Background: an optimization exercise with open tools, aiming at small area. Do not read the settings as production practice. RTL that was checked went through simulation tests only; none was proved equivalent to the original. Some runs may be left out. An edit can pass the tests and still lose a function that they never use. The RTL of runs 2 and 3 was laid out without a check of its function. No activity file was given, so power comes from the tool's default toggle rates.

==> flow/design.v <==
module synchronizer (
    input   wire            i_clk,
    input   wire            i_sig,
    output	wire			o_sig
    );
    reg	[1:0]	r_ff;
    always @(posedge i_clk) begin
        r_ff[1:0] <= {r_ff[0] , i_sig};
    end
    assign o_sig = r_ff[1];
endmodule
module spi_slave (
    input   wire            i_clk,
    input   wire            i_rst_n,
    input   wire            i_spi_clk,
    input   wire            i_spi_cs,
    input   wire            i_spi_mosi,
    input   wire            i_dc,
    output  reg     [ 7:0]  o_data,
    output  reg             o_dc,
    output  reg             o_rxdone
    );
    reg [ 2:0]  r_sck_ff;
    reg [ 1:0]  r_cs_ff;
    reg [ 1:0]  r_mosi_ff;
    reg [ 1:0]  r_dc_ff;
    always @(posedge i_clk or negedge i_rst_n) begin
        if (~i_rst_n) begin
            r_sck_ff[2:0]  <= 3'd0;
            r_cs_ff[1:0]   <= 2'b11;
            r_mosi_ff[1:0] <= 2'd0;
            r_dc_ff[1:0]   <= 2'd0;
        end else begin
            r_sck_ff[2:0]  <= {r_sck_ff[1:0], i_spi_clk};
            r_cs_ff[1:0]   <= {r_cs_ff[0], i_spi_cs};
            r_mosi_ff[1:0] <= {r_mosi_ff[0], i_spi_mosi};
            r_dc_ff[1:0]   <= {r_dc_ff[0], i_dc};
        end
    end
    wire        w_sck_rise = (r_sck_ff[2:1] == 2'b01);
    wire        w_cs       = r_cs_ff[1];
    wire        w_mosi     = r_mosi_ff[1];
    wire        w_dc       = r_dc_ff[1];
    reg [ 7:0]  r_mosi_shift_8;
    reg [ 2:0]  r_mosi_8bitCnt;
    wire        w_mosi_8bit_rx_fin = &r_mosi_8bitCnt[2:0];
    always @(posedge i_clk or negedge i_rst_n) begin
        if (~i_rst_n) begin
            r_mosi_8bitCnt[2:0] <= 3'd0;
            o_rxdone <= 1'b0;
        end else begin
            o_rxdone <= 1'b0;
            if (w_cs) begin
                r_mosi_8bitCnt[2:0] <= 3'd0;
            end else if (w_sck_rise) begin
                r_mosi_8bitCnt[2:0] <= r_mosi_8bitCnt[2:0] + 3'd1;
                if (w_mosi_8bit_rx_fin) begin
                    o_rxdone <= 1'b1;
                end
            end
        end
    end
    always @(posedge i_clk) begin
        if (~w_cs & w_sck_rise) begin
            r_mosi_shift_8[7:0] <= {r_mosi_shift_8[6:0], w_mosi};
            if (w_mosi_8bit_rx_fin) begin
                o_data[7:0] <= {r_mosi_shift_8[6:0], w_mosi};
                o_dc <= w_dc;
            end
        end
    end
endmodule
module inst_dec_reg (
    input   wire            i_clk,           
    input   wire            i_rst_n,         
    input	wire    [ 7:0]  i_spi_data,
    input   wire            i_spi_dc,
    input   wire            i_spi_rxdone,
    output  wire    [15:0]  o_pixel_data,
    output  reg     [31:0]  o_col_addr,      
    output  reg     [31:0]  o_row_addr,      
    output  wire            o_sram_clr_req,          
    output  wire            o_sram_write_req,        
    output  wire            o_sram_waddr_set_req,    
    output  reg             o_dispOn,
    output  reg     [ 7:0]  o_pwm_duty       
    );
    localparam CMD_NOP      = 8'h00;     
    localparam CMD_SWRESET  = 8'h01;     
    localparam CMD_DISPOFF  = 8'h28;     
    localparam CMD_DISPON   = 8'h29;     
    localparam CMD_CASET    = 8'h2A;     
    localparam CMD_RASET    = 8'h2B;     
    localparam CMD_RAMWR    = 8'h2C;     
    localparam CMD_PWMDS    = 8'h02;     
    reg [15:0]  r_mosi_16_pixel_data;
    reg         r_pixel_data_fin;
    reg [1:0]   r_inst_byte_cnt;
    reg [ 7:0]  r_inst_data;                 
    reg [3:0]   r_sram_clr_req;
    reg [3:0]   r_sram_write_req;
    reg [3:0]   r_sram_waddr_set_req;
    reg         r_inst_en;
    always @(posedge i_clk or negedge i_rst_n) begin
        if (~i_rst_n) begin
            r_inst_data[7:0] <= 8'd0;
            r_pixel_data_fin <= 1'b0;
            o_col_addr[31:0] <= 32'd0;
            r_inst_byte_cnt[1:0] <= 2'd0;
            o_row_addr[31:0] <= 32'd0;
            o_pwm_duty <= 8'd255;
            o_dispOn <= 1'b0;
            r_sram_clr_req[3:0] <= 4'd0;
            r_sram_write_req[3:0] <= 4'd0;
            r_sram_waddr_set_req[3:0] <= 4'd0;
        end else begin
            if (i_spi_rxdone & ~i_spi_dc) begin
                r_inst_data[7:0] <= i_spi_data[7:0];
                r_pixel_data_fin <= 1'b0;
                r_inst_byte_cnt[1:0] <= 2'd0;
                case (i_spi_data[7:0])
                    CMD_NOP : ;
                    CMD_SWRESET : begin
                            o_pwm_duty[7:0] <= 8'd255;
                            r_sram_clr_req[3:0] <= 4'd1;       
                            o_dispOn <= 1'b0;                  
                        end
                    CMD_DISPOFF : begin
                            o_dispOn <= 1'b0;
                        end
                    CMD_DISPON  : begin
                            o_dispOn <= 1'b1;
                        end
                    default : ;
                endcase
            end else if (i_spi_rxdone & i_spi_dc) begin
                case (r_inst_data[7:0])
                    CMD_RAMWR : begin
                            r_mosi_16_pixel_data[15:0] <= {r_mosi_16_pixel_data[7:0], i_spi_data[7:0]};
                            r_pixel_data_fin <= ~r_pixel_data_fin;
                            if (r_pixel_data_fin) begin
                                r_sram_write_req[3:0] <= 4'd1;
                            end
                        end
                    CMD_CASET : begin
                            o_col_addr[31:0] <= {o_col_addr[23:0], i_spi_data[7:0]};
                        end
                    CMD_RASET : begin
                            o_row_addr[31:0] <= {o_row_addr[23:0], i_spi_data[7:0]};
                            r_inst_byte_cnt[1:0] <= r_inst_byte_cnt[1:0] + 2'd1;
                            if (r_inst_byte_cnt[1:0] == 2'd3) begin
                                r_sram_waddr_set_req[3:0] <= 4'd1;
                            end
                        end
                    CMD_PWMDS : begin
                            o_pwm_duty[7:0] <= i_spi_data[7:0];
                        end
                    default : ;
                endcase
            end else begin
                r_sram_clr_req[3:0] <= {r_sram_clr_req[2:0], 1'b0};
                r_sram_write_req[3:0] <= {r_sram_write_req[2:0], 1'b0};
                r_sram_waddr_set_req[3:0] <= {r_sram_waddr_set_req[2:0], 1'b0};
            end
        end
    end
    assign o_pixel_data[15:0]   = r_mosi_16_pixel_data[15:0];
    assign o_sram_clr_req       = |r_sram_clr_req[3:0];
    assign o_sram_write_req     = |r_sram_write_req[3:0];
    assign o_sram_waddr_set_req = |r_sram_waddr_set_req[3:0];
endmodule
module pwm (
    input   wire            i_clk,
    input   wire            i_rst_n,
    input   wire    [7:0]   i_duty,
    output  wire            o_pwm
);
    reg [6:0]   r_prsc;
    wire        w_prsc_pls = &r_prsc[6:0];
    always @(posedge i_clk or negedge i_rst_n) begin
        if (~i_rst_n) begin
            r_prsc[6:0] <= 7'd0;
        end else begin
            r_prsc[6:0] <= r_prsc[6:0] + 7'd1;
        end
    end
    reg [7:0]  r_pwm_cmp;
    always @(posedge i_clk or negedge i_rst_n) begin
        if (~i_rst_n) begin
            r_pwm_cmp[7:0] <= 8'd0;
        end else if (w_prsc_pls) begin
            r_pwm_cmp[7:0] <= r_pwm_cmp[7:0] + 8'd1;
        end
    end
    assign o_pwm = (r_pwm_cmp[7:0] < i_duty) ? 1'b1 : 1'b0;
endmodule
module lcd_controller (
    input   wire            i_clk,           
    input   wire            i_rst_n,         
	output	wire	[16:0]	o_sram_raddr,
	output	wire	[16:0]	o_sram_raddr_max,
	output  wire	[15:0]	o_disp_width,
	output  reg             o_DispClockPort,
    output  wire            o_DispHsyncPort,
    output  wire            o_DispVsyncPort,
    output  wire            o_DispDataEnablePort,
    output  wire            o_DispDispPort
	);
    localparam DispWidth        = 480;
    localparam DispHeight       = 272;
    localparam DispHBackPorch   = 43;
    localparam DispHFrontPorch  = DispWidth + DispHBackPorch;
    localparam DispVBackPorch   = 12;
    localparam DispVFrontPorch  = DispHeight + DispVBackPorch;
    localparam DispHPeriodTime  = 531;
    localparam DispVPeriodTime  = 288;
    localparam DispSramMaxAddr  = DispWidth * DispHeight;
	assign o_DispDispPort        = 1'b1;
    assign o_DispDataEnablePort  = 1'b0;     
	reg [ 1:0]  r_state;
	always @(posedge i_clk or negedge i_rst_n) begin
		if (~i_rst_n) begin
			r_state[1:0] <= 2'd0;
		end else begin
			r_state[1:0] <= r_state[1:0] + 2'd1;
		end
	end
    reg [16:0]  r_displayCnt;
    reg [ 9:0]  r_hPeriodCnt;
    reg [ 8:0]  r_vPeriodCnt;
    reg         r_hInVisibleArea;
    reg         r_vInVisibleArea;
    always @(posedge i_clk or negedge i_rst_n) begin
        if (~i_rst_n) begin
            r_displayCnt[16:0] <= 17'd0;
            r_hPeriodCnt[9:0] <= 10'd0;
            r_vPeriodCnt[8:0] <= 9'd0;
            r_hInVisibleArea <= 1'd0;
            r_vInVisibleArea <= 1'd0;
            o_DispClockPort <= 1'b0;
        end else begin
            case (r_state[1:0])
                2'b01 : begin
                    o_DispClockPort <= 1'b1;
                    if (r_hPeriodCnt[9:0] == (DispHPeriodTime - 10'd1)) begin
                        r_hPeriodCnt[9:0] <= 10'd0;
                    end else begin
                        r_hPeriodCnt[9:0] <= r_hPeriodCnt[9:0] + 10'b1;
                    end
                    if (r_hPeriodCnt[9:0] == (DispHPeriodTime - 10'd1)) begin
                        if (r_vPeriodCnt[8:0] == (DispVPeriodTime - 9'd1)) begin
                            r_vPeriodCnt[8:0] <= 9'd0;
                            r_displayCnt[16:0] <= 17'd0;
                        end else begin
                            r_vPeriodCnt[8:0] <= r_vPeriodCnt[8:0] + 9'b1;
                        end
                    end
                end
                2'b10 : begin
                    r_hInVisibleArea <= (r_hPeriodCnt[9:0] == DispHBackPorch)  ? 1'b1 :
                                        (r_hPeriodCnt[9:0] == DispHFrontPorch) ? 1'b0 : r_hInVisibleArea;
                    r_vInVisibleArea <= (r_vPeriodCnt[8:0] == DispVBackPorch)  ? 1'b1 :
                                        (r_vPeriodCnt[8:0] == DispVFrontPorch) ? 1'b0 : r_vInVisibleArea;
                end
                2'b11 : begin
                    o_DispClockPort <= 1'b0;
                    if (r_hInVisibleArea & r_vInVisibleArea) begin
                        r_displayCnt[16:0] <= r_displayCnt[16:0] + 17'd1;
                    end
                end
            endcase
        end
    end
    assign o_DispHsyncPort 			= (r_hPeriodCnt[9:0] == 10'd0) ? 1'b0 : 1'b1;    
    assign o_DispVsyncPort 			= (r_vPeriodCnt[8:0] <= 9'd9)  ? 1'b0 : 1'b1;    
	assign o_sram_raddr[16:0]		= r_displayCnt[16:0];
	assign o_sram_raddr_max[16:0]	= DispSramMaxAddr;
	assign o_disp_width[15:0]		= DispWidth;
endmodule
module sram_controller (
    input   wire            i_clk,           
    input   wire            i_rst_n,         
    input   wire            i_height_is_270,
    input   wire    [15:0]  i_pixel_data,
    input   wire    [31:0]  i_col_addr,      
    input   wire    [31:0]  i_row_addr,      
    input   wire            i_sram_clr_req,
    input   wire            i_sram_write_req,
    input   wire            i_sram_waddr_set_req,
    input   wire            i_dispOn,
    input   wire    [16:0]  i_sram_raddr,
    input   wire    [16:0]  i_sram_raddr_max,
    input   wire    [15:0]  i_disp_width,
    output  wire            o_SRAMWriteEnablePort,
    output  wire            o_SRAMOutputEnablePort,
    output  wire    [23:0]  o_SRAMDataPort,
    output  wire            o_SRAMDataDrivePort,
    output  wire    [17:0]  o_SRAMAddrPort
    );
    reg [ 1:0]  r_state;
	always @(posedge i_clk or negedge i_rst_n) begin
		if (~i_rst_n) begin
			r_state[1:0] <= 2'd0;
		end else begin
			r_state[1:0] <= r_state[1:0] + 2'd1;
		end
	end
    reg     [16:0]  r_sramWriteAddr;
    reg             r_sram_OE;
    reg             r_sram_WE;
    reg             r_sram_clr_busy;
    reg     [8:0]   r_pos_win_x;
    reg     [8:0]   r_pos_win_y;
    wire    [23:0]  w_sram_wdata;
    always @(posedge i_clk or negedge i_rst_n) begin
        if (~i_rst_n) begin
            r_sramWriteAddr[16:0] <= 17'd0;
            r_sram_OE <= 1'b0;
            r_sram_WE <= 1'b0;
            r_sram_clr_busy <= 1'b0;
            r_pos_win_x[8:0] <= 9'd0;
            r_pos_win_y[8:0] <= 9'd0;
        end else begin
            case (r_state[1:0])
                2'b00: begin
                    if (i_sram_clr_req & ~r_sram_clr_busy) begin
                        r_sramWriteAddr[16:0] <= 17'd0;
                        r_sram_clr_busy <= 1'b1;
                        r_sram_OE <= 1'b0;
                        r_sram_WE <= 1'b1;
                    end if (r_sram_clr_busy) begin
                        if (r_sramWriteAddr[16:0] == i_sram_raddr_max[16:0]) begin
                            r_sram_clr_busy <= 1'b0;
                        end else begin
                            r_sramWriteAddr[16:0] <= r_sramWriteAddr[16:0] + 17'd1;
                            r_sram_OE <= 1'b0;
                            r_sram_WE <= 1'b1;
                        end
                    end else if (i_sram_write_req) begin
                        r_pos_win_x[8:0] <= r_pos_win_x[8:0] + 9'd1;
                        if (r_pos_win_x[8:0] >= i_col_addr[8:0]) begin
                            r_pos_win_x[8:0] <= i_col_addr[24:16];       
                            r_pos_win_y[8:0] <= r_pos_win_y[8:0] + 9'd1;
                            if (r_pos_win_y[8:0] >= i_row_addr[8:0]) begin
                                r_pos_win_y[8:0] <= i_row_addr[24:16];   
                            end
                        end
                        r_sramWriteAddr[16:0] <= ({8'd0, r_pos_win_y[8:0]} * i_disp_width[15:0]) + {8'd0, r_pos_win_x[8:0]} +
                                                 (i_height_is_270 ? 17'd480 : 17'd0);
                        r_sram_OE <= 1'b0;
                        r_sram_WE <= 1'b1;
                    end else if (i_sram_waddr_set_req) begin
                        r_pos_win_x[8:0] <= i_col_addr[24:16];     
                        r_pos_win_y[8:0] <= i_row_addr[24:16];     
                    end
                end
                2'b01: ;
                2'b10: begin
                    r_sram_OE <= i_dispOn;
                    r_sram_WE <= 1'b0;
                end
                2'b11: ;
            endcase
        end
    end
    assign o_SRAMWriteEnablePort  = ~r_sram_WE;
    assign o_SRAMOutputEnablePort = ~r_sram_OE;
    assign w_sram_wdata[23:0]    = (i_sram_clr_req | r_sram_clr_busy) ? 24'd0 :
                                  {8'b0, i_pixel_data[4:0], i_pixel_data[10:5], i_pixel_data[15:11]};
    assign o_SRAMDataPort[23:0]   = r_sram_WE ? w_sram_wdata[23:0] : 24'd0;
    assign o_SRAMDataDrivePort    = r_sram_WE | ~i_dispOn;
    assign o_SRAMAddrPort  = r_sram_OE ? {1'b0, i_sram_raddr[16:0]} :
                                         {1'b0, r_sramWriteAddr[16:0]};
endmodule
module spi_display_controller_top (
    input   wire            mco,
    input   wire            rst_n,
    input   wire            SPI_CLK,
    input   wire            SPI_CS,
    input   wire            SPI_MOSI,
    input   wire            DC,
    input   wire    [ 5:0]  iModeSelectorPort,
    output  wire            oDispClockPort,
    output  wire            oDispHsyncPort,
    output  wire            oDispVsyncPort,
    output  wire            oDispDataEnablePort,
    output  wire            oDispDispPort,
    output  wire            oDispLedSHDNPort,
    output  wire    [17:0]  oSRAMAddrPort,
    output  wire    [23:0]  oSRAMDataPort,
    output  wire            oSRAMDataDrivePort,
    output  wire            oSRAMWriteEnablePort,
    output  wire            oSRAMOutputEnablePort
    );
    wire        w_rst_n_sync;
    wire [ 7:0] w_spi_mosi_data;
    wire        w_spi_dc;
    wire        w_spi_rxdone;
    wire [15:0] w_pixel_data;
    wire [31:0] w_col_addr;
    wire [31:0] w_row_addr;
    wire        w_sram_clr_req;
    wire        w_sram_write_req;
    wire        w_sram_waddr_set_req;
    wire        w_dispOn;
    wire [ 7:0] w_pwm_duty;
    wire [16:0] w_sram_raddr;
    wire [16:0] w_sram_raddr_max;
    wire [15:0] w_disp_width;
    synchronizer sync_reset_inst (
        .i_clk ( mco ),                              
        .i_sig ( rst_n ),
        .o_sig ( w_rst_n_sync )                     
	);
    spi_slave spi_slave_inst (
        .i_clk ( mco ),                              
        .i_rst_n ( w_rst_n_sync ),                   
        .i_spi_clk ( SPI_CLK ),                      
        .i_spi_cs ( SPI_CS ),                        
        .i_spi_mosi ( SPI_MOSI ),                    
        .i_dc ( DC ),                                
        .o_data ( w_spi_mosi_data[7:0] ),            
        .o_dc ( w_spi_dc ),                          
        .o_rxdone ( w_spi_rxdone )                   
    );
    inst_dec_reg inst_dec_reg_inst (
        .i_clk ( mco ),                              
        .i_rst_n ( w_rst_n_sync ),                   
        .i_spi_data ( w_spi_mosi_data[7:0] ),        
        .i_spi_dc ( w_spi_dc ),                      
        .i_spi_rxdone ( w_spi_rxdone ),              
        .o_pixel_data ( w_pixel_data[15:0] ),        
        .o_col_addr ( w_col_addr[31:0] ),            
        .o_row_addr ( w_row_addr[31:0] ),            
        .o_sram_clr_req ( w_sram_clr_req ),              
        .o_sram_write_req ( w_sram_write_req ),          
        .o_sram_waddr_set_req ( w_sram_waddr_set_req ),  
        .o_dispOn ( w_dispOn ),                      
        .o_pwm_duty ( w_pwm_duty[7:0] )              
    );
    pwm pwm_lcd_inst (
        .i_clk ( mco ),                              
        .i_rst_n ( w_rst_n_sync ),                   
        .i_duty ( w_pwm_duty[7:0] ),                 
        .o_pwm ( oDispLedSHDNPort )                  
    );
    lcd_controller lcd_controller_inst (
        .i_clk ( mco ),                              
        .i_rst_n ( w_rst_n_sync ),                   
        .o_sram_raddr ( w_sram_raddr[16:0] ),        
        .o_sram_raddr_max ( w_sram_raddr_max[16:0] ),    
        .o_disp_width ( w_disp_width[15:0] ),
        .o_DispClockPort ( oDispClockPort ),         
        .o_DispHsyncPort ( oDispHsyncPort ),         
        .o_DispVsyncPort ( oDispVsyncPort ),         
        .o_DispDataEnablePort ( oDispDataEnablePort ),   
        .o_DispDispPort ( oDispDispPort )            
    );
    sram_controller sram_controller_inst (
        .i_clk ( mco ),                              
        .i_rst_n ( w_rst_n_sync ),                   
        .i_height_is_270 ( iModeSelectorPort[0] ),   
        .i_pixel_data ( w_pixel_data[15:0] ),        
        .i_col_addr ( w_col_addr[31:0] ),            
        .i_row_addr ( w_row_addr[31:0] ),            
        .i_sram_clr_req ( w_sram_clr_req ),          
        .i_sram_write_req ( w_sram_write_req ),      
        .i_sram_waddr_set_req ( w_sram_waddr_set_req ),  
        .i_dispOn ( w_dispOn ),                      
        .i_sram_raddr ( w_sram_raddr[16:0] ),        
        .i_sram_raddr_max ( w_sram_raddr_max[16:0] ),    
        .i_disp_width ( w_disp_width[15:0] ),
        .o_SRAMWriteEnablePort ( oSRAMWriteEnablePort ),     
        .o_SRAMOutputEnablePort ( oSRAMOutputEnablePort ),   
        .o_SRAMDataPort ( oSRAMDataPort ),
        .o_SRAMDataDrivePort ( oSRAMDataDrivePort ),                 
        .o_SRAMAddrPort ( oSRAMAddrPort )                    
    );
endmodule
==> flow/run.sh <==
#!/bin/bash
# synth_recipe.tcl (not shown) runs the flow's synth.tcl, then flattens the netlist and writes it again
# the make line also repeats each setting of config.mk as NAME=value (left out here)
make -C /OpenROAD-flow-scripts/flow DESIGN_CONFIG=/design/flow/config.mk WORK_HOME=/design/flow/orfs CLKGATE_MAP_FILE= SYNTH_SCRIPT=/design/flow/synth_recipe.tcl finish
==> flow/config.mk <==
export PLATFORM = sky130hd
export DESIGN_NAME = spi_display_controller_top
export DESIGN_NICKNAME = spi_display_controller_top
export VERILOG_FILES = /design/flow/design.v
export SDC_FILE = /design/flow/constraint.sdc
export NUM_CORES = 4
export LEC_CHECK = 0
export CAP_MARGIN = 20
export CORE_MARGIN = 2
export CORE_UTILIZATION = 40
export SLEW_MARGIN = 20
==> flow/constraint.sdc <==
create_clock -name core_clock -period 5.0 [get_ports {mco}]
set_input_delay 1.0000 -clock core_clock [delete_from_list [all_inputs] [get_ports {mco}]]
set_output_delay 1.0000 -clock core_clock [all_outputs]
set_load 0.01 [all_outputs]
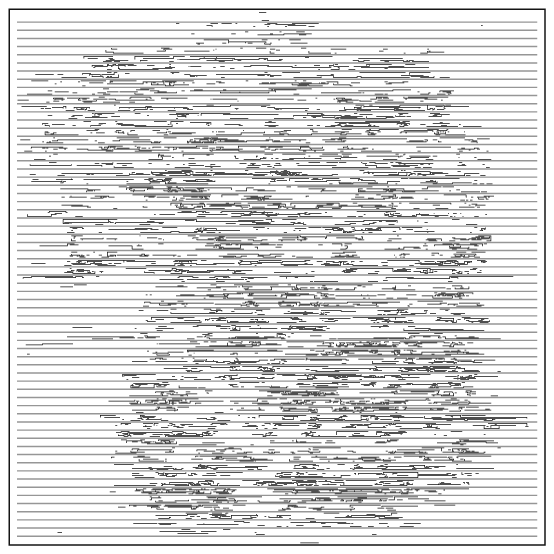
**Above:** run 1 (the metal 1 layer).
Drawn at 3 px/um. Supply wires on this layer in grey.
- longest straight run: 47.4 um
- share of all routed wire: 48%
- main direction: horizontal

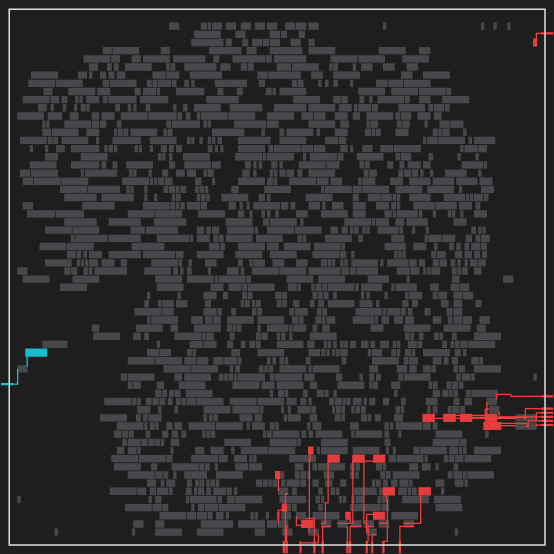
**Above:** run 1 (wires at chosen ports, followed through buffers).
Drawn at 3 px/um.
- oSRAMAddrPort: red (direction output; end cells 18; buffers 17; wire 416 um)
- rst_n: cyan (direction input; end cells 1; buffers 1; wire 11.8 um)

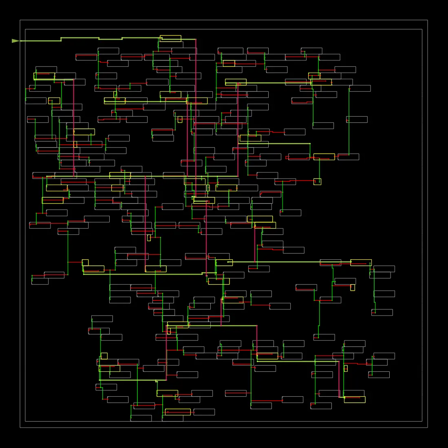
**Above:** run 1 (clock routing).
later-pin clock latency in the skew report: 0.53 ns
clk_skew: 0.00957 ns
power in the clock group: 0.00190 W
total CTS buffers: 25
Clock Sinks: 225

==> run 1: report_power, final <==
part	switching [W]	total, W	internal [W]
clock	0.000752	0.00190	0.00115
sequential	0.00000944	0.00187	0.00186
combinational	0.0000341	0.0000434	0.00000925
total	0.000796	0.00382	0.00302
==> run 1: synth_stat cells (27+ instances only) <==
cell and n:
a21oi_1 61, edfxtp_1 32, ha_1 69, clkbuf_1 34, nand2_1 128, and2_1 29, o21ai_0 82, nand3_1 51
nor2_1 71, xnor2_1 27, inv_1 105, mux2_2 46, dfrtp_1 181
==> run 1: final cells by class <==
type	instances	area, sq um	share of cell area [%]
multi-input combinational	840	5760	41.7
clock inverter	8	114	0.823
tap	390	488	3.53
clock buffer	37	753	5.45
inverter	105	394	2.85
timing repair buffer	54	520	3.76
sequential	225	5800	41.9
==> run 1: routing by layer <==
| layer | vias up | GRT usage (%) | routed length [um] |
|---|---|---|---|
| li1 | 4270 | - | - |
| met1 | 4174 | 22.8 | 12000 |
| met2 | 107 | 26.4 | 11600 |
| met3 | 36 | 2.24 | 793 |
| met4 | 0 | 4.03 | 465 |
| met5 | - | 0 | 0 |
==> run 1: worst register-to-register path, stage by stage, from the launching register on <==
cell      delay (ns)
dfrtp_1         0.48
fa_1            0.55
fa_1            0.52
inv_1           0.05
fa_1            0.45
fa_1            0.49
inv_1           0.04
ha_1            0.31
nor2b_1         0.13
o21ai_0         0.08
nand2b_1        0.13
nand4_1         0.14
nor4bb_1        0.37
xnor2_1         0.19
a21oi_1         0.10
==> run 1: kinds of logic after synthesis <==
kind of cell,after synthesis,share of synthesized area (%)
flops,225,47.8
simple gates,402,16.5
fa+ha+maj,89,10.4
compound gates,234,11.6
other cells,2,0.0619
buf+inv,152,5.07
xor+xnor,46,3.32
mux,58,5.26
==> run 1: per-stage QoR <==
step / instances / total power (W)
2_1_floorplan: 1217 / 0.00194
3_3_place_gp: 1614 / 0.00195
3_5_place_dp: 1614 / 0.00195
4_1_cts: 1659 / 0.00388
5_1_grt: 1659 / 0.00395
6_report: 1659 / 0.00382
==> run 1: flip-flops by register name, indices dropped and copies added (netlist names), 8 cells and up <==
name and count:
inst_dec_reg_inst.o_col_addr 25, inst_dec_reg_inst.o_row_addr 25, lcd_controller_inst.r_displayCnt 17, sram_controller_inst.r_sramWriteAddr 17, inst_dec_reg_inst.r_mosi_16_pixel_data 16, lcd_controller_inst.r_hPeriodCnt 10
lcd_controller_inst.r_vPeriodCnt 9, sram_controller_inst.r_pos_win_x 9, sram_controller_inst.r_pos_win_y 9, inst_dec_reg_inst.o_pwm_duty 8, inst_dec_reg_inst.r_inst_data 8, pwm_lcd_inst.r_pwm_cmp 8
spi_slave_inst.o_data 8
==> run 1: how the worst max path moves through the flow <==
stage | from | endpoint | slack (ns) | cells after the start
2_1_floorplan | sram_controller_inst.r_pos_win_y[0] | sram_controller_inst.r_sramWriteAddr[10] | 1.12 | 14
4_1_cts | sram_controller_inst.r_pos_win_y[0] | sram_controller_inst.r_sramWriteAddr[16] | 0.81 | 14
3_3_place_gp | sram_controller_inst.r_pos_win_y[0] | sram_controller_inst.r_sramWriteAddr[16] | 0.89 | 14
6_report | sram_controller_inst.r_pos_win_y[0] | sram_controller_inst.r_sramWriteAddr[16] | 0.85 | 14
3_5_place_dp | sram_controller_inst.r_pos_win_y[0] | sram_controller_inst.r_sramWriteAddr[16] | 0.83 | 14
5_1_grt | sram_controller_inst.r_pos_win_y[0] | sram_controller_inst.r_sramWriteAddr[16] | 0.54 | 14
==> impl_metrics.env, run 1 <==
export IMPL_worst_path_dominant_cell_family="adder cells"
export IMPL_final_setup_worst_slack_ns=0.847
export IMPL_start_util_pct=40.8
export IMPL_place_congestion=0.803
export IMPL_cts_root_buf="clkbuf_16"
export IMPL_worstSetupEndpointType="register"
export IMPL_timing_rr_start="sram_controller_inst.r_pos_win_y[0]"
export IMPL_grt_usage_pct=16.2
export IMPL_synth_seq_cells=225
export IMPL_ioPinCount=63
export IMPL_max_freq_mhz=241
export IMPL_grt_antenna_before_repair=0
export IMPL_synthCells=1208
export IMPL_place_area_sq_um=13000
export IMPL_cts_max_path_buffers=3
export IMPL_fp_coreArea_sq_um=29700
export IMPL_period_needed_ns=4.15
export IMPL_route_vias_total=8587
export IMPL_worst_pin_slew_ns=1.08
export IMPL_p_per_area_nw_per_um2=276
export IMPL_rr_endpoint="sram_controller_inst.r_sramWriteAddr[16]"
export IMPL_cts_htree_levels=1
export IMPL_synth_largest_area_cell="dfrtp_1"
export IMPL_hp_class="register to asynchronous set/reset pin"
export IMPL_leakage_nw=6.12
export IMPL_vias_per_cell=5.18
export IMPL_drt_iter0_markers=522
export IMPL_grt_max_degree=78
export IMPL_drive_gt1_share_pct=9.06
export IMPL_fill_cells=2707
export IMPL_setup_tns_final_ns=0
export IMPL_ys_warn_count=6
export IMPL_wl_per_cell_um=15.0
export IMPL_hold_buffers=0
export IMPL_reg2reg_depth=14
export IMPL_synth_main_ff_cell="dfrtp_1"
export IMPL_fin_util_pct=46.5
export IMPL_worst_path_max_delay_cell="fa_1"
export IMPL_crit_type="register to register"
export IMPL_synth_edf_count=32
export IMPL_dr_pass1_iters=4
export IMPL_nets=1352
export IMPL_dp_hpwl_um=17300
export IMPL_first_global_vias=8438
export IMPL_layout_common_cells="dfrtp_1, nand2_1, inv_1"
export IMPL_synth_top_area_share_pct=37.4
export IMPL_synthesis_area_sq_um=12100
export IMPL_gr_total_overflow=0
export IMPL_crit_buf_inv=2
export IMPL_rsz0062_at_grt="no"
export IMPL_clkTransAtPathRegs_ns=0.06
export IMPL_reg2reg_slack_ns=0.85
export IMPL_finalSetupViolCount=0
export IMPL_syn_avg_cell_area_sq_um=10.0
export IMPL_timing_critical_path_mode_cell="fa_1"
export IMPL_die_y_um=178
export IMPL_rows=63
export IMPL_ys_top_cells_by_area="dfrtp_1, edfxtp_1, ha_1"
export IMPL_port_buffers=46
export IMPL_critPathMaxStageDelay_ns=0.55
export IMPL_drc=0
export IMPL_final_common_cell="dfrtp_1"
export IMPL_worstPathMaxFanout=8
export IMPL_die_w_um=178
export IMPL_finalCritPeriodShare_pct=83.1
export IMPL_antennaDiodeCount=0
export IMPL_ant_nets=0
export IMPL_drt_total_wl_um=24800
export IMPL_syn2layout_area_growth_pct=14.0
export IMPL_peakVddDrop_mv=0.256
export IMPL_outcome="no timing/DRC/antenna violations"
export IMPL_drv_slew=0
export IMPL_ys_types=60
export IMPL_cts_resized=0
export IMPL_maxCapViolCount=0
export IMPL_finish_instance_area_sq_um=13800
export IMPL_cts_tree="yes"
export IMPL_dieArea_sq_um=31700
export IMPL_pre_cts_slack_ns=0.827
export IMPL_synth_async_sr_flop_share_pct=84.9
export IMPL_yosysSeqAreaShare_pct=47.8
export IMPL_worstPathArrival_ns=4.57
export IMPL_hold_violations=0
export IMPL_crit_chain="fa_1 > fa_1 > inv_1 > fa_1 > fa_1 > inv_1 > ha_1 > nor2b_1 > o21ai_0 > nand2b_1 > nand4_1 > nor4bb_1 > xnor2_1 > a21oi_1"
export IMPL_cp_required_ns=5.41
export IMPL_grt_pass1_wl_um=42100
export IMPL_relSlewSlack_pct=27.2
export IMPL_cts_setup_buffers=0
export IMPL_worstSetupStartpointType="register"
export IMPL_whs_ns=0.239
**Run 1: hierarchy map of the flops**

Drawn at 4 px/um. Other sequential cells in the stronger grey, the rest of the logic in the fainter grey.
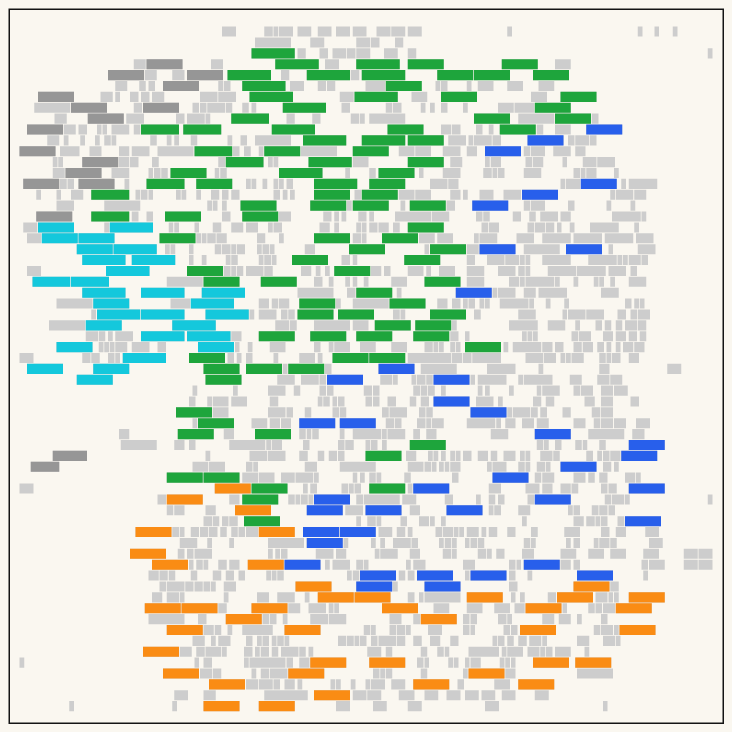

## Run 2: files that changed since run 1, shown whole
==> flow/design.v <==
module synchronizer (
    input   wire            i_clk,
    input   wire            i_sig,
    output  wire            o_rst
    );
    reg [1:0]   r_ff;
    always @(posedge i_clk) begin
        r_ff[1:0] <= {r_ff[0], i_sig};
    end
    assign o_rst = ~(r_ff[0] & r_ff[1]);
endmodule
module spi_slave (
    input   wire            i_clk,
    input   wire            i_rst,
    input   wire            i_spi_clk,
    input   wire            i_spi_cs,
    input   wire            i_spi_mosi,
    input   wire            i_dc,
    output  reg     [ 7:0]  o_data,
    output  reg             o_dc,
    output  wire            o_rxdone
    );
    reg         r_sck;
    reg [ 3:0]  r_cnt;       
    wire        w_rise = i_spi_clk & ~r_sck & ~i_spi_cs;
    always @(posedge i_clk) begin
        if (i_rst) begin
            r_sck <= 1'b0;
            r_cnt <= 4'd0;
        end else begin
            r_sck <= i_spi_clk;
            if (r_cnt[3]) begin
                r_cnt <= (r_cnt[1]) ? 4'd0 : r_cnt + 4'd1;
            end else if (i_spi_cs) begin
                r_cnt <= 4'd0;
            end else if (w_rise) begin
                r_cnt <= r_cnt + 4'd1;
            end
        end
    end
    always @(posedge i_clk) begin
        if (w_rise) begin
            o_data <= {o_data[6:0], i_spi_mosi};
            o_dc   <= i_dc;
        end
    end
    assign o_rxdone = r_cnt[3] & r_cnt[1];
endmodule
module inst_dec_reg (
    input   wire            i_clk,
    input   wire            i_rst,
    input   wire    [ 7:0]  i_spi_data,
    input   wire            i_spi_dc,
    input   wire            i_spi_rxdone,
    input   wire            i_slot,          
    output  reg     [15:0]  o_pixel_data,
    output  reg     [24:0]  o_col_addr,      
    output  reg     [24:0]  o_row_addr,      
    output  wire            o_sram_clr_req,
    output  wire            o_sram_write_req,
    output  wire            o_sram_waddr_set_req,
    output  reg             o_dispOn,
    output  reg     [ 7:0]  o_pwm_duty
    );
    localparam I_NONE  = 3'd0;
    localparam I_RESET = 3'd1;
    localparam I_RAMWR = 3'd4;
    localparam I_RASET = 3'd5;
    localparam I_CASET = 3'd6;
    localparam I_PWMDS = 3'd7;
    reg [2:0]   r_inst;
    reg [1:0]   r_byte_cnt;      
    reg         r_req;
    wire        w_cmd  = i_spi_rxdone & ~i_spi_dc;
    wire        w_data = i_spi_rxdone &  i_spi_dc;
    always @(posedge i_clk) begin
        if (i_rst) begin
            r_inst <= I_NONE;
            o_col_addr <= 25'd0;
            o_row_addr <= 25'd0;
            o_pwm_duty <= 8'd255;
            o_dispOn <= 1'b0;
        end else begin
            if (i_slot) r_req <= 1'b0;
            if (w_cmd) begin
                r_byte_cnt <= 2'd0;
                case (i_spi_data)
                    8'h01: begin
                        r_inst <= I_RESET;
                        o_pwm_duty <= 8'd255;
                        o_dispOn <= 1'b0;
                        r_req <= 1'b1;
                    end
                    8'h28: begin r_inst <= I_NONE;  o_dispOn <= 1'b0; end
                    8'h29: begin r_inst <= I_NONE;  o_dispOn <= 1'b1; end
                    8'h2A: r_inst <= I_CASET;
                    8'h2B: r_inst <= I_RASET;
                    8'h2C: r_inst <= I_RAMWR;
                    8'h02: r_inst <= I_PWMDS;
                    default: r_inst <= I_NONE;
                endcase
            end else if (w_data) begin
                case (r_inst)
                    I_RAMWR: begin
                        r_byte_cnt <= r_byte_cnt + 2'd1;
                        if (r_byte_cnt[0]) r_req <= 1'b1;
                    end
                    I_CASET: o_col_addr <= {o_col_addr[16:0], i_spi_data};
                    I_RASET: begin
                        o_row_addr <= {o_row_addr[16:0], i_spi_data};
                        r_byte_cnt <= r_byte_cnt + 2'd1;
                        if (r_byte_cnt == 2'd3) r_req <= 1'b1;
                    end
                    I_PWMDS: o_pwm_duty <= i_spi_data;
                    default: ;
                endcase
            end
        end
    end
    always @(posedge i_clk) begin
        if (i_spi_rxdone)
            o_pixel_data <= {o_pixel_data[7:0], i_spi_data};
    end
    assign o_sram_clr_req       = r_req & (r_inst == I_RESET);
    assign o_sram_write_req     = r_req & (r_inst == I_RAMWR);
    assign o_sram_waddr_set_req = r_req & (r_inst == I_RASET);
endmodule
module pwm (
    input   wire            i_clk,
    input   wire            i_rst,
    input   wire    [7:0]   i_duty,
    output  wire    [1:0]   o_phase,
    output  wire            o_pwm
);
    reg [14:0]  r_cnt;
    always @(posedge i_clk) begin
        if (i_rst) r_cnt <= 15'd0;
        else       r_cnt <= r_cnt + 15'd1;
    end
    assign o_phase = r_cnt[1:0];
    assign o_pwm = (r_cnt[14:7] < i_duty);
endmodule
module lcd_controller (
    input   wire            i_clk,
    input   wire            i_rst,
    input   wire    [1:0]   i_phase,
    output  wire    [16:0]  o_sram_raddr,
    output  wire            o_DispClockPort,
    output  wire            o_DispHsyncPort,
    output  wire            o_DispVsyncPort,
    output  wire            o_DispDataEnablePort,
    output  wire            o_DispDispPort
    );
    assign o_DispDispPort       = 1'b1;
    assign o_DispDataEnablePort = 1'b0;
    assign o_DispClockPort      = i_phase[1];
    reg [ 9:0]  r_h;
    reg [ 8:0]  r_v;
    reg [11:0]  r_cnt_hi;
    wire        w_h_end  = (r_h == 10'd530);
    wire        w_line   = (r_h == 10'd487);           
    wire        w_h_vis  = (r_h < 10'd480);
    wire        w_v_vis  = (r_v < 9'd272);
    wire        w_vis    = w_h_vis & w_v_vis;
    always @(posedge i_clk) begin
        if (i_rst) begin
            r_h <= 10'd488;
            r_v <= 9'd276;
            r_cnt_hi <= 12'd0;
        end else begin
            if (i_phase == 2'b01) begin
                r_h <= w_h_end ? 10'd0 : r_h + 10'd1;
                if (w_line) begin
                    r_v <= (r_v == 9'd287) ? 9'd0 : r_v + 9'd1;
                    if (r_v == 9'd275) r_cnt_hi <= 12'd0;
                end
            end
            if ((i_phase == 2'b11) & w_vis & (&r_h[4:0]))
                r_cnt_hi <= r_cnt_hi + 12'd1;
        end
    end
    wire [4:0]  w_lo = r_h[4:0] + {4'd0, ~i_phase[1]};
    assign o_sram_raddr = {r_cnt_hi, w_vis ? w_lo : 5'd0};
    assign o_DispHsyncPort = ~(r_h == 10'd488);
    assign o_DispVsyncPort = ~((r_v >= 9'd276) & (r_v <= 9'd285));
endmodule
module sram_controller (
    input   wire            i_clk,
    input   wire            i_rst,
    input   wire    [1:0]   i_phase,
    input   wire            i_height_is_270,
    input   wire    [15:0]  i_pixel_data,
    input   wire    [24:0]  i_col_addr,
    input   wire    [24:0]  i_row_addr,
    input   wire            i_sram_clr_req,
    input   wire            i_sram_write_req,
    input   wire            i_sram_waddr_set_req,
    input   wire            i_dispOn,
    input   wire    [16:0]  i_sram_raddr,
    output  wire            o_SRAMWriteEnablePort,
    output  wire            o_SRAMOutputEnablePort,
    output  wire    [23:0]  o_SRAMDataPort,
    output  wire            o_SRAMDataDrivePort,
    output  wire    [17:0]  o_SRAMAddrPort
    );
    reg     [16:0]  r_waddr;
    reg             r_oe_on;         
    reg             r_we;
    reg             r_clr_busy;
    reg     [8:0]   r_x;
    reg     [8:0]   r_y;
    wire            w_slot = (i_phase == 2'b00);
    wire            w_x_end = (r_x >= i_col_addr[8:0]);
    wire            w_y_end = (r_y >= i_row_addr[8:0]);
    wire    [7:0]   w_ym = r_y[7:0] + {7'd0, i_height_is_270};
    wire    [11:0]  w_hi = {w_ym, r_x[8:5]} + {3'b111, ~r_y} + {11'd0, ~i_height_is_270};
    wire    [16:0]  w_addr = {w_hi, r_x[4:0]};
    always @(posedge i_clk) begin
        if (i_rst) begin
            r_waddr <= 17'd0;
            r_oe_on <= 1'b0;
            r_we <= 1'b0;
            r_clr_busy <= 1'b0;
            r_x <= 9'd0;
            r_y <= 9'd0;
        end else begin
            if (w_slot) begin
                r_we <= 1'b0;
                if (r_clr_busy) begin
                    if (&r_waddr[16:9]) begin
                        r_clr_busy <= 1'b0;
                    end else begin
                        r_waddr <= r_waddr + 17'd1;
                        r_we <= 1'b1;
                    end
                end else if (i_sram_clr_req) begin
                    r_waddr <= 17'd0;
                    r_clr_busy <= 1'b1;
                    r_we <= 1'b1;
                end else if (i_sram_write_req) begin
                    r_x <= r_x + 9'd1;
                    if (w_x_end) begin
                        r_x <= i_col_addr[24:16];
                        r_y <= r_y + 9'd1;
                        if (w_y_end) r_y <= i_row_addr[24:16];
                    end
                    r_waddr <= w_addr;
                    r_we <= 1'b1;
                end else if (i_sram_waddr_set_req) begin
                    r_x <= i_col_addr[24:16];
                    r_y <= i_row_addr[24:16];
                end
            end else if (i_phase == 2'b10) begin
                r_oe_on <= i_dispOn;
                r_we <= 1'b0;
            end
        end
    end
    wire            w_oe = r_oe_on & ~r_we;
    assign o_SRAMWriteEnablePort  = ~r_we;
    assign o_SRAMOutputEnablePort = ~w_oe;
    assign o_SRAMDataPort = (r_we & ~r_clr_busy) ?
        {8'b0, i_pixel_data[4:0], i_pixel_data[10:5], i_pixel_data[15:11]} : 24'd0;
    assign o_SRAMDataDrivePort = r_we | ~i_dispOn;
    assign o_SRAMAddrPort = {1'b0, w_oe ? i_sram_raddr : r_waddr};
endmodule
module spi_display_controller_top (
    input   wire            mco,
    input   wire            rst_n,
    input   wire            SPI_CLK,
    input   wire            SPI_CS,
    input   wire            SPI_MOSI,
    input   wire            DC,
    input   wire    [ 5:0]  iModeSelectorPort,
    output  wire            oDispClockPort,
    output  wire            oDispHsyncPort,
    output  wire            oDispVsyncPort,
    output  wire            oDispDataEnablePort,
    output  wire            oDispDispPort,
    output  wire            oDispLedSHDNPort,
    output  wire    [17:0]  oSRAMAddrPort,
    output  wire    [23:0]  oSRAMDataPort,
    output  wire            oSRAMDataDrivePort,
    output  wire            oSRAMWriteEnablePort,
    output  wire            oSRAMOutputEnablePort
    );
    wire        w_rst;
    wire [ 1:0] w_phase;
    wire [ 7:0] w_spi_mosi_data;
    wire        w_spi_dc;
    wire        w_spi_rxdone;
    wire [15:0] w_pixel_data;
    wire [24:0] w_col_addr;
    wire [24:0] w_row_addr;
    wire        w_sram_clr_req;
    wire        w_sram_write_req;
    wire        w_sram_waddr_set_req;
    wire        w_dispOn;
    wire [ 7:0] w_pwm_duty;
    wire [16:0] w_sram_raddr;
    synchronizer sync_reset_inst (
        .i_clk ( mco ),
        .i_sig ( rst_n ),
        .o_rst ( w_rst )
    );
    spi_slave spi_slave_inst (
        .i_clk ( mco ),
        .i_rst ( w_rst ),
        .i_spi_clk ( SPI_CLK ),
        .i_spi_cs ( SPI_CS ),
        .i_spi_mosi ( SPI_MOSI ),
        .i_dc ( DC ),
        .o_data ( w_spi_mosi_data ),
        .o_dc ( w_spi_dc ),
        .o_rxdone ( w_spi_rxdone )
    );
    inst_dec_reg inst_dec_reg_inst (
        .i_clk ( mco ),
        .i_rst ( w_rst ),
        .i_spi_data ( w_spi_mosi_data ),
        .i_spi_dc ( w_spi_dc ),
        .i_spi_rxdone ( w_spi_rxdone ),
        .i_slot ( w_phase == 2'b00 ),
        .o_pixel_data ( w_pixel_data ),
        .o_col_addr ( w_col_addr ),
        .o_row_addr ( w_row_addr ),
        .o_sram_clr_req ( w_sram_clr_req ),
        .o_sram_write_req ( w_sram_write_req ),
        .o_sram_waddr_set_req ( w_sram_waddr_set_req ),
        .o_dispOn ( w_dispOn ),
        .o_pwm_duty ( w_pwm_duty )
    );
    pwm pwm_lcd_inst (
        .i_clk ( mco ),
        .i_rst ( w_rst ),
        .i_duty ( w_pwm_duty ),
        .o_phase ( w_phase ),
        .o_pwm ( oDispLedSHDNPort )
    );
    lcd_controller lcd_controller_inst (
        .i_clk ( mco ),
        .i_rst ( w_rst ),
        .i_phase ( w_phase ),
        .o_sram_raddr ( w_sram_raddr ),
        .o_DispClockPort ( oDispClockPort ),
        .o_DispHsyncPort ( oDispHsyncPort ),
        .o_DispVsyncPort ( oDispVsyncPort ),
        .o_DispDataEnablePort ( oDispDataEnablePort ),
        .o_DispDispPort ( oDispDispPort )
    );
    sram_controller sram_controller_inst (
        .i_clk ( mco ),
        .i_rst ( w_rst ),
        .i_phase ( w_phase ),
        .i_height_is_270 ( iModeSelectorPort[0] ),
        .i_pixel_data ( w_pixel_data ),
        .i_col_addr ( w_col_addr ),
        .i_row_addr ( w_row_addr ),
        .i_sram_clr_req ( w_sram_clr_req ),
        .i_sram_write_req ( w_sram_write_req ),
        .i_sram_waddr_set_req ( w_sram_waddr_set_req ),
        .i_dispOn ( w_dispOn ),
        .i_sram_raddr ( w_sram_raddr ),
        .o_SRAMWriteEnablePort ( oSRAMWriteEnablePort ),
        .o_SRAMOutputEnablePort ( oSRAMOutputEnablePort ),
        .o_SRAMDataPort ( oSRAMDataPort ),
        .o_SRAMDataDrivePort ( oSRAMDataDrivePort ),
        .o_SRAMAddrPort ( oSRAMAddrPort )
    );
endmodule
==> flow/config.mk <==
export PLATFORM = sky130hd
export DESIGN_NAME = spi_display_controller_top
export DESIGN_NICKNAME = spi_display_controller_top
export VERILOG_FILES = /design/flow/design.v
export SDC_FILE = /design/flow/constraint.sdc
export NUM_CORES = 4
export LEC_CHECK = 0
export CAP_MARGIN = 20
export CORE_MARGIN = 2
export CORE_UTILIZATION = 40
export CTS_BUF_LIST = sky130_fd_sc_hd__clkbuf_4 sky130_fd_sc_hd__clkbuf_8
export CTS_CLUSTER_DIAMETER = 50
export CTS_CLUSTER_SIZE = 10
export SLEW_MARGIN = 20
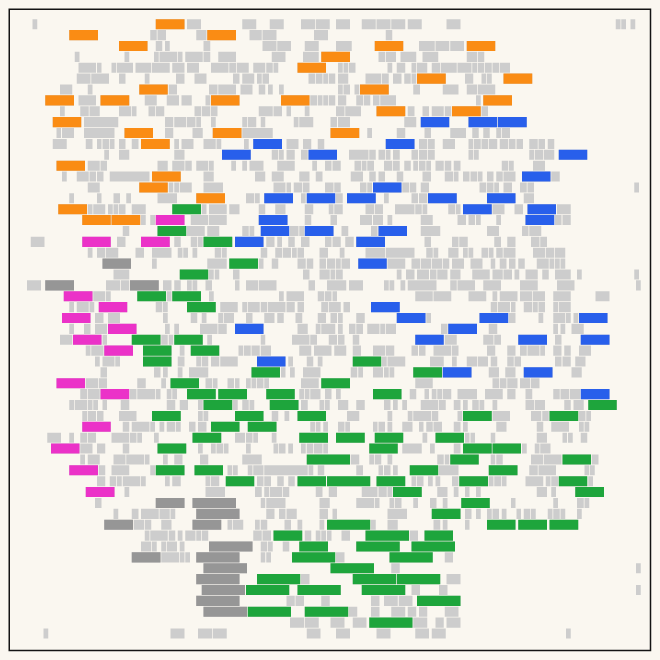
**Above:** run 2 (hierarchy map of the flops).
Drawn at 4 px/um. Other sequential cells in the stronger grey, the rest of the logic in the fainter grey.
- lcd_controller_inst: orange (sequential cells 31; where a band across the top)
- pwm_lcd_inst: magenta (sequential cells 15; where west)
- sram_controller_inst: blue (sequential cells 38)
- inst_dec_reg_inst: green (sequential cells 81)

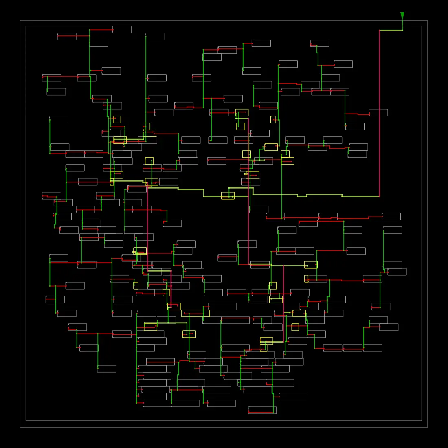
**Above:** run 2 (clock routing).
total CTS buffers: 17
num sequential: 181

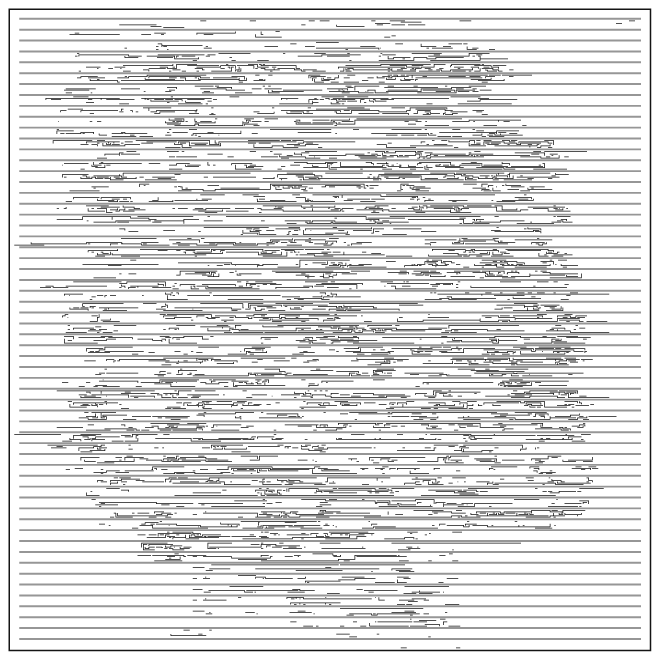
**Above:** run 2 (the metal 1 layer).
Drawn at 4 px/um. Supply wires on this layer in grey.
- nets with wire on the layer: 1164
- share of all routed wire: 49%
- main direction: horizontal

==> run 2 against run 1 <==
Still clean on timing, DRC and antenna; cell count down 8.4%; final area down 23%; critical path type is now register to output pin; clock power down about 50%; first-iteration DRC count down 1.9%; worst hold slack better by 0.19 ns; combinational power up 68%; setup slack better by 0.27 ns; synthesized area down 20%; register-to-register slack better by 1.1 ns; critical endpoint is now oSRAMAddrPort[6]; largest power group is now registers.
==> impl_metrics.env, run 2 <==
export IMPL_synthCells=1177
export IMPL_ys_warn_count=6
export IMPL_outcome="no timing/DRC/antenna violations"
export IMPL_vias_per_cell=5.33
export IMPL_worstPathMaxFanout=20
export IMPL_antennaDiodeCount=0
export IMPL_synth_edf_count=28
export IMPL_cts_max_path_buffers=2
export IMPL_cts_htree_levels=4
export IMPL_grt_usage_pct=18.0
export IMPL_ioPinCount=63
export IMPL_hp_class="register to register"
export IMPL_gr_total_overflow=0
export IMPL_worstSkewPairLatency_ns=0.47
export IMPL_cts_setup_buffers=0
export IMPL_clock_sinks=181
export IMPL_synth_common_cells="nand2_1, dfxtp_1, a21oi_1, nor2_1"
export IMPL_relSlewSlack_pct=39.9
export IMPL_synth_async_sr_flop_share_pct=0
export IMPL_fill_cells=2457
export IMPL_worstSetupStartpointType="register"
export IMPL_dieArea_sq_um=25600
export IMPL_synth_main_ff_cell="dfxtp_1"
export IMPL_rows=57
export IMPL_cts_tree="yes"
export IMPL_syn_avg_cell_area_sq_um=8.27
export IMPL_dr_pass1_iters=5
export IMPL_drt_iter0_markers=512
export IMPL_biggestRegsByFlops="inst_dec_reg_inst.o_col_addr (25), inst_dec_reg_inst.o_row_addr (25), sram_controller_inst.r_waddr (17)"
export IMPL_hold_violations=0
export IMPL_crit_type="register to output pin"
export IMPL_first_global_vias=7527
export IMPL_cts_root_buf="clkbuf_8"
export IMPL_ant_nets=0
export IMPL_layout_common_cells="nand2_1, dfxtp_1, a21oi_1"
export IMPL_maxCapViolCount=0
export IMPL_leakage_nw=3.71
export IMPL_dp_hpwl_um=16000
export IMPL_yosysSeqAreaShare_pct=40.1
export IMPL_setup_tns_final_ns=0
export IMPL_max_freq_mhz=258
export IMPL_cts_resized=0
export IMPL_grt_pass1_wl_um=38100
export IMPL_grt_max_degree=63
export IMPL_ys_types=68
export IMPL_drive_gt1_share_pct=5.69
export IMPL_clkTransAtPathRegs_ns=0.09
export IMPL_period_needed_ns=3.88
export IMPL_peakVddDrop_mv=0.127
export IMPL_nets=1254
export IMPL_die_w_um=160
export IMPL_start_util_pct=40.4
export IMPL_port_buffers=46
export IMPL_drv_slew=0
export IMPL_syn2layout_area_growth_pct=9.93
export IMPL_finalCritPeriodShare_pct=77.7
export IMPL_synth_most_common_cell="nand2_1"
export IMPL_route_vias_total=8108
export IMPL_finalSetupViolCount=0
export IMPL_synth_largest_area_cell="dfxtp_1"
export IMPL_grt_antenna_before_repair=0
export IMPL_drt_total_wl_um=22600
export IMPL_synth_seq_cells=181
export IMPL_whs_ns=0.430
export IMPL_final_common_cell="nand2_1"
export IMPL_hold_buffers=0
export IMPL_worstPathArrival_ns=2.88
export IMPL_rsz0062_at_grt="no"
export IMPL_drc=0
export IMPL_worstSetupEndpointType="output pin"
export IMPL_worst_pin_slew_ns=0.901
export IMPL_synth_top_area_share_pct=31.5
export IMPL_place_congestion=0.827
export IMPL_synthesis_area_sq_um=9730
export IMPL_clock_skew_final_ns=0.0208
export IMPL_fp_coreArea_sq_um=24100
export IMPL_die_y_um=160
export IMPL_ys_top_cells_by_area="dfxtp_1, edfxtp_1, ha_1"
export IMPL_p_per_area_nw_per_um2=235
export IMPL_wl_per_cell_um=14.9
-- run 2: cell count changes after synthesis, moves of 12 or more --
cell / before / now
a21oi_1: 61 / 105
and2_1: 29 / 13
dfrtp_1: 181 / 0
dfxtp_1: 2 / 153
fa_1: 20 / 2
ha_1: 69 / 57
inv_1: 105 / 55
mux2_2: 46 / 14
nand2_1: 128 / 184
o21ai_0: 82 / 55
-- run 2: worst paths after layout --
check | start | to | slack, ns | depth (start not counted)
hold / removal | sync_reset_inst.r_ff[0] | sync_reset_inst.r_ff[1] | 0.43 | 0
setup / recovery | sram_controller_inst.r_we | oSRAMAddrPort[6] | 1.12 | 4
setup reg to reg | sram_controller_inst.r_clr_busy | sram_controller_inst.r_y[7] | 1.99 | 5
hold reg to reg | sync_reset_inst.r_ff[0] | sync_reset_inst.r_ff[1] | 0.43 | 0
-- run 2: where the power goes --
group | switching, W | internal (W) | total (W)
clock | 0.000544 | 0.000410 | 0.000953
combinational | 0.0000497 | 0.0000231 | 0.0000728
sequential | 0.0000113 | 0.00148 | 0.00149
-- run 2: cells by family (layout without fill, tap and decap cells) --
logic type | count (synthesis) | after routing | share of synthesized area [%]
and+or+nand+nor | 489 | 489 | 24.6
muxes | 19 | 19 | 2.13
DFF | 181 | 181 | 40.1
other | 2 | 11 | 0.0772
adders and majority gates | 59 | 59 | 7.74
buffers and inverters | 125 | 135 | 5.39
AOI/OAI and AO/OA | 259 | 259 | 16.0
xor gates and xnor gates | 43 | 43 | 3.87
-- run 2: worst max-delay path: stages (launching register included) --
cell and delay [ns]:
dfxtp_1 0.69, inv_1 0.20, nand2_1 0.62, mux2_2 0.42, clkdlybuf4s50_1 0.49
-- run 2: area by class of cell --
cell class	count	area, sq um	area share (%)
clock inverter	12	105	0.983
sequential	181	3900	36.5
timing repair buffer	48	475	4.45
multi-input combinational	880	5340	50.0
clock buffer	20	256	2.40
inverter	55	206	1.93
tap	324	405	3.79
-- run 2: per-stage QoR --
step	util [%]	area (sq um)	setup slack, ns	power (W)	cells
3_5_place_dp	42.9	10300	1.45	0.00160	1488
4_1_cts	44.4	10700	1.05	0.00255	1520
2_1_floorplan	-	9760	2.21	0.00158	1186
5_1_grt	44.4	10700	0.912	0.00261	1520
3_3_place_gp	42.9	10300	1.46	0.00160	1488
6_report	44.4	10700	1.12	0.00252	1520
-- run 2: per-layer routing --
layer / part of all wire, % / GRT usage, % / up-vias
li1: - / - / 4159
met1: 49 / 24.6 / 3811
met2: 47 / 29.7 / 115
met3: 2.8 / 2.78 / 23
met4: 1.5 / 4.91 / 0
met5: 0 / 0 / -
**Run 2: wires at chosen ports, followed through buffers**

Drawn at 3 px/um.
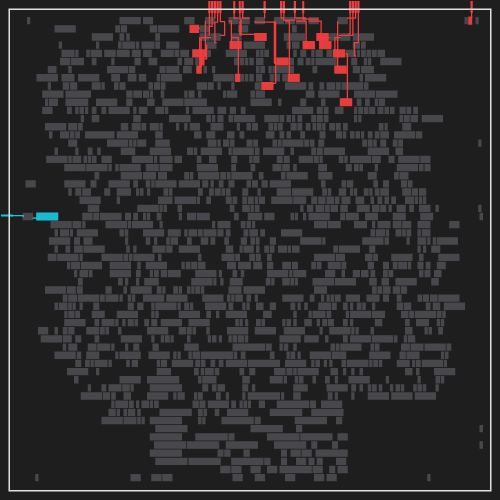

==> run 3: changes to the inputs <==
--- a/flow/config.mk
+++ b/flow/config.mk
@@ -8,7 +8,5 @@
 export CAP_MARGIN = 20
 export CORE_MARGIN = 2
 export CORE_UTILIZATION = 40
-export CTS_BUF_LIST = sky130_fd_sc_hd__clkbuf_4 sky130_fd_sc_hd__clkbuf_8
-export CTS_CLUSTER_DIAMETER = 50
-export CTS_CLUSTER_SIZE = 10
+export CTS_BUF_LIST = sky130_fd_sc_hd__clkbuf_8
 export SLEW_MARGIN = 20
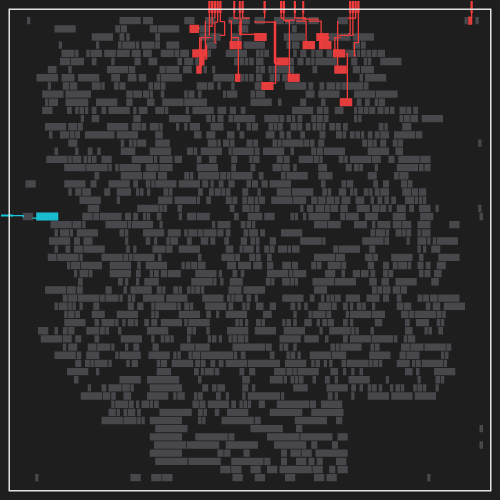
**Above:** run 3 (wires at chosen ports, followed through buffers).
Drawn at 3 px/um.
- oSRAMAddrPort: red (direction output; end cells 18; buffers 17; wire 339 um)
- rst_n: cyan (direction input; end cells 1; buffers 1; wire 7.00 um)

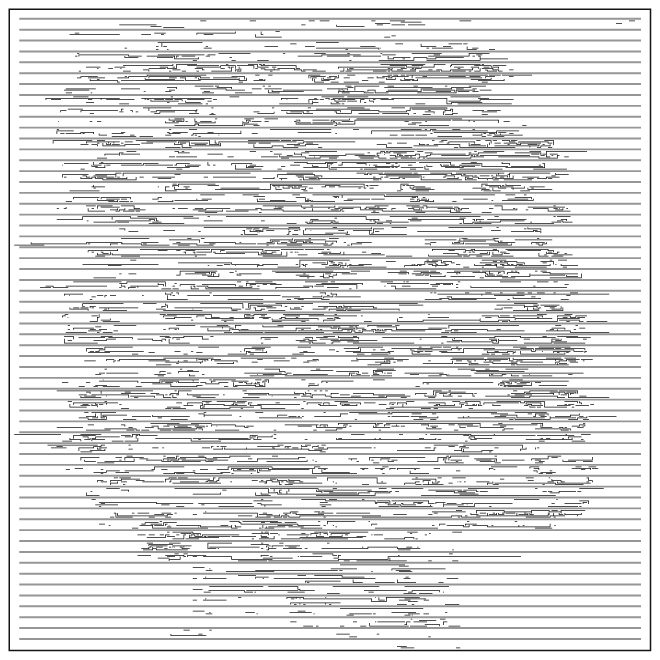
**Above:** run 3 (the metal 1 layer).
Drawn at 4 px/um. Supply wires on this layer in grey.
- share of all routed wire: 49%
- wire length on this layer: 11100 um

==> run 3 against run 2 <==
Still clean; register-to-register slack hardly changed; sequential share of layout area hardly changed; routed wire length is 0.20% higher; largest power group unchanged.
==> impl_metrics.env, run 3 <==
export IMPL_reg2reg_slack_ns=1.98
export IMPL_finalCritPeriodShare_pct=77.6
export IMPL_rows=57
export IMPL_clkTransAtPathRegs_ns=0.09
export IMPL_port_buffers=46
export IMPL_worstSkewPairLatency_ns=0.47
export IMPL_worstPathMaxFanout=20
export IMPL_pre_cts_slack_ns=1.45
export IMPL_dieArea_sq_um=25600
export IMPL_cts_max_path_buffers=2
export IMPL_worstSetupStartpointType="register"
export IMPL_drive_gt1_share_pct=5.43
export IMPL_grt_pass1_wl_um=38100
export IMPL_hold_buffers=0
export IMPL_synth_common_cells="nand2_1, dfxtp_1, a21oi_1, nor2_1"
export IMPL_ys_types=68
export IMPL_relSlewSlack_pct=40.0
export IMPL_outcome="no timing/DRC/antenna violations"
export IMPL_cts_root_buf="clkbuf_8"
export IMPL_synth_top_area_share_pct=31.5
export IMPL_tritoncts_num_buffers=17
export IMPL_yosysSeqAreaShare_pct=40.1
export IMPL_synth_edf_count=28
export IMPL_endpoint="oSRAMAddrPort[6]"
export IMPL_hold_depth=0
export IMPL_startpoint="sram_controller_inst.r_we"
export IMPL_fill_cells=2455
export IMPL_period_needed_ns=3.88
export IMPL_clock_skew_final_ns=0.0243
export IMPL_register_area_sq_um=3900
export IMPL_cts_tree="yes"
export IMPL_final_setup_worst_slack_ns=1.12
export IMPL_grt_max_degree=63
export IMPL_maxCapViolCount=0
export IMPL_antennaDiodeCount=0
export IMPL_syn2layout_area_growth_pct=9.81
export IMPL_drt_total_wl_um=22700
export IMPL_synthesis_area_sq_um=9730
export IMPL_start_util_pct=40.4
export IMPL_ys_warn_count=6
export IMPL_dp_hpwl_um=16000
export IMPL_drc=0
export IMPL_synth_most_common_cell="nand2_1"
export IMPL_synth_main_ff_cell="dfxtp_1"
export IMPL_synth_seq_cells=181
export IMPL_worstHoldStart="sync_reset_inst.r_ff[0]"
export IMPL_clock_sinks=181
export IMPL_multi_input_area_sq_um=5340
export IMPL_cp_required_ns=4.00
export IMPL_ioPinCount=63
export IMPL_die_w_um=160
export IMPL_ant_nets=0
export IMPL_biggestRegsByFlops="inst_dec_reg_inst.o_col_addr (25), inst_dec_reg_inst.o_row_addr (25), sram_controller_inst.r_waddr (17)"
export IMPL_p_per_area_nw_per_um2=233
export IMPL_vias_per_cell=5.34
export IMPL_nets=1254
export IMPL_leakage_nw=3.72
export IMPL_rr_endpoint="sram_controller_inst.r_y[7]"
export IMPL_finalSetupViolCount=0
export IMPL_wl_per_cell_um=14.9
export IMPL_cts_resized=0
export IMPL_place_congestion=0.827
export IMPL_cts_setup_buffers=0
export IMPL_rsz0062_at_grt="no"
export IMPL_peakVddDrop_mv=0.121
export IMPL_timing_rr_start="sram_controller_inst.r_clr_busy"
export IMPL_reg2reg_depth=5
export IMPL_grt_antenna_before_repair=0
export IMPL_drt_iter0_markers=472
export IMPL_gr_total_overflow=0
export IMPL_first_global_vias=7509
export IMPL_dr_pass1_iters=5
export IMPL_max_freq_mhz=258
export IMPL_hold_violations=0
export IMPL_fp_coreArea_sq_um=24100
export IMPL_drv_slew=0
export IMPL_die_y_um=160
export IMPL_ys_top_cells_by_area="dfxtp_1, edfxtp_1, ha_1"
export IMPL_synth_largest_area_cell="dfxtp_1"
export IMPL_synthCells=1177
export IMPL_layout_common_cells="nand2_1, dfxtp_1, a21oi_1"
export IMPL_crit_type="register to output pin"
export IMPL_grt_usage_pct=17.9
export IMPL_worst_pin_slew_ns=0.900
export IMPL_cts_htree_levels=4
export IMPL_route_vias_total=8112
export IMPL_worstSetupEndpointType="output pin"
export IMPL_hp_class="register to register"
export IMPL_final_common_cell="nand2_1"
export IMPL_worstPathArrival_ns=2.88
export IMPL_setup_tns_final_ns=0
export IMPL_synth_async_sr_flop_share_pct=0
export IMPL_syn_avg_cell_area_sq_um=8.27
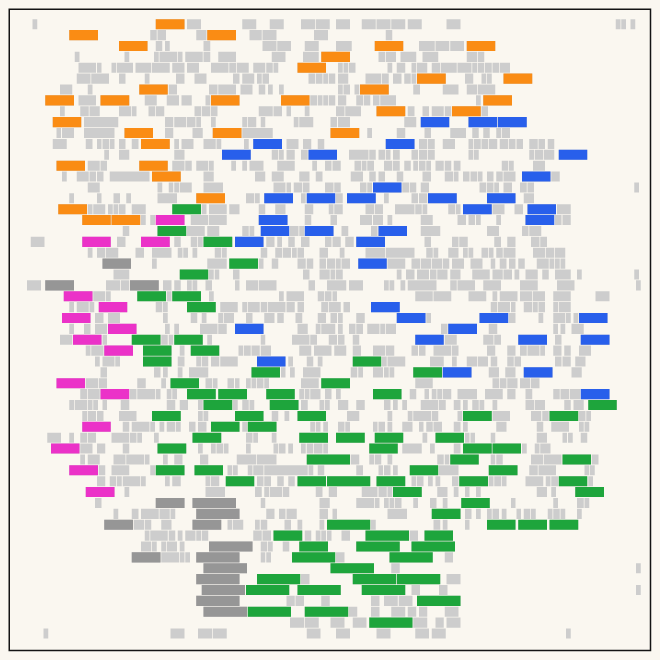
**Above:** run 3 (hierarchy map of the flops).
Drawn at 4 px/um. Other sequential cells in the stronger grey, the rest of the logic in the fainter grey.
- lcd_controller_inst: orange (sequential cells 31; where a band across the top)
- inst_dec_reg_inst: green (sequential cells 81)
- pwm_lcd_inst: magenta (sequential cells 15; where west)
- sram_controller_inst: blue (sequential cells 38)

-- run 3: changes by cell type in the layout (fill, tap and decap cells not counted), sizes merged --
cell | before | now
clkbuf | 20 | 17
inv | 57 | 60
-- run 3: how the worst min path moves through the flow --
stage / endpoint / slack [ns]
3_3_place_gp: sync_reset_inst.r_ff[1] / 0.41
3_5_place_dp: sync_reset_inst.r_ff[1] / 0.42
6_report: sync_reset_inst.r_ff[1] / 0.43
2_1_floorplan: sync_reset_inst.r_ff[1] / 0.36
5_1_grt: sync_reset_inst.r_ff[1] / 0.44
4_1_cts: sync_reset_inst.r_ff[1] / 0.43
-- run 3: report_power, final --
| group | switching (W) | internal (W) | total (W) |
|---|---|---|---|
| Sequential | 0.0000112 | 0.00148 | 0.00149 |
| Combinational | 0.0000497 | 0.0000231 | 0.0000729 |
| Clock | 0.000542 | 0.000387 | 0.000929 |
-- run 3: critical path: stages (launching register included) --
cell	delay [ns]
dfxtp_1	0.69
inv_1	0.20
nand2_1	0.62
mux2_2	0.42
clkdlybuf4s50_1	0.49
-- run 3: final cells by class --
class	count	area share, %
multi-input combinational	880	50.0
sequential	181	36.5
timing repair buffer	48	4.45
tap	324	3.79
clock buffer	17	2.19
inverter	55	1.93
clock inverter	15	1.09
-- run 3: kinds of logic (layout without fill, tap and decap cells) --
| family | after synthesis | in the layout | share of synthesized area, % |
|---|---|---|---|
| xor+xnor | 43 | 43 | 3.87 |
| buf+inv | 125 | 135 | 5.39 |
| compound gates | 259 | 259 | 16.0 |
| simple gates | 489 | 489 | 24.6 |
| flops | 181 | 181 | 40.1 |
| mux | 19 | 19 | 2.13 |
| fa+ha+maj | 59 | 59 | 7.74 |
| other cells | 2 | 11 | 0.0772 |
-- run 3: metrics by stage --
| stage | total power [W] | util (%) | instances | area (sq um) | hold slack, ns |
|---|---|---|---|---|---|
| after floorplan | 0.00158 | - | 1186 | 9760 | 0.355 |
| after global routing | 0.00259 | 44.3 | 1520 | 10700 | 0.437 |
| after detailed placement | 0.00160 | 42.9 | 1488 | 10300 | 0.417 |
| after global placement | 0.00160 | 42.9 | 1488 | 10300 | 0.409 |
| final | 0.00249 | 44.3 | 1520 | 10700 | 0.430 |
| after CTS | 0.00252 | 44.3 | 1520 | 10700 | 0.430 |
-- run 3: routing by layer --
layer / vias to the layer above / wire [um] / share of wire (%) / GRT usage [%]
met5: - / 0 / 0 / 0
met4: 0 / 308 / 1.4 / 4.42
met3: 20 / 645 / 2.8 / 2.94
met2: 100 / 10600 / 47 / 29.7
met1: 3837 / 11100 / 49 / 24.6
li1: 4155 / - / - / -
**Run 3: M4 wires**

Drawn at 4 px/um. Supply wires on this layer in grey.
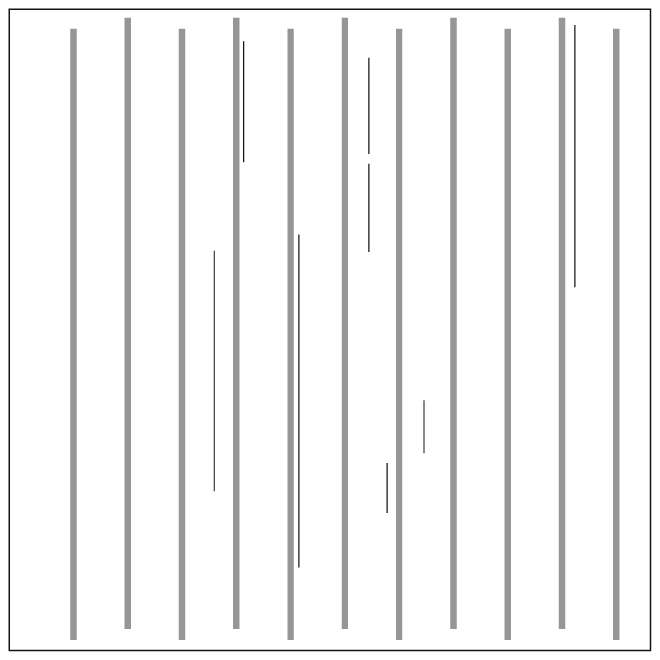

==> run 4: changes to the inputs <==
--- a/flow/design.v
+++ b/flow/design.v
@@ -76,6 +76,8 @@
     always @(posedge i_clk) begin
         if (i_rst) begin
             r_inst <= I_NONE;
+            r_byte_cnt <= 2'd0;
+            r_req <= 1'b0;
             o_col_addr <= 25'd0;
             o_row_addr <= 25'd0;
             o_pwm_duty <= 8'd255;
@@ -118,7 +120,7 @@
         end
     end
     always @(posedge i_clk) begin
-        if (i_spi_rxdone)
+        if (w_data & (r_inst == I_RAMWR))
             o_pixel_data <= {o_pixel_data[7:0], i_spi_data};
     end
     assign o_sram_clr_req       = r_req & (r_inst == I_RESET);
--- a/flow/config.mk
+++ b/flow/config.mk
@@ -8,5 +8,4 @@
 export CAP_MARGIN = 20
 export CORE_MARGIN = 2
 export CORE_UTILIZATION = 40
-export CTS_BUF_LIST = sky130_fd_sc_hd__clkbuf_8
 export SLEW_MARGIN = 20
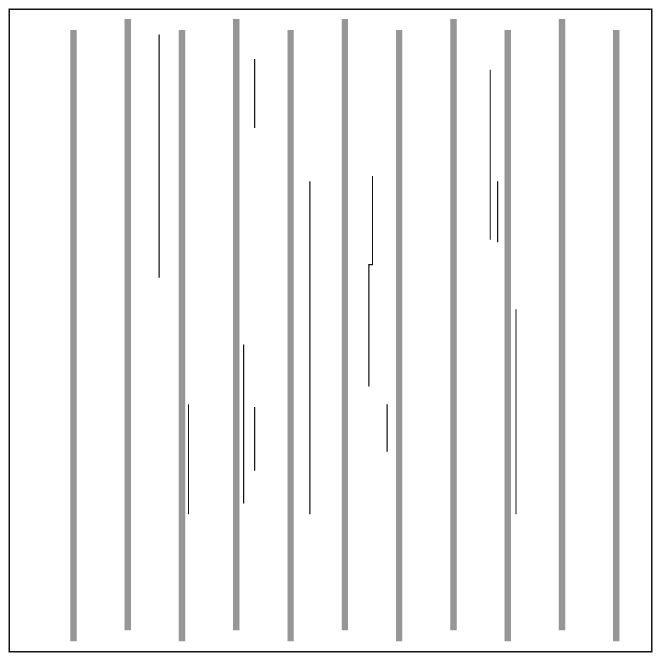
**Above:** run 4 (M4 wires).
Drawn at 4 px/um. Supply wires on this layer in grey.
- main direction: vertical
- nets with wire on the layer: 9

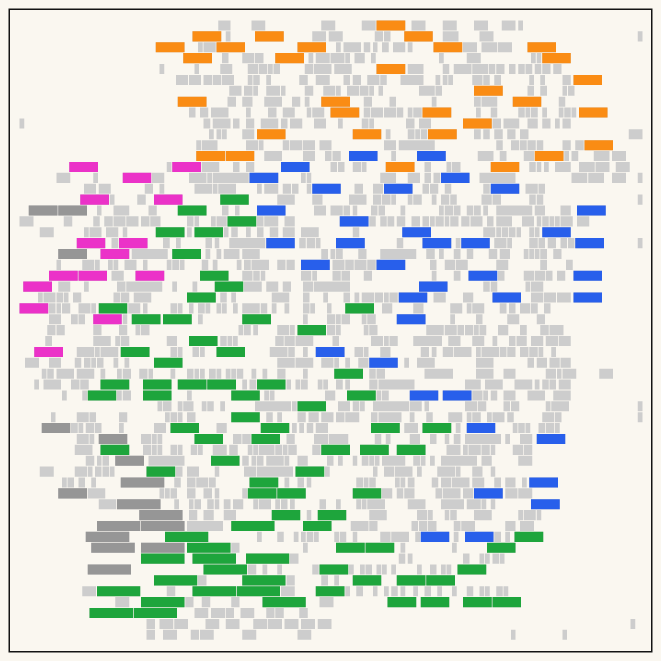
**Above:** run 4 (hierarchy map of the flops).
Drawn at 4 px/um. Other sequential cells in the stronger grey, the rest of the logic in the fainter grey.
- pwm_lcd_inst: magenta (sequential cells 15)
- lcd_controller_inst: orange (sequential cells 31)
- sram_controller_inst: blue (sequential cells 38)
- inst_dec_reg_inst: green (sequential cells 81)
- not coloured: 16

==> run 4 against run 3 <==
Routed wire length decreased by 0.43%; global-route usage increased by 0.095 points; synthesized area increased by 0.41%; still clean; combinational power increased by 2%; cell count increased by 0.46%; non-clock buffer count increased by 7; synthesized cell count increased by 0.42%; clock-buffer cell count unchanged; setup slack improved by 0.24 ns; critical path type unchanged.
==> impl_metrics.env, run 4 <==
export IMPL_tritoncts_num_buffers=17
export IMPL_setup_tns_final_ns=0
export IMPL_clock_skew_final_ns=0.0104
export IMPL_timing_rr_start="pwm_lcd_inst.r_cnt[1]"
export IMPL_synth_async_sr_flop_share_pct=0
export IMPL_grt_busiest_layer="met2"
export IMPL_rows=57
export IMPL_period_needed_ns=3.64
export IMPL_peakVddDrop_mv=0.180
export IMPL_drive_gt1_share_pct=5.99
export IMPL_fp_coreArea_sq_um=24200
export IMPL_grt_usage_pct=18.0
export IMPL_leakage_nw=3.80
export IMPL_maxCapViolCount=0
export IMPL_drv_slew=0
export IMPL_met1_usage_pct=24.8
export IMPL_cts_max_path_buffers=2
export IMPL_cts_tree="yes"
export IMPL_synthCells=1182
export IMPL_layout_common_cells="nand2_1, dfxtp_1, a21oi_1"
export IMPL_yosysSeqAreaShare_pct=39.7
export IMPL_cts_resized=0
export IMPL_final_common_cell="nand2_1"
export IMPL_ys_warn_count=6
export IMPL_wl_per_cell_um=14.8
export IMPL_biggestRegsByFlops="inst_dec_reg_inst.o_col_addr (25), inst_dec_reg_inst.o_row_addr (25), sram_controller_inst.r_waddr (17)"
export IMPL_die_y_um=160
export IMPL_grtUsageMet3_pct=3.19
export IMPL_first_global_vias=7487
export IMPL_startpoint="sram_controller_inst.r_we"
export IMPL_synth_edf_count=25
export IMPL_gr_total_overflow=0
export IMPL_route_vias_total=8182
export IMPL_antennaDiodeCount=0
export IMPL_syn2layout_area_growth_pct=12.4
export IMPL_relSlewSlack_pct=31.7
export IMPL_crit_chain="inv_1 > nand2_1 > nor2_1 > a22o_1 > clkdlybuf4s50_1"
export IMPL_outcome="no timing/DRC/antenna violations"
export IMPL_met2_usage_pct=28.9
export IMPL_crit_type="register to output pin"
export IMPL_rsz0062_at_grt="no"
export IMPL_clkTransAtPathRegs_ns=0.08
export IMPL_hold_violations=0
export IMPL_cts_htree_levels=4
export IMPL_nets=1261
export IMPL_ioPinCount=63
export IMPL_ys_top_cells_by_area="dfxtp_1, edfxtp_1, ha_1"
export IMPL_synth_common_cells="nand2_1, dfxtp_1, a21oi_1, nor2_1, ha_1"
export IMPL_clock_sinks=181
export IMPL_reg2reg_depth=6
export IMPL_synth_most_common_cell="nand2_1"
export IMPL_drt_iter0_markers=616
export IMPL_die_w_um=160
export IMPL_ant_nets=0
export IMPL_hold_buffers=0
export IMPL_ys_types=69
export IMPL_cts_root_buf="clkbuf_16"
export IMPL_grt_max_degree=70
export IMPL_finish_instance_area_sq_um=11000
export IMPL_synth_top_area_share_pct=32.0
export IMPL_max_freq_mhz=275
export IMPL_worst_pin_slew_ns=1.03
export IMPL_synth_largest_area_cell="dfxtp_1"
export IMPL_worstSetupStartpointType="register"
export IMPL_dr_pass1_iters=5
export IMPL_rr_endpoint="sram_controller_inst.r_y[4]"
export IMPL_place_congestion=0.825
export IMPL_drc=0
export IMPL_drt_total_wl_um=22600
export IMPL_hp_class="register to register"
export IMPL_p_per_area_nw_per_um2=265
export IMPL_worst_path_max_delay_cell="clkdlybuf4s50_1"
export IMPL_finalCritPeriodShare_pct=72.8
export IMPL_vias_per_cell=5.36
export IMPL_port_buffers=46
export IMPL_syn_avg_cell_area_sq_um=8.27
export IMPL_cp_required_ns=4.00
export IMPL_synth_seq_cells=181
export IMPL_grt_pass1_wl_um=38200
export IMPL_worstSkewPairLatency_ns=0.43
export IMPL_worstSetupEndpointType="output pin"
export IMPL_worstPathMaxFanout=19
export IMPL_dp_hpwl_um=15500
export IMPL_finalSetupViolCount=0
export IMPL_endpoint="oSRAMAddrPort[1]"
export IMPL_grt_antenna_before_repair=0
export IMPL_reg2reg_slack_ns=1.94
export IMPL_critPathMaxStageDelay_ns=0.54
export IMPL_dieArea_sq_um=25700
export IMPL_synth_main_ff_cell="dfxtp_1"
export IMPL_worstPathArrival_ns=2.64
export IMPL_synthesis_area_sq_um=9770
export IMPL_start_util_pct=40.4
export IMPL_cts_setup_buffers=0
export IMPL_place_area_sq_um=10400
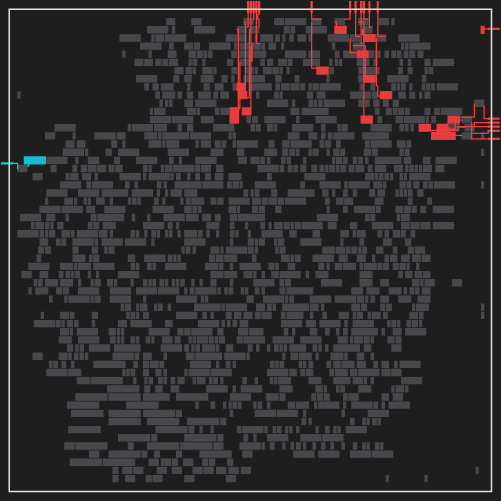
**Above:** run 4 (wires at chosen ports, followed through buffers).
Drawn at 3 px/um.
- rst_n: cyan (direction input; end cells 1; buffers 1; wire 6.50 um)
- oSRAMAddrPort: red (direction output; end cells 18; buffers 17; wire 411 um)

==> run 4: worst min-delay path by stage <==
stage	startpoint	to	slack [ns]	cells past startpoint
floorplan	sync_reset_inst.r_ff[0]	sync_reset_inst.r_ff[1]	0.36	0
global placement	inst_dec_reg_inst.o_pixel_data[2]	inst_dec_reg_inst.o_pixel_data[10]	0.42	0
detailed placement	inst_dec_reg_inst.o_pixel_data[4]	inst_dec_reg_inst.o_pixel_data[12]	0.42	0
CTS	sync_reset_inst.r_ff[0]	sync_reset_inst.r_ff[1]	0.43	0
global route	inst_dec_reg_inst.o_row_addr[14]	inst_dec_reg_inst.o_row_addr[22]	0.46	2
finish	sync_reset_inst.r_ff[0]	sync_reset_inst.r_ff[1]	0.43	0
==> run 4: power by group <==
part | switching [W] | internal [W]
Sequential | 0.0000110 | 0.00148
Combinational | 0.0000498 | 0.0000246
Clock | 0.000673 | 0.000678
==> run 4: cell type report <==
type                    instances  area [sq um]
well taps                     324           405
repair buffers                 55           528
flip-flops and latches        181          3870
clock buffers                  17           425
fillers                      2397         13200
inverters                      54           203
clock inverters                15           165
multi-input cells             881          5390
==> run 4: per-layer routing <==
metal,routed length [um],vias to the layer above
met5,0,-
met4,415,0
met3,718,25
met2,10500,157
met1,10900,3829
li1,-,4171
==> run 4: kinds of logic after synthesis <==
kind of cell	Yosys count	synth area share, %
AOI/OAI and AO/OA	258	16.5
adders and majority gates	59	7.71
other	2	0.0769
DFF	181	39.7
buffers and inverters	129	5.70
muxes	26	2.83
xor gates and xnor gates	41	3.68
and+or+nand+nor	486	23.9
==> run 4: critical path: cells and delay by family (launching register included) <==
family,cells,cell delay [ns]
compound gates,1,0.21
buf+inv,2,0.75
simple gates,2,0.95
flops,1,0.30
==> run 4: through the flow <==
| stage | instances | utilization [%] | total power, W | hold WS (ns) | setup slack (ns) |
|---|---|---|---|---|---|
| after floorplan | 1191 | - | 0.00157 | 0.364 | 2.07 |
| after global placement | 1495 | 43.0 | 0.00160 | 0.423 | 1.33 |
| after detailed placement | 1495 | 43.0 | 0.00160 | 0.423 | 1.35 |
| after CTS | 1527 | 45.4 | 0.00295 | 0.435 | 1.31 |
| after global routing | 1527 | 45.4 | 0.00302 | 0.455 | 1.15 |
| final | 1527 | 45.4 | 0.00291 | 0.429 | 1.36 |
**Run 4: the metal 1 layer**

Drawn at 4 px/um. Supply wires on this layer in grey.
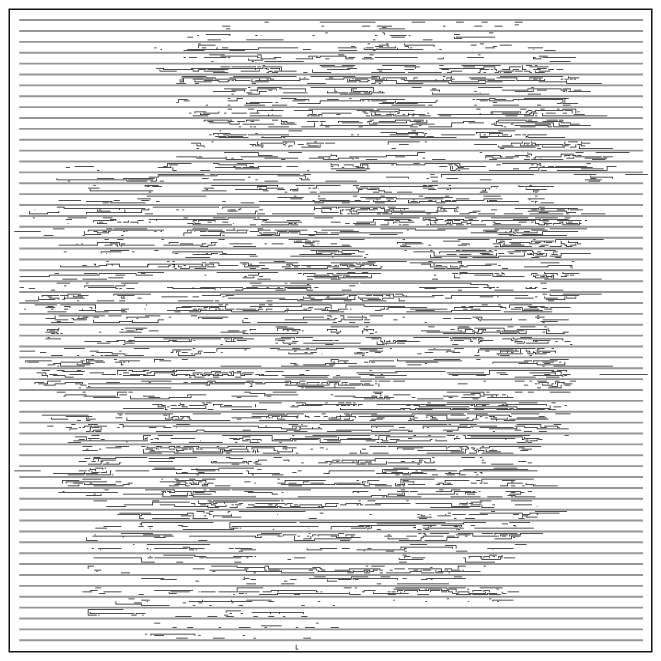

==> run 5: changes to the inputs <==
--- a/flow/design.v
+++ b/flow/design.v
@@ -20,6 +20,19 @@
     output  reg             o_dc,
     output  wire            o_rxdone
     );
+    function [16:0] f_inc;           
+        input [16:0] a;
+        input        ci;
+        integer i;
+        reg c;
+        begin
+            c = ci;
+            for (i = 0; i < 17; i = i + 1) begin
+                f_inc[i] = a[i] ^ c;
+                c = c & a[i];
+            end
+        end
+    endfunction
     reg         r_sck;
     reg [ 3:0]  r_cnt;       
     wire        w_rise = i_spi_clk & ~r_sck & ~i_spi_cs;
@@ -30,11 +43,11 @@
         end else begin
             r_sck <= i_spi_clk;
             if (r_cnt[3]) begin
-                r_cnt <= (r_cnt[1]) ? 4'd0 : r_cnt + 4'd1;
+                r_cnt <= (r_cnt[1]) ? 4'd0 : f_inc({13'd0, r_cnt}, 1'b1);
             end else if (i_spi_cs) begin
                 r_cnt <= 4'd0;
             end else if (w_rise) begin
-                r_cnt <= r_cnt + 4'd1;
+                r_cnt <= f_inc({13'd0, r_cnt}, 1'b1);
             end
         end
     end
@@ -62,6 +75,19 @@
     output  reg             o_dispOn,
     output  reg     [ 7:0]  o_pwm_duty
     );
+    function [16:0] f_inc;           
+        input [16:0] a;
+        input        ci;
+        integer i;
+        reg c;
+        begin
+            c = ci;
+            for (i = 0; i < 17; i = i + 1) begin
+                f_inc[i] = a[i] ^ c;
+                c = c & a[i];
+            end
+        end
+    endfunction
     localparam I_NONE  = 3'd0;
     localparam I_RESET = 3'd1;
     localparam I_RAMWR = 3'd4;
@@ -76,8 +102,6 @@
     always @(posedge i_clk) begin
         if (i_rst) begin
             r_inst <= I_NONE;
-            r_byte_cnt <= 2'd0;
-            r_req <= 1'b0;
             o_col_addr <= 25'd0;
             o_row_addr <= 25'd0;
             o_pwm_duty <= 8'd255;
@@ -104,13 +128,13 @@
             end else if (w_data) begin
                 case (r_inst)
                     I_RAMWR: begin
-                        r_byte_cnt <= r_byte_cnt + 2'd1;
+                        r_byte_cnt <= f_inc({15'd0, r_byte_cnt}, 1'b1);
                         if (r_byte_cnt[0]) r_req <= 1'b1;
                     end
                     I_CASET: o_col_addr <= {o_col_addr[16:0], i_spi_data};
                     I_RASET: begin
                         o_row_addr <= {o_row_addr[16:0], i_spi_data};
-                        r_byte_cnt <= r_byte_cnt + 2'd1;
+                        r_byte_cnt <= f_inc({15'd0, r_byte_cnt}, 1'b1);
                         if (r_byte_cnt == 2'd3) r_req <= 1'b1;
                     end
                     I_PWMDS: o_pwm_duty <= i_spi_data;
@@ -120,7 +144,7 @@
         end
     end
     always @(posedge i_clk) begin
-        if (w_data & (r_inst == I_RAMWR))
+        if (i_spi_rxdone)
             o_pixel_data <= {o_pixel_data[7:0], i_spi_data};
     end
     assign o_sram_clr_req       = r_req & (r_inst == I_RESET);
@@ -134,13 +158,38 @@
     output  wire    [1:0]   o_phase,
     output  wire            o_pwm
 );
+    function [16:0] f_inc;           
+        input [16:0] a;
+        input        ci;
+        integer i;
+        reg c;
+        begin
+            c = ci;
+            for (i = 0; i < 17; i = i + 1) begin
+                f_inc[i] = a[i] ^ c;
+                c = c & a[i];
+            end
+        end
+    endfunction
     reg [14:0]  r_cnt;
     always @(posedge i_clk) begin
         if (i_rst) r_cnt <= 15'd0;
-        else       r_cnt <= r_cnt + 15'd1;
+        else       r_cnt <= f_inc({2'd0, r_cnt}, 1'b1);
     end
     assign o_phase = r_cnt[1:0];
-    assign o_pwm = (r_cnt[14:7] < i_duty);
+    function f_lt8;
+        input [7:0] a;
+        input [7:0] b;
+        integer i;
+        reg lt;
+        begin
+            lt = 1'b0;
+            for (i = 0; i < 8; i = i + 1)
+                lt = (~a[i] & b[i]) | (~(a[i] ^ b[i]) & lt);
+            f_lt8 = lt;
+        end
+    endfunction
+    assign o_pwm = f_lt8(r_cnt[14:7], i_duty);
 endmodule
 module lcd_controller (
     input   wire            i_clk,
@@ -153,6 +202,19 @@
     output  wire            o_DispDataEnablePort,
     output  wire            o_DispDispPort
     );
+    function [16:0] f_inc;           
+        input [16:0] a;
+        input        ci;
+        integer i;
+        reg c;
+        begin
+            c = ci;
+            for (i = 0; i < 17; i = i + 1) begin
+                f_inc[i] = a[i] ^ c;
+                c = c & a[i];
+            end
+        end
+    endfunction
     assign o_DispDispPort       = 1'b1;
     assign o_DispDataEnablePort = 1'b0;
     assign o_DispClockPort      = i_phase[1];
@@ -161,8 +223,8 @@
     reg [11:0]  r_cnt_hi;
     wire        w_h_end  = (r_h == 10'd530);
     wire        w_line   = (r_h == 10'd487);           
-    wire        w_h_vis  = (r_h < 10'd480);
-    wire        w_v_vis  = (r_v < 9'd272);
+    wire        w_h_vis  = ~(r_h[9] | (&r_h[8:5]));        
+    wire        w_v_vis  = ~r_v[8] | ~(|r_v[7:4]);         
     wire        w_vis    = w_h_vis & w_v_vis;
     always @(posedge i_clk) begin
         if (i_rst) begin
@@ -171,17 +233,18 @@
             r_cnt_hi <= 12'd0;
         end else begin
             if (i_phase == 2'b01) begin
-                r_h <= w_h_end ? 10'd0 : r_h + 10'd1;
+                r_h <= w_h_end ? 10'd0 : f_inc({7'd0, r_h}, 1'b1);
                 if (w_line) begin
-                    r_v <= (r_v == 9'd287) ? 9'd0 : r_v + 9'd1;
+                    r_v <= (r_v == 9'd287) ? 9'd0 : f_inc({8'd0, r_v}, 1'b1);
                     if (r_v == 9'd275) r_cnt_hi <= 12'd0;
                 end
             end
             if ((i_phase == 2'b11) & w_vis & (&r_h[4:0]))
-                r_cnt_hi <= r_cnt_hi + 12'd1;
+                r_cnt_hi <= f_inc({5'd0, r_cnt_hi}, 1'b1);
         end
     end
-    wire [4:0]  w_lo = r_h[4:0] + {4'd0, ~i_phase[1]};
+    wire [16:0] w_lo17 = f_inc({12'd0, r_h[4:0]}, ~i_phase[1]);
+    wire [4:0]  w_lo = w_lo17[4:0];
     assign o_sram_raddr = {r_cnt_hi, w_vis ? w_lo : 5'd0};
     assign o_DispHsyncPort = ~(r_h == 10'd488);
     assign o_DispVsyncPort = ~((r_v >= 9'd276) & (r_v <= 9'd285));
@@ -205,6 +268,45 @@
     output  wire            o_SRAMDataDrivePort,
     output  wire    [17:0]  o_SRAMAddrPort
     );
+    function [16:0] f_inc;           
+        input [16:0] a;
+        input        ci;
+        integer i;
+        reg c;
+        begin
+            c = ci;
+            for (i = 0; i < 17; i = i + 1) begin
+                f_inc[i] = a[i] ^ c;
+                c = c & a[i];
+            end
+        end
+    endfunction
+    function [11:0] f_add12;         
+        input [11:0] a;
+        input [11:0] b;
+        input        ci;
+        integer i;
+        reg c;
+        begin
+            c = ci;
+            for (i = 0; i < 12; i = i + 1) begin
+                f_add12[i] = a[i] ^ b[i] ^ c;
+                c = (a[i] & b[i]) | (c & (a[i] ^ b[i]));
+            end
+        end
+    endfunction
+    function f_ge9;                  
+        input [8:0] a;
+        input [8:0] b;
+        integer i;
+        reg ge;
+        begin
+            ge = 1'b1;
+            for (i = 0; i < 9; i = i + 1)
+                ge = (a[i] & ~b[i]) | (~(a[i] ^ b[i]) & ge);
+            f_ge9 = ge;
+        end
+    endfunction
     reg     [16:0]  r_waddr;
     reg             r_oe_on;         
     reg             r_we;
@@ -212,10 +314,11 @@
     reg     [8:0]   r_x;
     reg     [8:0]   r_y;
     wire            w_slot = (i_phase == 2'b00);
-    wire            w_x_end = (r_x >= i_col_addr[8:0]);
-    wire            w_y_end = (r_y >= i_row_addr[8:0]);
-    wire    [7:0]   w_ym = r_y[7:0] + {7'd0, i_height_is_270};
-    wire    [11:0]  w_hi = {w_ym, r_x[8:5]} + {3'b111, ~r_y} + {11'd0, ~i_height_is_270};
+    wire            w_x_end = f_ge9(r_x, i_col_addr[8:0]);
+    wire            w_y_end = f_ge9(r_y, i_row_addr[8:0]);
+    wire    [16:0]  w_ym17 = f_inc({9'd0, r_y[7:0]}, i_height_is_270);
+    wire    [7:0]   w_ym = w_ym17[7:0];
+    wire    [11:0]  w_hi = f_add12({w_ym, r_x[8:5]}, {3'b111, ~r_y}, ~i_height_is_270);
     wire    [16:0]  w_addr = {w_hi, r_x[4:0]};
     always @(posedge i_clk) begin
         if (i_rst) begin
@@ -232,7 +335,7 @@
                     if (&r_waddr[16:9]) begin
                         r_clr_busy <= 1'b0;
                     end else begin
-                        r_waddr <= r_waddr + 17'd1;
+                        r_waddr <= f_inc(r_waddr, 1'b1);
                         r_we <= 1'b1;
                     end
                 end else if (i_sram_clr_req) begin
@@ -240,10 +343,10 @@
                     r_clr_busy <= 1'b1;
                     r_we <= 1'b1;
                 end else if (i_sram_write_req) begin
-                    r_x <= r_x + 9'd1;
+                    r_x <= f_inc({8'd0, r_x}, 1'b1);
                     if (w_x_end) begin
                         r_x <= i_col_addr[24:16];
-                        r_y <= r_y + 9'd1;
+                        r_y <= f_inc({8'd0, r_y}, 1'b1);
                         if (w_y_end) r_y <= i_row_addr[24:16];
                     end
                     r_waddr <= w_addr;
--- a/flow/config.mk
+++ b/flow/config.mk
@@ -8,4 +8,5 @@
 export CAP_MARGIN = 20
 export CORE_MARGIN = 2
 export CORE_UTILIZATION = 40
+export CTS_BUF_LIST = sky130_fd_sc_hd__clkbuf_8
 export SLEW_MARGIN = 20
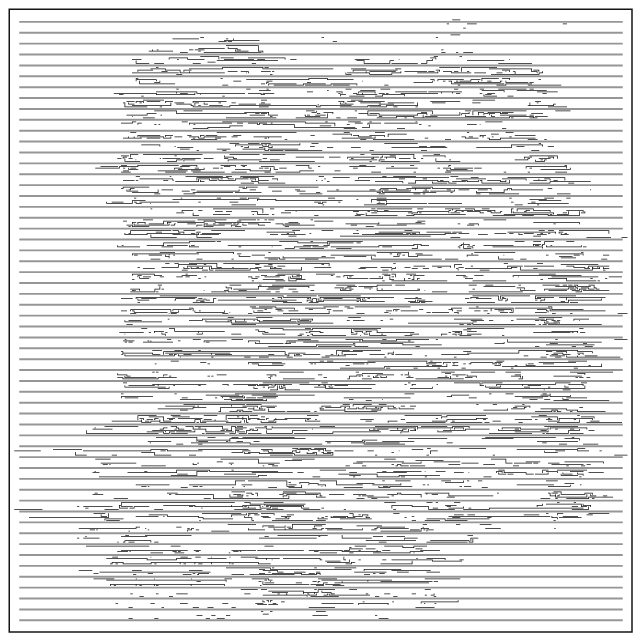
**Above:** run 5 (the metal 1 layer).
Drawn at 4 px/um. Supply wires on this layer in grey.
- longest straight run: 39.8 um
- main direction: horizontal
- share of all routed wire: 50%
- wire length on this layer: 9490 um
- nets with wire on the layer: 1086

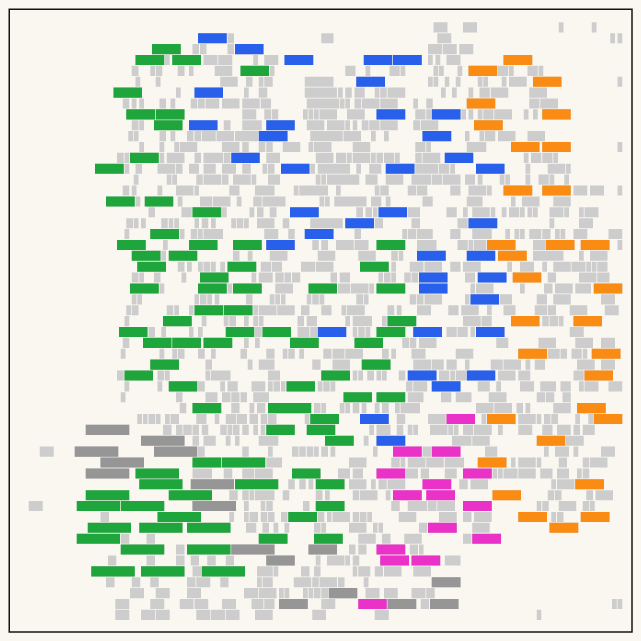
**Above:** run 5 (hierarchy map of the flops).
Drawn at 4 px/um. Other sequential cells in the stronger grey, the rest of the logic in the fainter grey.
- sram_controller_inst: blue (sequential cells 38)
- pwm_lcd_inst: magenta (sequential cells 15)
- lcd_controller_inst: orange (sequential cells 31; where a column on the right)
- inst_dec_reg_inst: green (sequential cells 81)

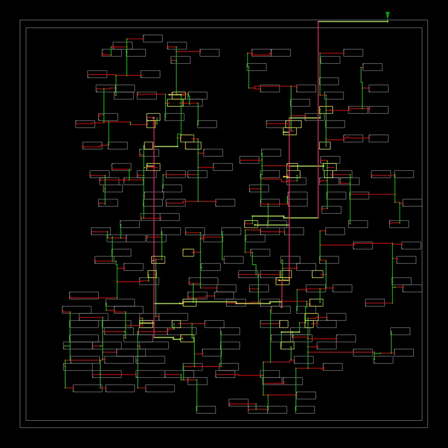
**Above:** run 5 (clock routing).
clk_skew: 0.0177 ns
Clock Sinks: 181
power in the clock group: 0.00101 W
CLK BUF: 17

==> run 5 against run 4 <==
Setup slack lost 1.2 ns; via count shrank 17%; die area shrank 6.1%; non-clock buffer count shrank 3; flip-flop and latch count is the same; register-to-register slack lost 1.4 ns; core utilization shrank 0.25 points; worst hold slack gained 0.018 ns; synthesized area shrank 6.3%; sequential share of layout area grew 3.0 points; highest routed layer unchanged.
==> impl_metrics.env, run 5 <==
export IMPL_drt_iter0_markers=372
export IMPL_vias_per_cell=5.14
export IMPL_leakage_nw=4.11
export IMPL_die_w_um=155
export IMPL_period_needed_ns=4.83
export IMPL_hp_class="register to register"
export IMPL_grt_max_degree=96
export IMPL_whs_ns=0.448
export IMPL_ioPinCount=63
export IMPL_power_share_combinational_pct=2.9
export IMPL_cp_required_ns=5.32
export IMPL_multi_input_area_sq_um=4840
export IMPL_biggestRegsByFlops="inst_dec_reg_inst.o_col_addr (25), inst_dec_reg_inst.o_row_addr (25), sram_controller_inst.r_waddr (17)"
export IMPL_worstSkewPairLatency_ns=0.48
export IMPL_drive_gt1_share_pct=5.59
export IMPL_register_area_sq_um=3900
export IMPL_p_per_area_nw_per_um2=253
export IMPL_clkTransAtPathRegs_ns=0.11
export IMPL_synth_async_sr_flop_share_pct=0
export IMPL_synth_largest_area_cell="dfxtp_1"
export IMPL_synth_common_cells="nand2_1, dfxtp_1, ha_1, a21oi_1, nor2_1"
export IMPL_worstPathArrival_ns=5.15
export IMPL_die_y_um=155
export IMPL_fill_cells=2182
export IMPL_tritoncts_num_buffers=17
export IMPL_first_global_vias=6485
export IMPL_grt_antenna_before_repair=0
export IMPL_relSlewSlack_pct=29.9
export IMPL_synth_most_common_cell="nand2_1"
export IMPL_ys_top_cells_by_area="dfxtp_1, ha_1, edfxtp_1"
export IMPL_layout_common_cells="nand2_1, dfxtp_1, ha_1"
export IMPL_seqPwrFrac_pct=58.0
export IMPL_worst_pin_slew_ns=1.05
export IMPL_hold_buffers=0
export IMPL_ys_warn_count=6
export IMPL_maxCapViolCount=0
export IMPL_finalSetupViolCount=0
export IMPL_worstSetupEndpointType="register"
export IMPL_p_clk_share_pct=39.1
export IMPL_crit_type="primary input to register"
export IMPL_drt_total_wl_um=19100
export IMPL_cts_max_path_buffers=2
export IMPL_antennaDiodeCount=0
export IMPL_hold_violations=0
export IMPL_grt_usage_pct=16.4
export IMPL_yosysSeqAreaShare_pct=42.6
export IMPL_gr_total_overflow=0
export IMPL_ant_nets=0
export IMPL_rsz0062_at_grt="no"
export IMPL_place_congestion=0.777
export IMPL_route_vias_total=6802
export IMPL_syn2layout_area_growth_pct=11.4
export IMPL_fin_util_pct=45.2
export IMPL_start_util_pct=40.6
export IMPL_drc=0
export IMPL_p_sw_share_pct=26.6
export IMPL_cts_root_buf="clkbuf_8"
export IMPL_worstPathMaxFanout=2
export IMPL_cts_setup_buffers=0
export IMPL_synth_edf_count=28
export IMPL_nets=1161
export IMPL_wl_per_cell_um=14.4
export IMPL_grt_pass1_wl_um=32300
export IMPL_synth_top_area_share_pct=33.5
export IMPL_rows=55
export IMPL_synth_seq_cells=181
export IMPL_cts_htree_levels=4
export IMPL_drv_slew=0
export IMPL_finalCritPeriodShare_pct=96.5
export IMPL_syn_avg_cell_area_sq_um=9.10
export IMPL_synthesis_area_sq_um=9160
export IMPL_outcome="no timing/DRC/antenna violations"
export IMPL_power_w=0.00258
export IMPL_ys_types=62
export IMPL_power_internal_w=0.00189
export IMPL_port_buffers=46
export IMPL_power_switching_w=0.000686
export IMPL_worstSetupStartpointType="primary input"
export IMPL_peakVddDrop_mv=0.145
export IMPL_dieArea_sq_um=24100
export IMPL_dr_pass1_iters=5
export IMPL_final_common_cell="nand2_1"
export IMPL_synthCells=1006
export IMPL_cts_tree="yes"
export IMPL_dp_hpwl_um=13400
export IMPL_max_freq_mhz=207
export IMPL_synth_main_ff_cell="dfxtp_1"
export IMPL_fp_coreArea_sq_um=22600
## run 5: changes by cell type in the layout (fill, tap and decap cells not counted), moves of 13 or more
| cell | change |
|---|---|
| nand3_1 | -35 |
| xor2_1 | -17 |
| a31oi_1 | -20 |
| nand2_1 | -21 |
| clkbuf_16 | -17 |
| ha_1 | +58 |
| and3_1 | +18 |
| a21oi_1 | -13 |
| and2_1 | -20 |
| a22oi_1 | +25 |
| clkbuf_8 | +17 |
| xnor2_1 | -15 |
| or3_1 | -16 |
## run 5: final timing paths
kind                                       to                            start  cells after the start  slack, ns
min reg2reg  inst_dec_reg_inst.o_row_addr[17]  inst_dec_reg_inst.o_row_addr[9]                      2       0.45
min          inst_dec_reg_inst.o_row_addr[17]  inst_dec_reg_inst.o_row_addr[9]                      2       0.45
max          sram_controller_inst.r_waddr[16]             iModeSelectorPort[0]                     19       0.17
max reg2reg  sram_controller_inst.r_waddr[16]      sram_controller_inst.r_y[0]                     18       0.51
## run 5: through the flow
stage	cells	setup TNS, ns	setup WS, ns	instance area, sq um
6_report	1323	0	0.174	10200
5_1_grt	1323	0	0.00872	10200
4_1_cts	1323	0	0.131	10200
3_5_place_dp	1291	-1.81	-0.727	9780
3_3_place_gp	1291	-1.66	-0.702	9780
2_1_floorplan	1015	0	0.00257	9190
## run 5: worst max-delay path: stages
cell and delay, ns:
dlygate4sd2_1 0.26, inv_2 0.07, fa_2 0.21, fa_2 0.22, fa_2 0.21, fa_1 0.17
inv_1 0.06, fa_2 0.37, fa_2 0.40, fa_2 0.37, fa_2 0.37, fa_1 0.42
ha_1 0.20, ha_1 0.18, xor2_1 0.16, xnor2_1 0.14, o22ai_1 0.09, a22oi_1 0.18
nor2_1 0.05
## run 5: power by group through the flow
stage / registers [W] / clock network, W / logic (W)
4_1_cts: 0.00150 / 0.00104 / 0.0000757
6_report: 0.00150 / 0.00101 / 0.0000750
5_1_grt: 0.00150 / 0.00109 / 0.0000857
3_5_place_dp: 0.00153 / 0 / 0.0000751
3_3_place_gp: 0.00153 / 0 / 0.0000746
2_1_floorplan: 0.00152 / 0 / 0.0000599
## run 5: per-layer routing
layer  global-route usage [%]  routed length (um)  vias up
li1                         -                   -     3525
met2                     27.5                8970       71
met5                        0                   0        -
met4                     4.85                 230        0
met1                     22.1                9490     3189
met3                     2.31                 383       17
## run 5: final cells by class
class | count | area share, %
multi-input cells | 720 | 47.4
flip-flops and latches | 181 | 38.3
clock buffers | 17 | 2.29
inverters | 53 | 1.95
repair buffers | 52 | 4.94
clock inverters | 15 | 1.63
well taps | 285 | 3.50
## run 5: logic make-up (layout without fill, tap and decap cells)
logic type | Yosys count | count (layout) | share of synthesized area (%)
mux | 25 | 25 | 2.76
buf+inv | 114 | 137 | 5.29
flops | 181 | 181 | 42.6
fa+ha+maj | 124 | 124 | 17.7
simple gates | 347 | 347 | 17.0
other cells | 2 | 11 | 0.0820
xor+xnor | 9 | 9 | 0.861
compound gates | 204 | 204 | 13.7
## run 5: repair_timing
action,4_1_cts,5_1_grt
gates resized for setup,8,1
endpoints found under the setup margin,2,1
pin swaps,1,2
**Run 5: wires at chosen ports, followed through buffers**

Drawn at 3 px/um.
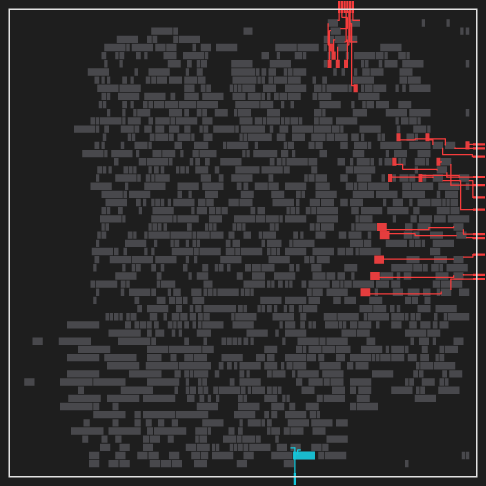

==> run 6: changes to the inputs <==
==> flow/flow/run.sh (new file) <==
#!/bin/bash
# Standard ORFS layout with a lighter clock tree (no dummy loads) and
# minimum-size port buffers. The make output goes to a log file here.
set -euo pipefail
export CTS_ARGS="-sink_clustering_enable -repair_clock_nets -dont_use_dummy_load -buf_list sky130_fd_sc_hd__clkbuf_8"
export BUFFER_PORTS_ARGS="-buffer_cell sky130_fd_sc_hd__buf_1"
bash standard.sh > standard_flow.log 2>&1
==> flow/standard.sh (new file) <==
#!/bin/bash
# synth_recipe.tcl (not shown) runs the flow's synth.tcl, then flattens the netlist and writes it again
# the make line also repeats each setting of config.mk as NAME=value (left out here)
make -C /OpenROAD-flow-scripts/flow DESIGN_CONFIG=/design/flow/config.mk WORK_HOME=/design/flow/orfs CLKGATE_MAP_FILE= SYNTH_SCRIPT=/design/flow/synth_recipe.tcl "${@:-finish}"
--- a/flow/config.mk
+++ b/flow/config.mk
@@ -8,5 +8,4 @@
 export CAP_MARGIN = 20
 export CORE_MARGIN = 2
 export CORE_UTILIZATION = 40
-export CTS_BUF_LIST = sky130_fd_sc_hd__clkbuf_8
 export SLEW_MARGIN = 20
removed: flow/run.sh
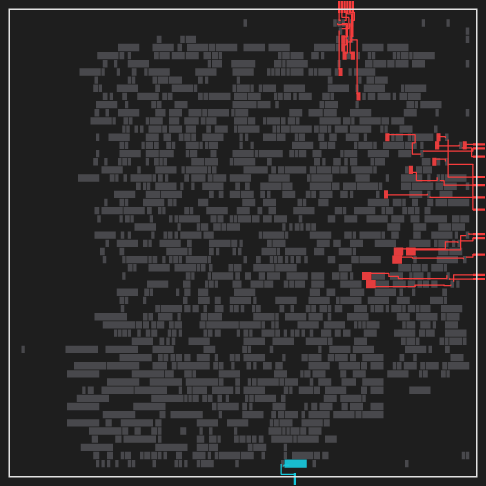
**Above:** run 6 (wires at chosen ports, followed through buffers).
Drawn at 3 px/um.
- rst_n: cyan (direction input; end cells 1; buffers 1; wire 10.2 um)
- oSRAMAddrPort: red (direction output; end cells 18; buffers 17; wire 425 um)

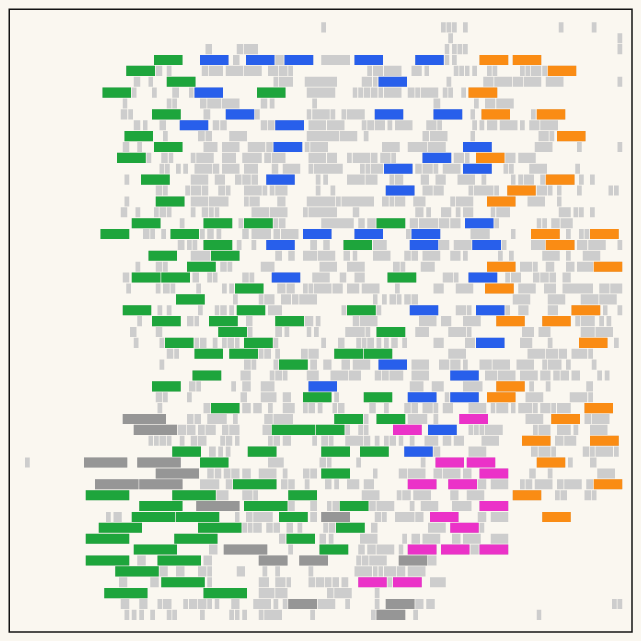
**Above:** run 6 (hierarchy map of the flops).
Drawn at 4 px/um. Other sequential cells in the stronger grey, the rest of the logic in the fainter grey.
- inst_dec_reg_inst: green (sequential cells 81)
- lcd_controller_inst: orange (sequential cells 31)
- sram_controller_inst: blue (sequential cells 38)
- pwm_lcd_inst: magenta (sequential cells 15; where south-east)
- not coloured: 16

==> run 6 against run 5 <==
Critical path depth unchanged; critical path type unchanged; clock skew up 0.018 ns; sequential power hardly changed; clock power decreased by 26%.
==> impl_metrics.env, run 6 <==
export IMPL_drive_gt1_share_pct=3.72
export IMPL_die_y_um=155
export IMPL_syn_avg_cell_area_sq_um=9.10
export IMPL_vias_per_cell=5.13
export IMPL_fp_coreArea_sq_um=22600
export IMPL_cts_root_buf="clkbuf_8"
export IMPL_p_clk_share_pct=32.5
export IMPL_seqPwrFrac_pct=64.5
export IMPL_peakVddDrop_mv=0.109
export IMPL_reg2reg_depth=18
export IMPL_ioPinCount=63
export IMPL_synth_edf_count=28
export IMPL_worst_pin_slew_ns=1.05
export IMPL_nets=1160
export IMPL_dp_hpwl_um=13400
export IMPL_worst_path_max_delay_cell="fa_1"
export IMPL_power_w=0.00232
export IMPL_place_congestion=0.773
export IMPL_grt_usage_pct=16.4
export IMPL_crit_chain="buf_1 > inv_1 > fa_2 > fa_2 > fa_1 > fa_1 > inv_1 > fa_1 > fa_2 > fa_1 > fa_2 > fa_1 > ha_1 > ha_1 > xor2_1 > xnor2_1 > o22ai_1 > a22oi_1 > nor2_1"
export IMPL_finalSetupViolCount=0
export IMPL_drt_total_wl_um=19000
export IMPL_rsz0062_at_grt="no"
export IMPL_grt_max_degree=91
export IMPL_route_vias_total=6703
export IMPL_period_needed_ns=4.79
export IMPL_grt_pass1_wl_um=32100
export IMPL_clock_sinks=181
export IMPL_hold_buffers=0
export IMPL_start_util_pct=40.6
export IMPL_biggestRegsByFlops="inst_dec_reg_inst.o_col_addr (25), inst_dec_reg_inst.o_row_addr (25), sram_controller_inst.r_waddr (17)"
export IMPL_die_w_um=155
export IMPL_cp_required_ns=5.29
export IMPL_synth_top_area_share_pct=33.5
export IMPL_worstSetupStartpointType="primary input"
export IMPL_ys_top_cells_by_area="dfxtp_1, ha_1, edfxtp_1"
export IMPL_finalCritPeriodShare_pct=95.8
export IMPL_wl_per_cell_um=14.5
export IMPL_synth_main_ff_cell="dfxtp_1"
export IMPL_cts_tree="yes"
export IMPL_rows=55
export IMPL_hold_depth=2
export IMPL_whs_ns=0.450
export IMPL_clkTransAtPathRegs_ns=0.08
export IMPL_outcome="no timing/DRC/antenna violations"
export IMPL_multi_input_area_sq_um=4830
export IMPL_crit_type="primary input to register"
export IMPL_ys_warn_count=6
export IMPL_final_setup_worst_slack_ns=0.209
export IMPL_worstPathMaxFanout=2
export IMPL_dp_cells=1290
export IMPL_power_internal_w=0.00180
export IMPL_synthCells=1006
export IMPL_p_per_area_nw_per_um2=238
export IMPL_relSlewSlack_pct=30.0
export IMPL_worst_path_dominant_cell_family="adder cells"
export IMPL_power_share_combinational_pct=3.0
export IMPL_hp_class="register to register"
export IMPL_synth_largest_area_cell="dfxtp_1"
export IMPL_first_global_vias=6372
export IMPL_drt_iter0_markers=412
export IMPL_final_common_cell="nand2_1"
export IMPL_layout_cells_non_filler=1307
export IMPL_crit_buf_inv=3
export IMPL_cts_htree_levels=4
export IMPL_worstSkewPairLatency_ns=0.47
export IMPL_setup_tns_final_ns=0
export IMPL_tritoncts_num_buffers=17
export IMPL_worstSetupEndpointType="register"
export IMPL_dr_pass1_iters=5
export IMPL_worstHoldStart="inst_dec_reg_inst.o_row_addr[13]"
export IMPL_synth_most_common_cell="nand2_1"
export IMPL_cts_setup_buffers=0
export IMPL_port_buffers=46
export IMPL_register_area_sq_um=3900
export IMPL_leakage_nw=3.91
export IMPL_antennaDiodeCount=0
export IMPL_synth_async_sr_flop_share_pct=0
export IMPL_synthesis_area_sq_um=9160
export IMPL_gr_total_overflow=0
export IMPL_hold_violations=0
export IMPL_layout_common_cells="nand2_1, dfxtp_1, ha_1"
export IMPL_ys_types=62
export IMPL_rr_endpoint="sram_controller_inst.r_waddr[16]"
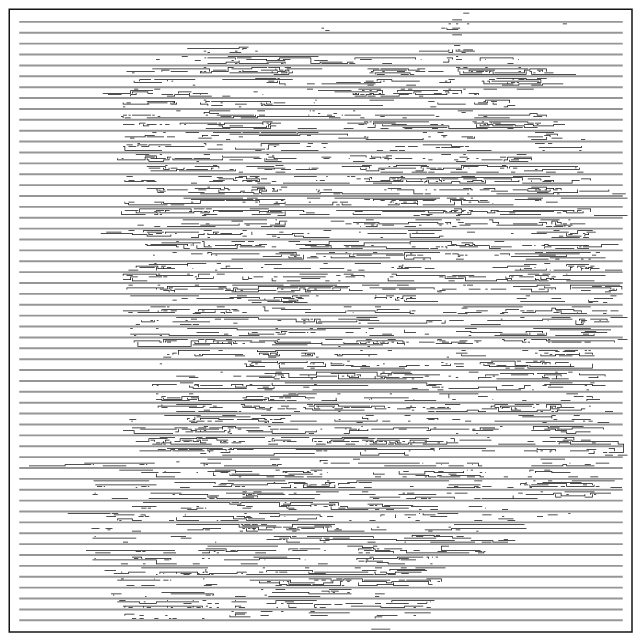
**Above:** run 6 (the metal 1 layer).
Drawn at 4 px/um. Supply wires on this layer in grey.
- main direction: horizontal
- longest straight run: 35.9 um

run 6: cell type report:
type,instances,area share (%)
sequential,181,40.1
tap,285,3.66
inverter,53,2.04
multi-input combinational,720,49.6
clock buffer,17,2.40
timing repair buffer,51,2.16
run 6: tightest hold or removal path, delay by kind of cell, from the launching register on:
kind | cells | cell delay, ns
compound gates | 1 | 0.05
flops | 1 | 0.31
simple gates | 1 | 0.05
run 6: how the worst max path moves through the flow:
stage | from | endpoint | slack, ns | depth (start not counted)
2_1_floorplan | iModeSelectorPort[0] | sram_controller_inst.r_waddr[16] | 0.003 | 18
3_3_place_gp | iModeSelectorPort[0] | sram_controller_inst.r_waddr[16] | -0.34 | 19
3_5_place_dp | iModeSelectorPort[0] | sram_controller_inst.r_waddr[16] | -0.40 | 19
4_1_cts | iModeSelectorPort[0] | sram_controller_inst.r_waddr[16] | 0.09 | 19
5_1_grt | iModeSelectorPort[0] | sram_controller_inst.r_waddr[16] | 0.01 | 19
6_report | iModeSelectorPort[0] | sram_controller_inst.r_waddr[16] | 0.21 | 19
run 6: logic make-up after synthesis:
logic type               after synthesis  synth area share [%]
AO/OA/AOI/OAI                        204                  13.7
XOR/XNOR                               9                 0.861
adder cells (fa/ha/maj)              124                  17.7
buffers and inverters                114                  5.29
flip-flops                           181                  42.6
multiplexers                          25                  2.76
other                                  2                0.0820
AND/OR/NAND/NOR                      347                  17.0
run 6: power groups by stage:
stage                     Sequential, W  Clock [W]  Combinational, W
after detailed placement        0.00153          0         0.0000701
final                           0.00150   0.000752         0.0000694
after floorplan                 0.00152          0         0.0000599
after CTS                       0.00150   0.000786         0.0000702
after global routing            0.00150   0.000840         0.0000805
after global placement          0.00153          0         0.0000690
run 6: stage by stage:
| step | area, sq um | utilization, % |
|---|---|---|
| after floorplan | 9190 | - |
| after global placement | 9490 | 42.0 |
| after detailed placement | 9490 | 42.0 |
| after CTS | 9720 | 43.1 |
| after global routing | 9730 | 43.1 |
| final | 9730 | 43.1 |
run 6: per-layer routing:
layer / part of all wire (%) / GRT usage [%] / up-vias
met3: 2.5 / 3.06 / 14
met5: 0 / 0 / -
met2: 48 / 27.4 / 80
met1: 49 / 21.9 / 3102
li1: - / - / 3507
met4: 1.0 / 4.41 / 0
**Run 6: clock routing**

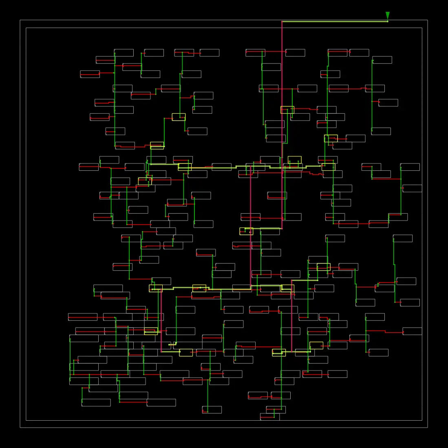

==> run 7: changes to the inputs <==
==> flow/flow/run.sh (replaced) <==
#!/bin/bash
# Layout flow: the standard synthesis, then its combinational logic
# re-mapped for area by ABC (the flip-flops, their names and cell types
# are kept as the standard synthesis made them), then the standard ORFS
# layout with a lighter clock tree (no dummy loads) and minimum-size port
# buffers. Each tool's output goes to its own log file in this folder.
set -euo pipefail
W=$(pwd)
R=$W/orfs/results/$FLOW_PLATFORM/spi_display_controller_top/base
LIB=$FLOW_HOME/platforms/$FLOW_PLATFORM/lib/sky130_fd_sc_hd__tt_025C_1v80.lib
YOSYS=yosys
[[ -x $FLOW_HOME/../tools/install/yosys/bin/yosys ]] && YOSYS=$FLOW_HOME/../tools/install/yosys/bin/yosys
export CTS_ARGS="-sink_clustering_enable -repair_clock_nets -dont_use_dummy_load -buf_list sky130_fd_sc_hd__clkbuf_8"
export BUFFER_PORTS_ARGS="-buffer_cell sky130_fd_sc_hd__buf_1"

bash standard.sh synth > synth_standard.log 2>&1
cp "$R/1_2_yosys.v" "$W/standard_netlist.v"
python3 flow/gen_models.py "$LIB" "$W/standard_netlist.v" "$W/comb_models.v" > gen_models.log 2>&1

DONT_USE=""
for c in sky130_fd_sc_hd__probe_p_8 sky130_fd_sc_hd__probec_p_8; do DONT_USE="$DONT_USE -dont_use $c"; done
for c in $(grep -o 'cell *( *"\?sky130_fd_sc_hd__lpflow_[a-z0-9_]*' "$LIB" | grep -o 'sky130_fd_sc_hd__lpflow_[a-z0-9_]*' | sort -u); do
  DONT_USE="$DONT_USE -dont_use $c"
done
cat > resynth.ys <<EOS
read_verilog $W/comb_models.v
read_liberty -lib -ignore_redef $LIB
read_verilog $W/standard_netlist.v
hierarchy -check -top $FLOW_TOP
flatten
delete t:\$scopeinfo
techmap
opt -fast
abc -liberty $LIB $DONT_USE -script $W/flow/area.abc
setundef -zero
splitnets
opt_clean -purge
hilomap -singleton -hicell sky130_fd_sc_hd__conb_1 HI -locell sky130_fd_sc_hd__conb_1 LO
insbuf -buf sky130_fd_sc_hd__buf_4 A X
opt_clean -purge
stat -liberty $LIB
write_verilog -noattr -noexpr -nohex -nodec $R/1_2_yosys.v
EOS
$YOSYS -s resynth.ys > resynth.log 2>&1

bash standard.sh synth > synth_odb.log 2>&1
bash standard.sh > layout.log 2>&1
==> flow/flow/area.abc (new file) <==
strash; &get -n; &deepsyn -T 45; &dch -f; &nf -R 1000; &put
==> flow/flow/gen_models.py (new file) <==
#!/usr/bin/env python3
"""Write Verilog models of the combinational cells a netlist uses, from
their liberty functions, so that Yosys can re-map that logic.
usage: gen_models.py LIB NETLIST OUT"""
import re
import sys

lib, netlist, out = sys.argv[1:4]
txt = open(lib).read()
used = set(re.findall(r'^\s*(sky130_fd_sc_hd__\w+)\s+\S+\s*\(', open(netlist).read(), re.M))
parts = re.split(r'\n\s*cell\s*\(\s*"?([A-Za-z0-9_]+)"?\s*\)\s*\{', txt)
mods = []
for i in range(1, len(parts), 2):
    name, body = parts[i], parts[i + 1]
    if name not in used:
        continue
    if re.search(r'\b(ff|latch|statetable)\s*\(', body) or 'three_state' in body:
        continue
    ins, outs = [], []
    for pn, pb in re.findall(r'pin\s*\(\s*"?(\w+)"?\s*\)\s*\{(.*?)\n\s{8}\}', body, re.S):
        d = re.search(r'direction\s*:\s*"?(\w+)"?', pb)
        if not d:
            continue
        if d.group(1) == 'input':
            ins.append(pn)
        elif d.group(1) == 'output':
            f = re.search(r'function\s*:\s*"([^"]*)"', pb)
            outs.append((pn, f.group(1) if f else None))
    if not outs or any(f is None for _, f in outs):
        print('no model for', name)
        continue

    def conv(f):
        f = f.replace('!', '~')
        return re.sub(r'(\w|\))\s+(?=[\w~(])', r'\1 & ', f)

    s = 'module %s(%s);\n' % (name, ', '.join(ins + [o for o, _ in outs]))
    s += ''.join('  input %s;\n' % p for p in ins)
    s += ''.join('  output %s;\n  assign %s = %s;\n' % (o, o, conv(f)) for o, f in outs)
    mods.append(s + 'endmodule\n')
open(out, 'w').write(''.join(mods))
print('models:', len(mods), 'cells used:', len(used))
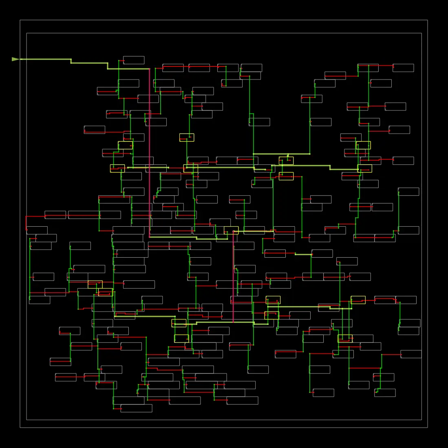
**Above:** run 7 (clock routing).
power in the clock group: 0.000749 W
clk_skew: 0.0366 ns
later-pin clock latency in the skew report: 0.45 ns

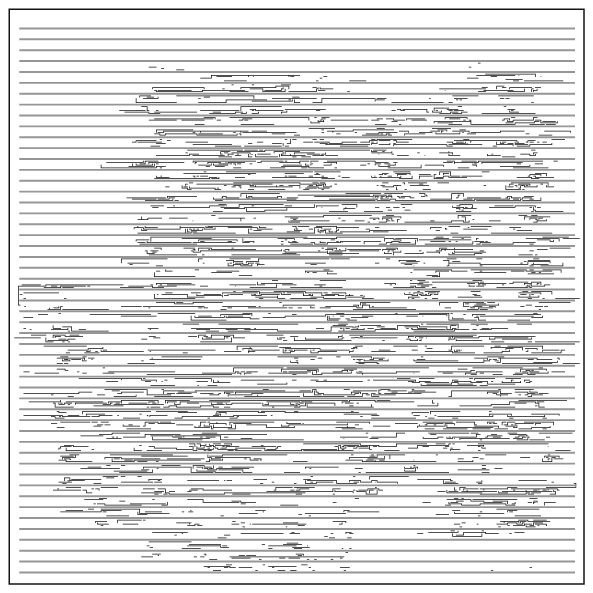
**Above:** run 7 (the metal 1 layer).
Drawn at 4 px/um. Supply wires on this layer in grey.
- nets with wire on the layer: 812
- main direction: horizontal
- share of all routed wire: 51%
- wire length on this layer: 8360 um

==> run 7 against run 6 <==
Still clean; maximum frequency grew 5.5%; non-clock buffer count grew 3; worst hold slack lost 0.10 ns; first-iteration DRC count shrank 0.24%; largest power group unchanged.
==> impl_metrics.env, run 7 <==
export IMPL_antennaDiodeCount=0
export IMPL_grt_usage_pct=16.6
export IMPL_first_global_vias=5285
export IMPL_layout_cells_non_filler=1120
export IMPL_peakVddDrop_mv=0.157
export IMPL_period_needed_ns=4.54
export IMPL_hp_class="register to register"
export IMPL_worstSetupEndpointType="output pin"
export IMPL_setup_tns_final_ns=0
export IMPL_dp_hpwl_um=11400
export IMPL_route_vias_total=5820
export IMPL_p_per_area_nw_per_um2=276
export IMPL_final_setup_worst_slack_ns=0.460
export IMPL_port_buffers=46
export IMPL_grt_pass1_wl_um=27200
export IMPL_ioPinCount=63
export IMPL_dr_pass1_iters=5
export IMPL_die_y_um=143
export IMPL_gr_total_overflow=0
export IMPL_drive_gt1_share_pct=3.02
export IMPL_cp_required_ns=4.00
export IMPL_fp_coreArea_sq_um=18900
export IMPL_relSlewSlack_pct=37.3
export IMPL_cts_htree_levels=4
export IMPL_seqPwrFrac_pct=64.9
export IMPL_worst_pin_slew_ns=0.928
export IMPL_synthesis_area_sq_um=7760
export IMPL_finish_instance_area_sq_um=8310
export IMPL_cts_tree="yes"
export IMPL_drt_iter0_markers=411
export IMPL_crit_type="register to output pin"
export IMPL_outcome="no timing/DRC/antenna violations"
export IMPL_start_util_pct=41.1
export IMPL_worst_path_max_delay_cell="maj3_1"
export IMPL_leakage_nw=2.87
export IMPL_fin_util_pct=44.0
export IMPL_power_w=0.00230
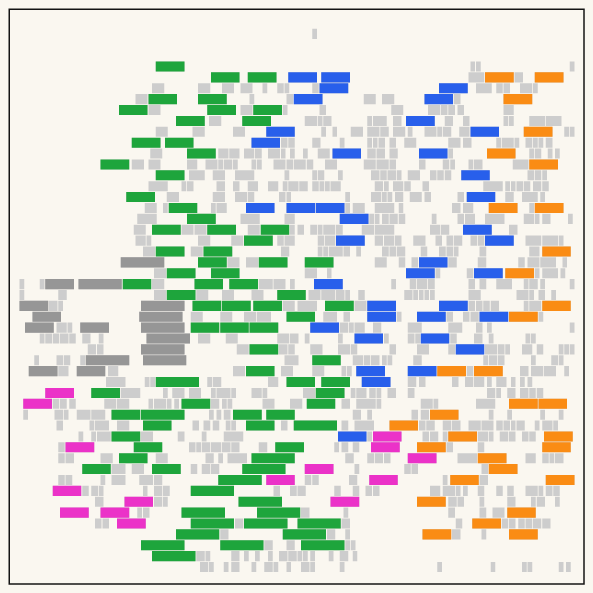
**Above:** run 7 (hierarchy map of the flops).
Drawn at 4 px/um. Other sequential cells in the stronger grey, the rest of the logic in the fainter grey.
- inst_dec_reg_inst: green (sequential cells 81)
- lcd_controller_inst: orange (sequential cells 31; where a column on the right)
- pwm_lcd_inst: magenta (sequential cells 15)
- sram_controller_inst: blue (sequential cells 38)
- not coloured: 16

## run 7: how the worst min path moves through the flow
| stage | start | end | slack (ns) | depth (start not counted) |
|---|---|---|---|---|
| final | sync_reset_inst.r_ff[0] | sync_reset_inst.r_ff[1] | 0.35 | 0 |
| after global routing | sync_reset_inst.r_ff[0] | sync_reset_inst.r_ff[1] | 0.36 | 0 |
| after CTS | sync_reset_inst.r_ff[0] | sync_reset_inst.r_ff[1] | 0.35 | 0 |
| after detailed placement | sync_reset_inst.r_ff[0] | sync_reset_inst.r_ff[1] | 0.35 | 0 |
| after global placement | sync_reset_inst.r_ff[0] | sync_reset_inst.r_ff[1] | 0.36 | 0 |
| after floorplan | sync_reset_inst.r_ff[0] | sync_reset_inst.r_ff[1] | 0.34 | 0 |
## run 7: per-layer routing
metal	track usage (%)	share of wire, %
met2	25.2	44
met1	23.7	51
met3	3.97	3.4
met4	4.85	0.90
met5	0	0
## run 7: power groups by stage
| stage | Sequential [W] | Combinational, W | Clock [W] |
|---|---|---|---|
| 5_1_grt | 0.00149 | 0.0000644 | 0.000837 |
| 2_1_floorplan | 0.00152 | 0.0000450 | 0 |
| 3_3_place_gp | 0.00152 | 0.0000573 | 0 |
| 3_5_place_dp | 0.00153 | 0.0000574 | 0 |
| 6_report | 0.00149 | 0.0000572 | 0.000749 |
| 4_1_cts | 0.00149 | 0.0000578 | 0.000781 |
## run 7: layout make-up
cell class,count,area [sq um],share of cell area (%)
Sequential cell,181,3900,47.0
Multi-Input combinational cell,576,3490,42.1
Tap cell,260,325,3.91
Clock buffer,17,234,2.82
Timing Repair Buffer,54,233,2.80
Inverter,32,120,1.45
## run 7: worst max-delay path, delay by kind of cell (launching register included)
kind	cells	cell delay (ns)
DFF	1	0.32
adders and majority gates	7	2.52
buffers and inverters	1	0.14
and+or+nand+nor	1	0.13

## Gallery

M4 wires.
Drawn at 4 px/um. Supply wires on this layer in grey.
(a)
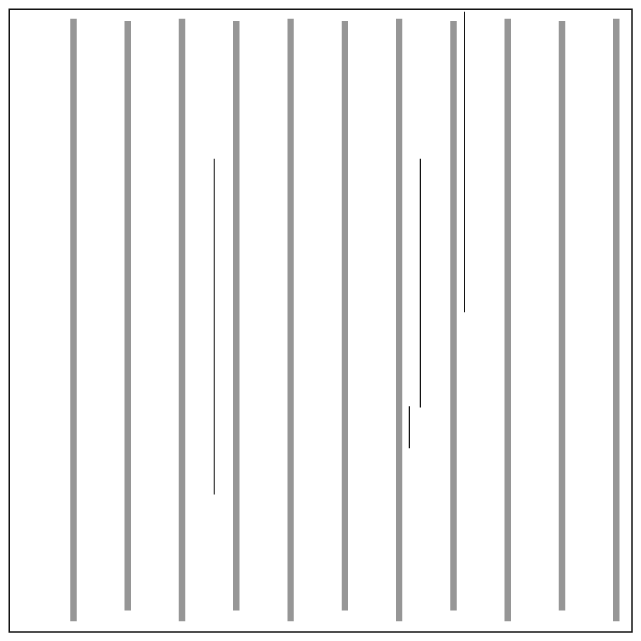
(b)
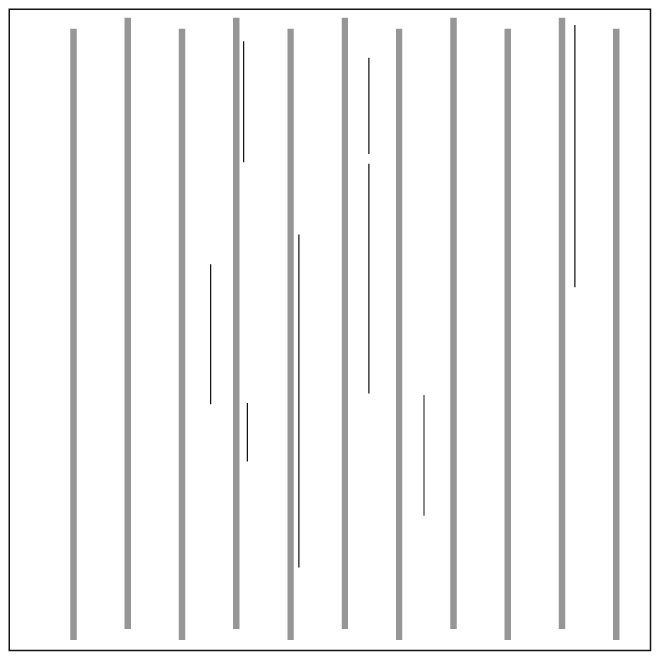
(c)
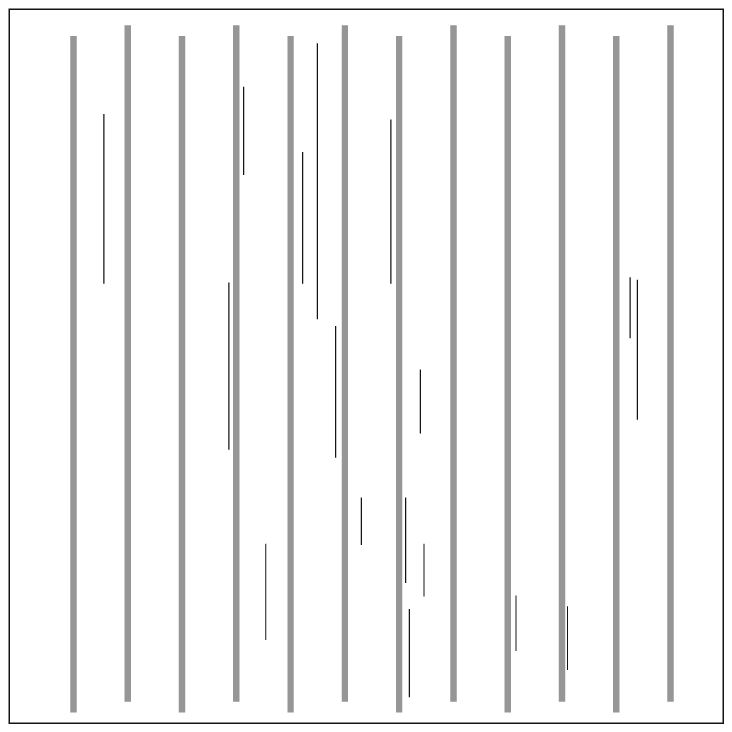
Run 5 is (a).
Run 1 is (c).
Run 2 is (b).
The one with the largest die is (c).

static timing again, ports no longer ideal:
The results above use ideal ports. As a check the final layouts listed here were re-extracted and re-timed, cells and wires unchanged.
Step 1 assumes that a clkbuf_16 drives the clock port and a buf_2 every other input.
Step 2 times the ports against the registers' clock, not the clock port: input delays grow and output delays shrink by t, the midpoint of the rising clock arrivals with the driver on.
Slacks: no drivers / after step 1 / after step 2; pairs: no drivers / after step 1.
run | shift t [ns] | slack for setup (ns) | worst setup path at the end | slew at the worst register clock pin (ns)
run 1 | 0.575 | 0.847 / 0.847 / 0.847 | register to register | 0.06 / 0.06
run 2 | 0.500 | 1.117 / 1.076 / 1.430 | input to register | 0.10 / 0.10
run 3 | 0.495 | 1.122 / 1.081 / 1.432 | input to register | 0.10 / 0.10
run 4 | 0.477 | 1.361 / 1.315 / 1.291 | input to register | 0.08 / 0.08
run 5 | 0.511 | 0.174 / 0.198 / -0.313 | input to register | 0.11 / 0.11
run 6 | 0.492 | 0.209 / 0.230 / -0.262 | input to register | 0.11 / 0.11
run 7 | 0.481 | 0.460 / 0.417 / 0.856 | input to register | 0.10 / 0.10
With both steps, setup timing fails in run 5 and run 6, where it was met with ideal ports. The setup slack of run 5, which loses most, moves by +0.024 ns with the drivers and by -0.487 ns with both steps.
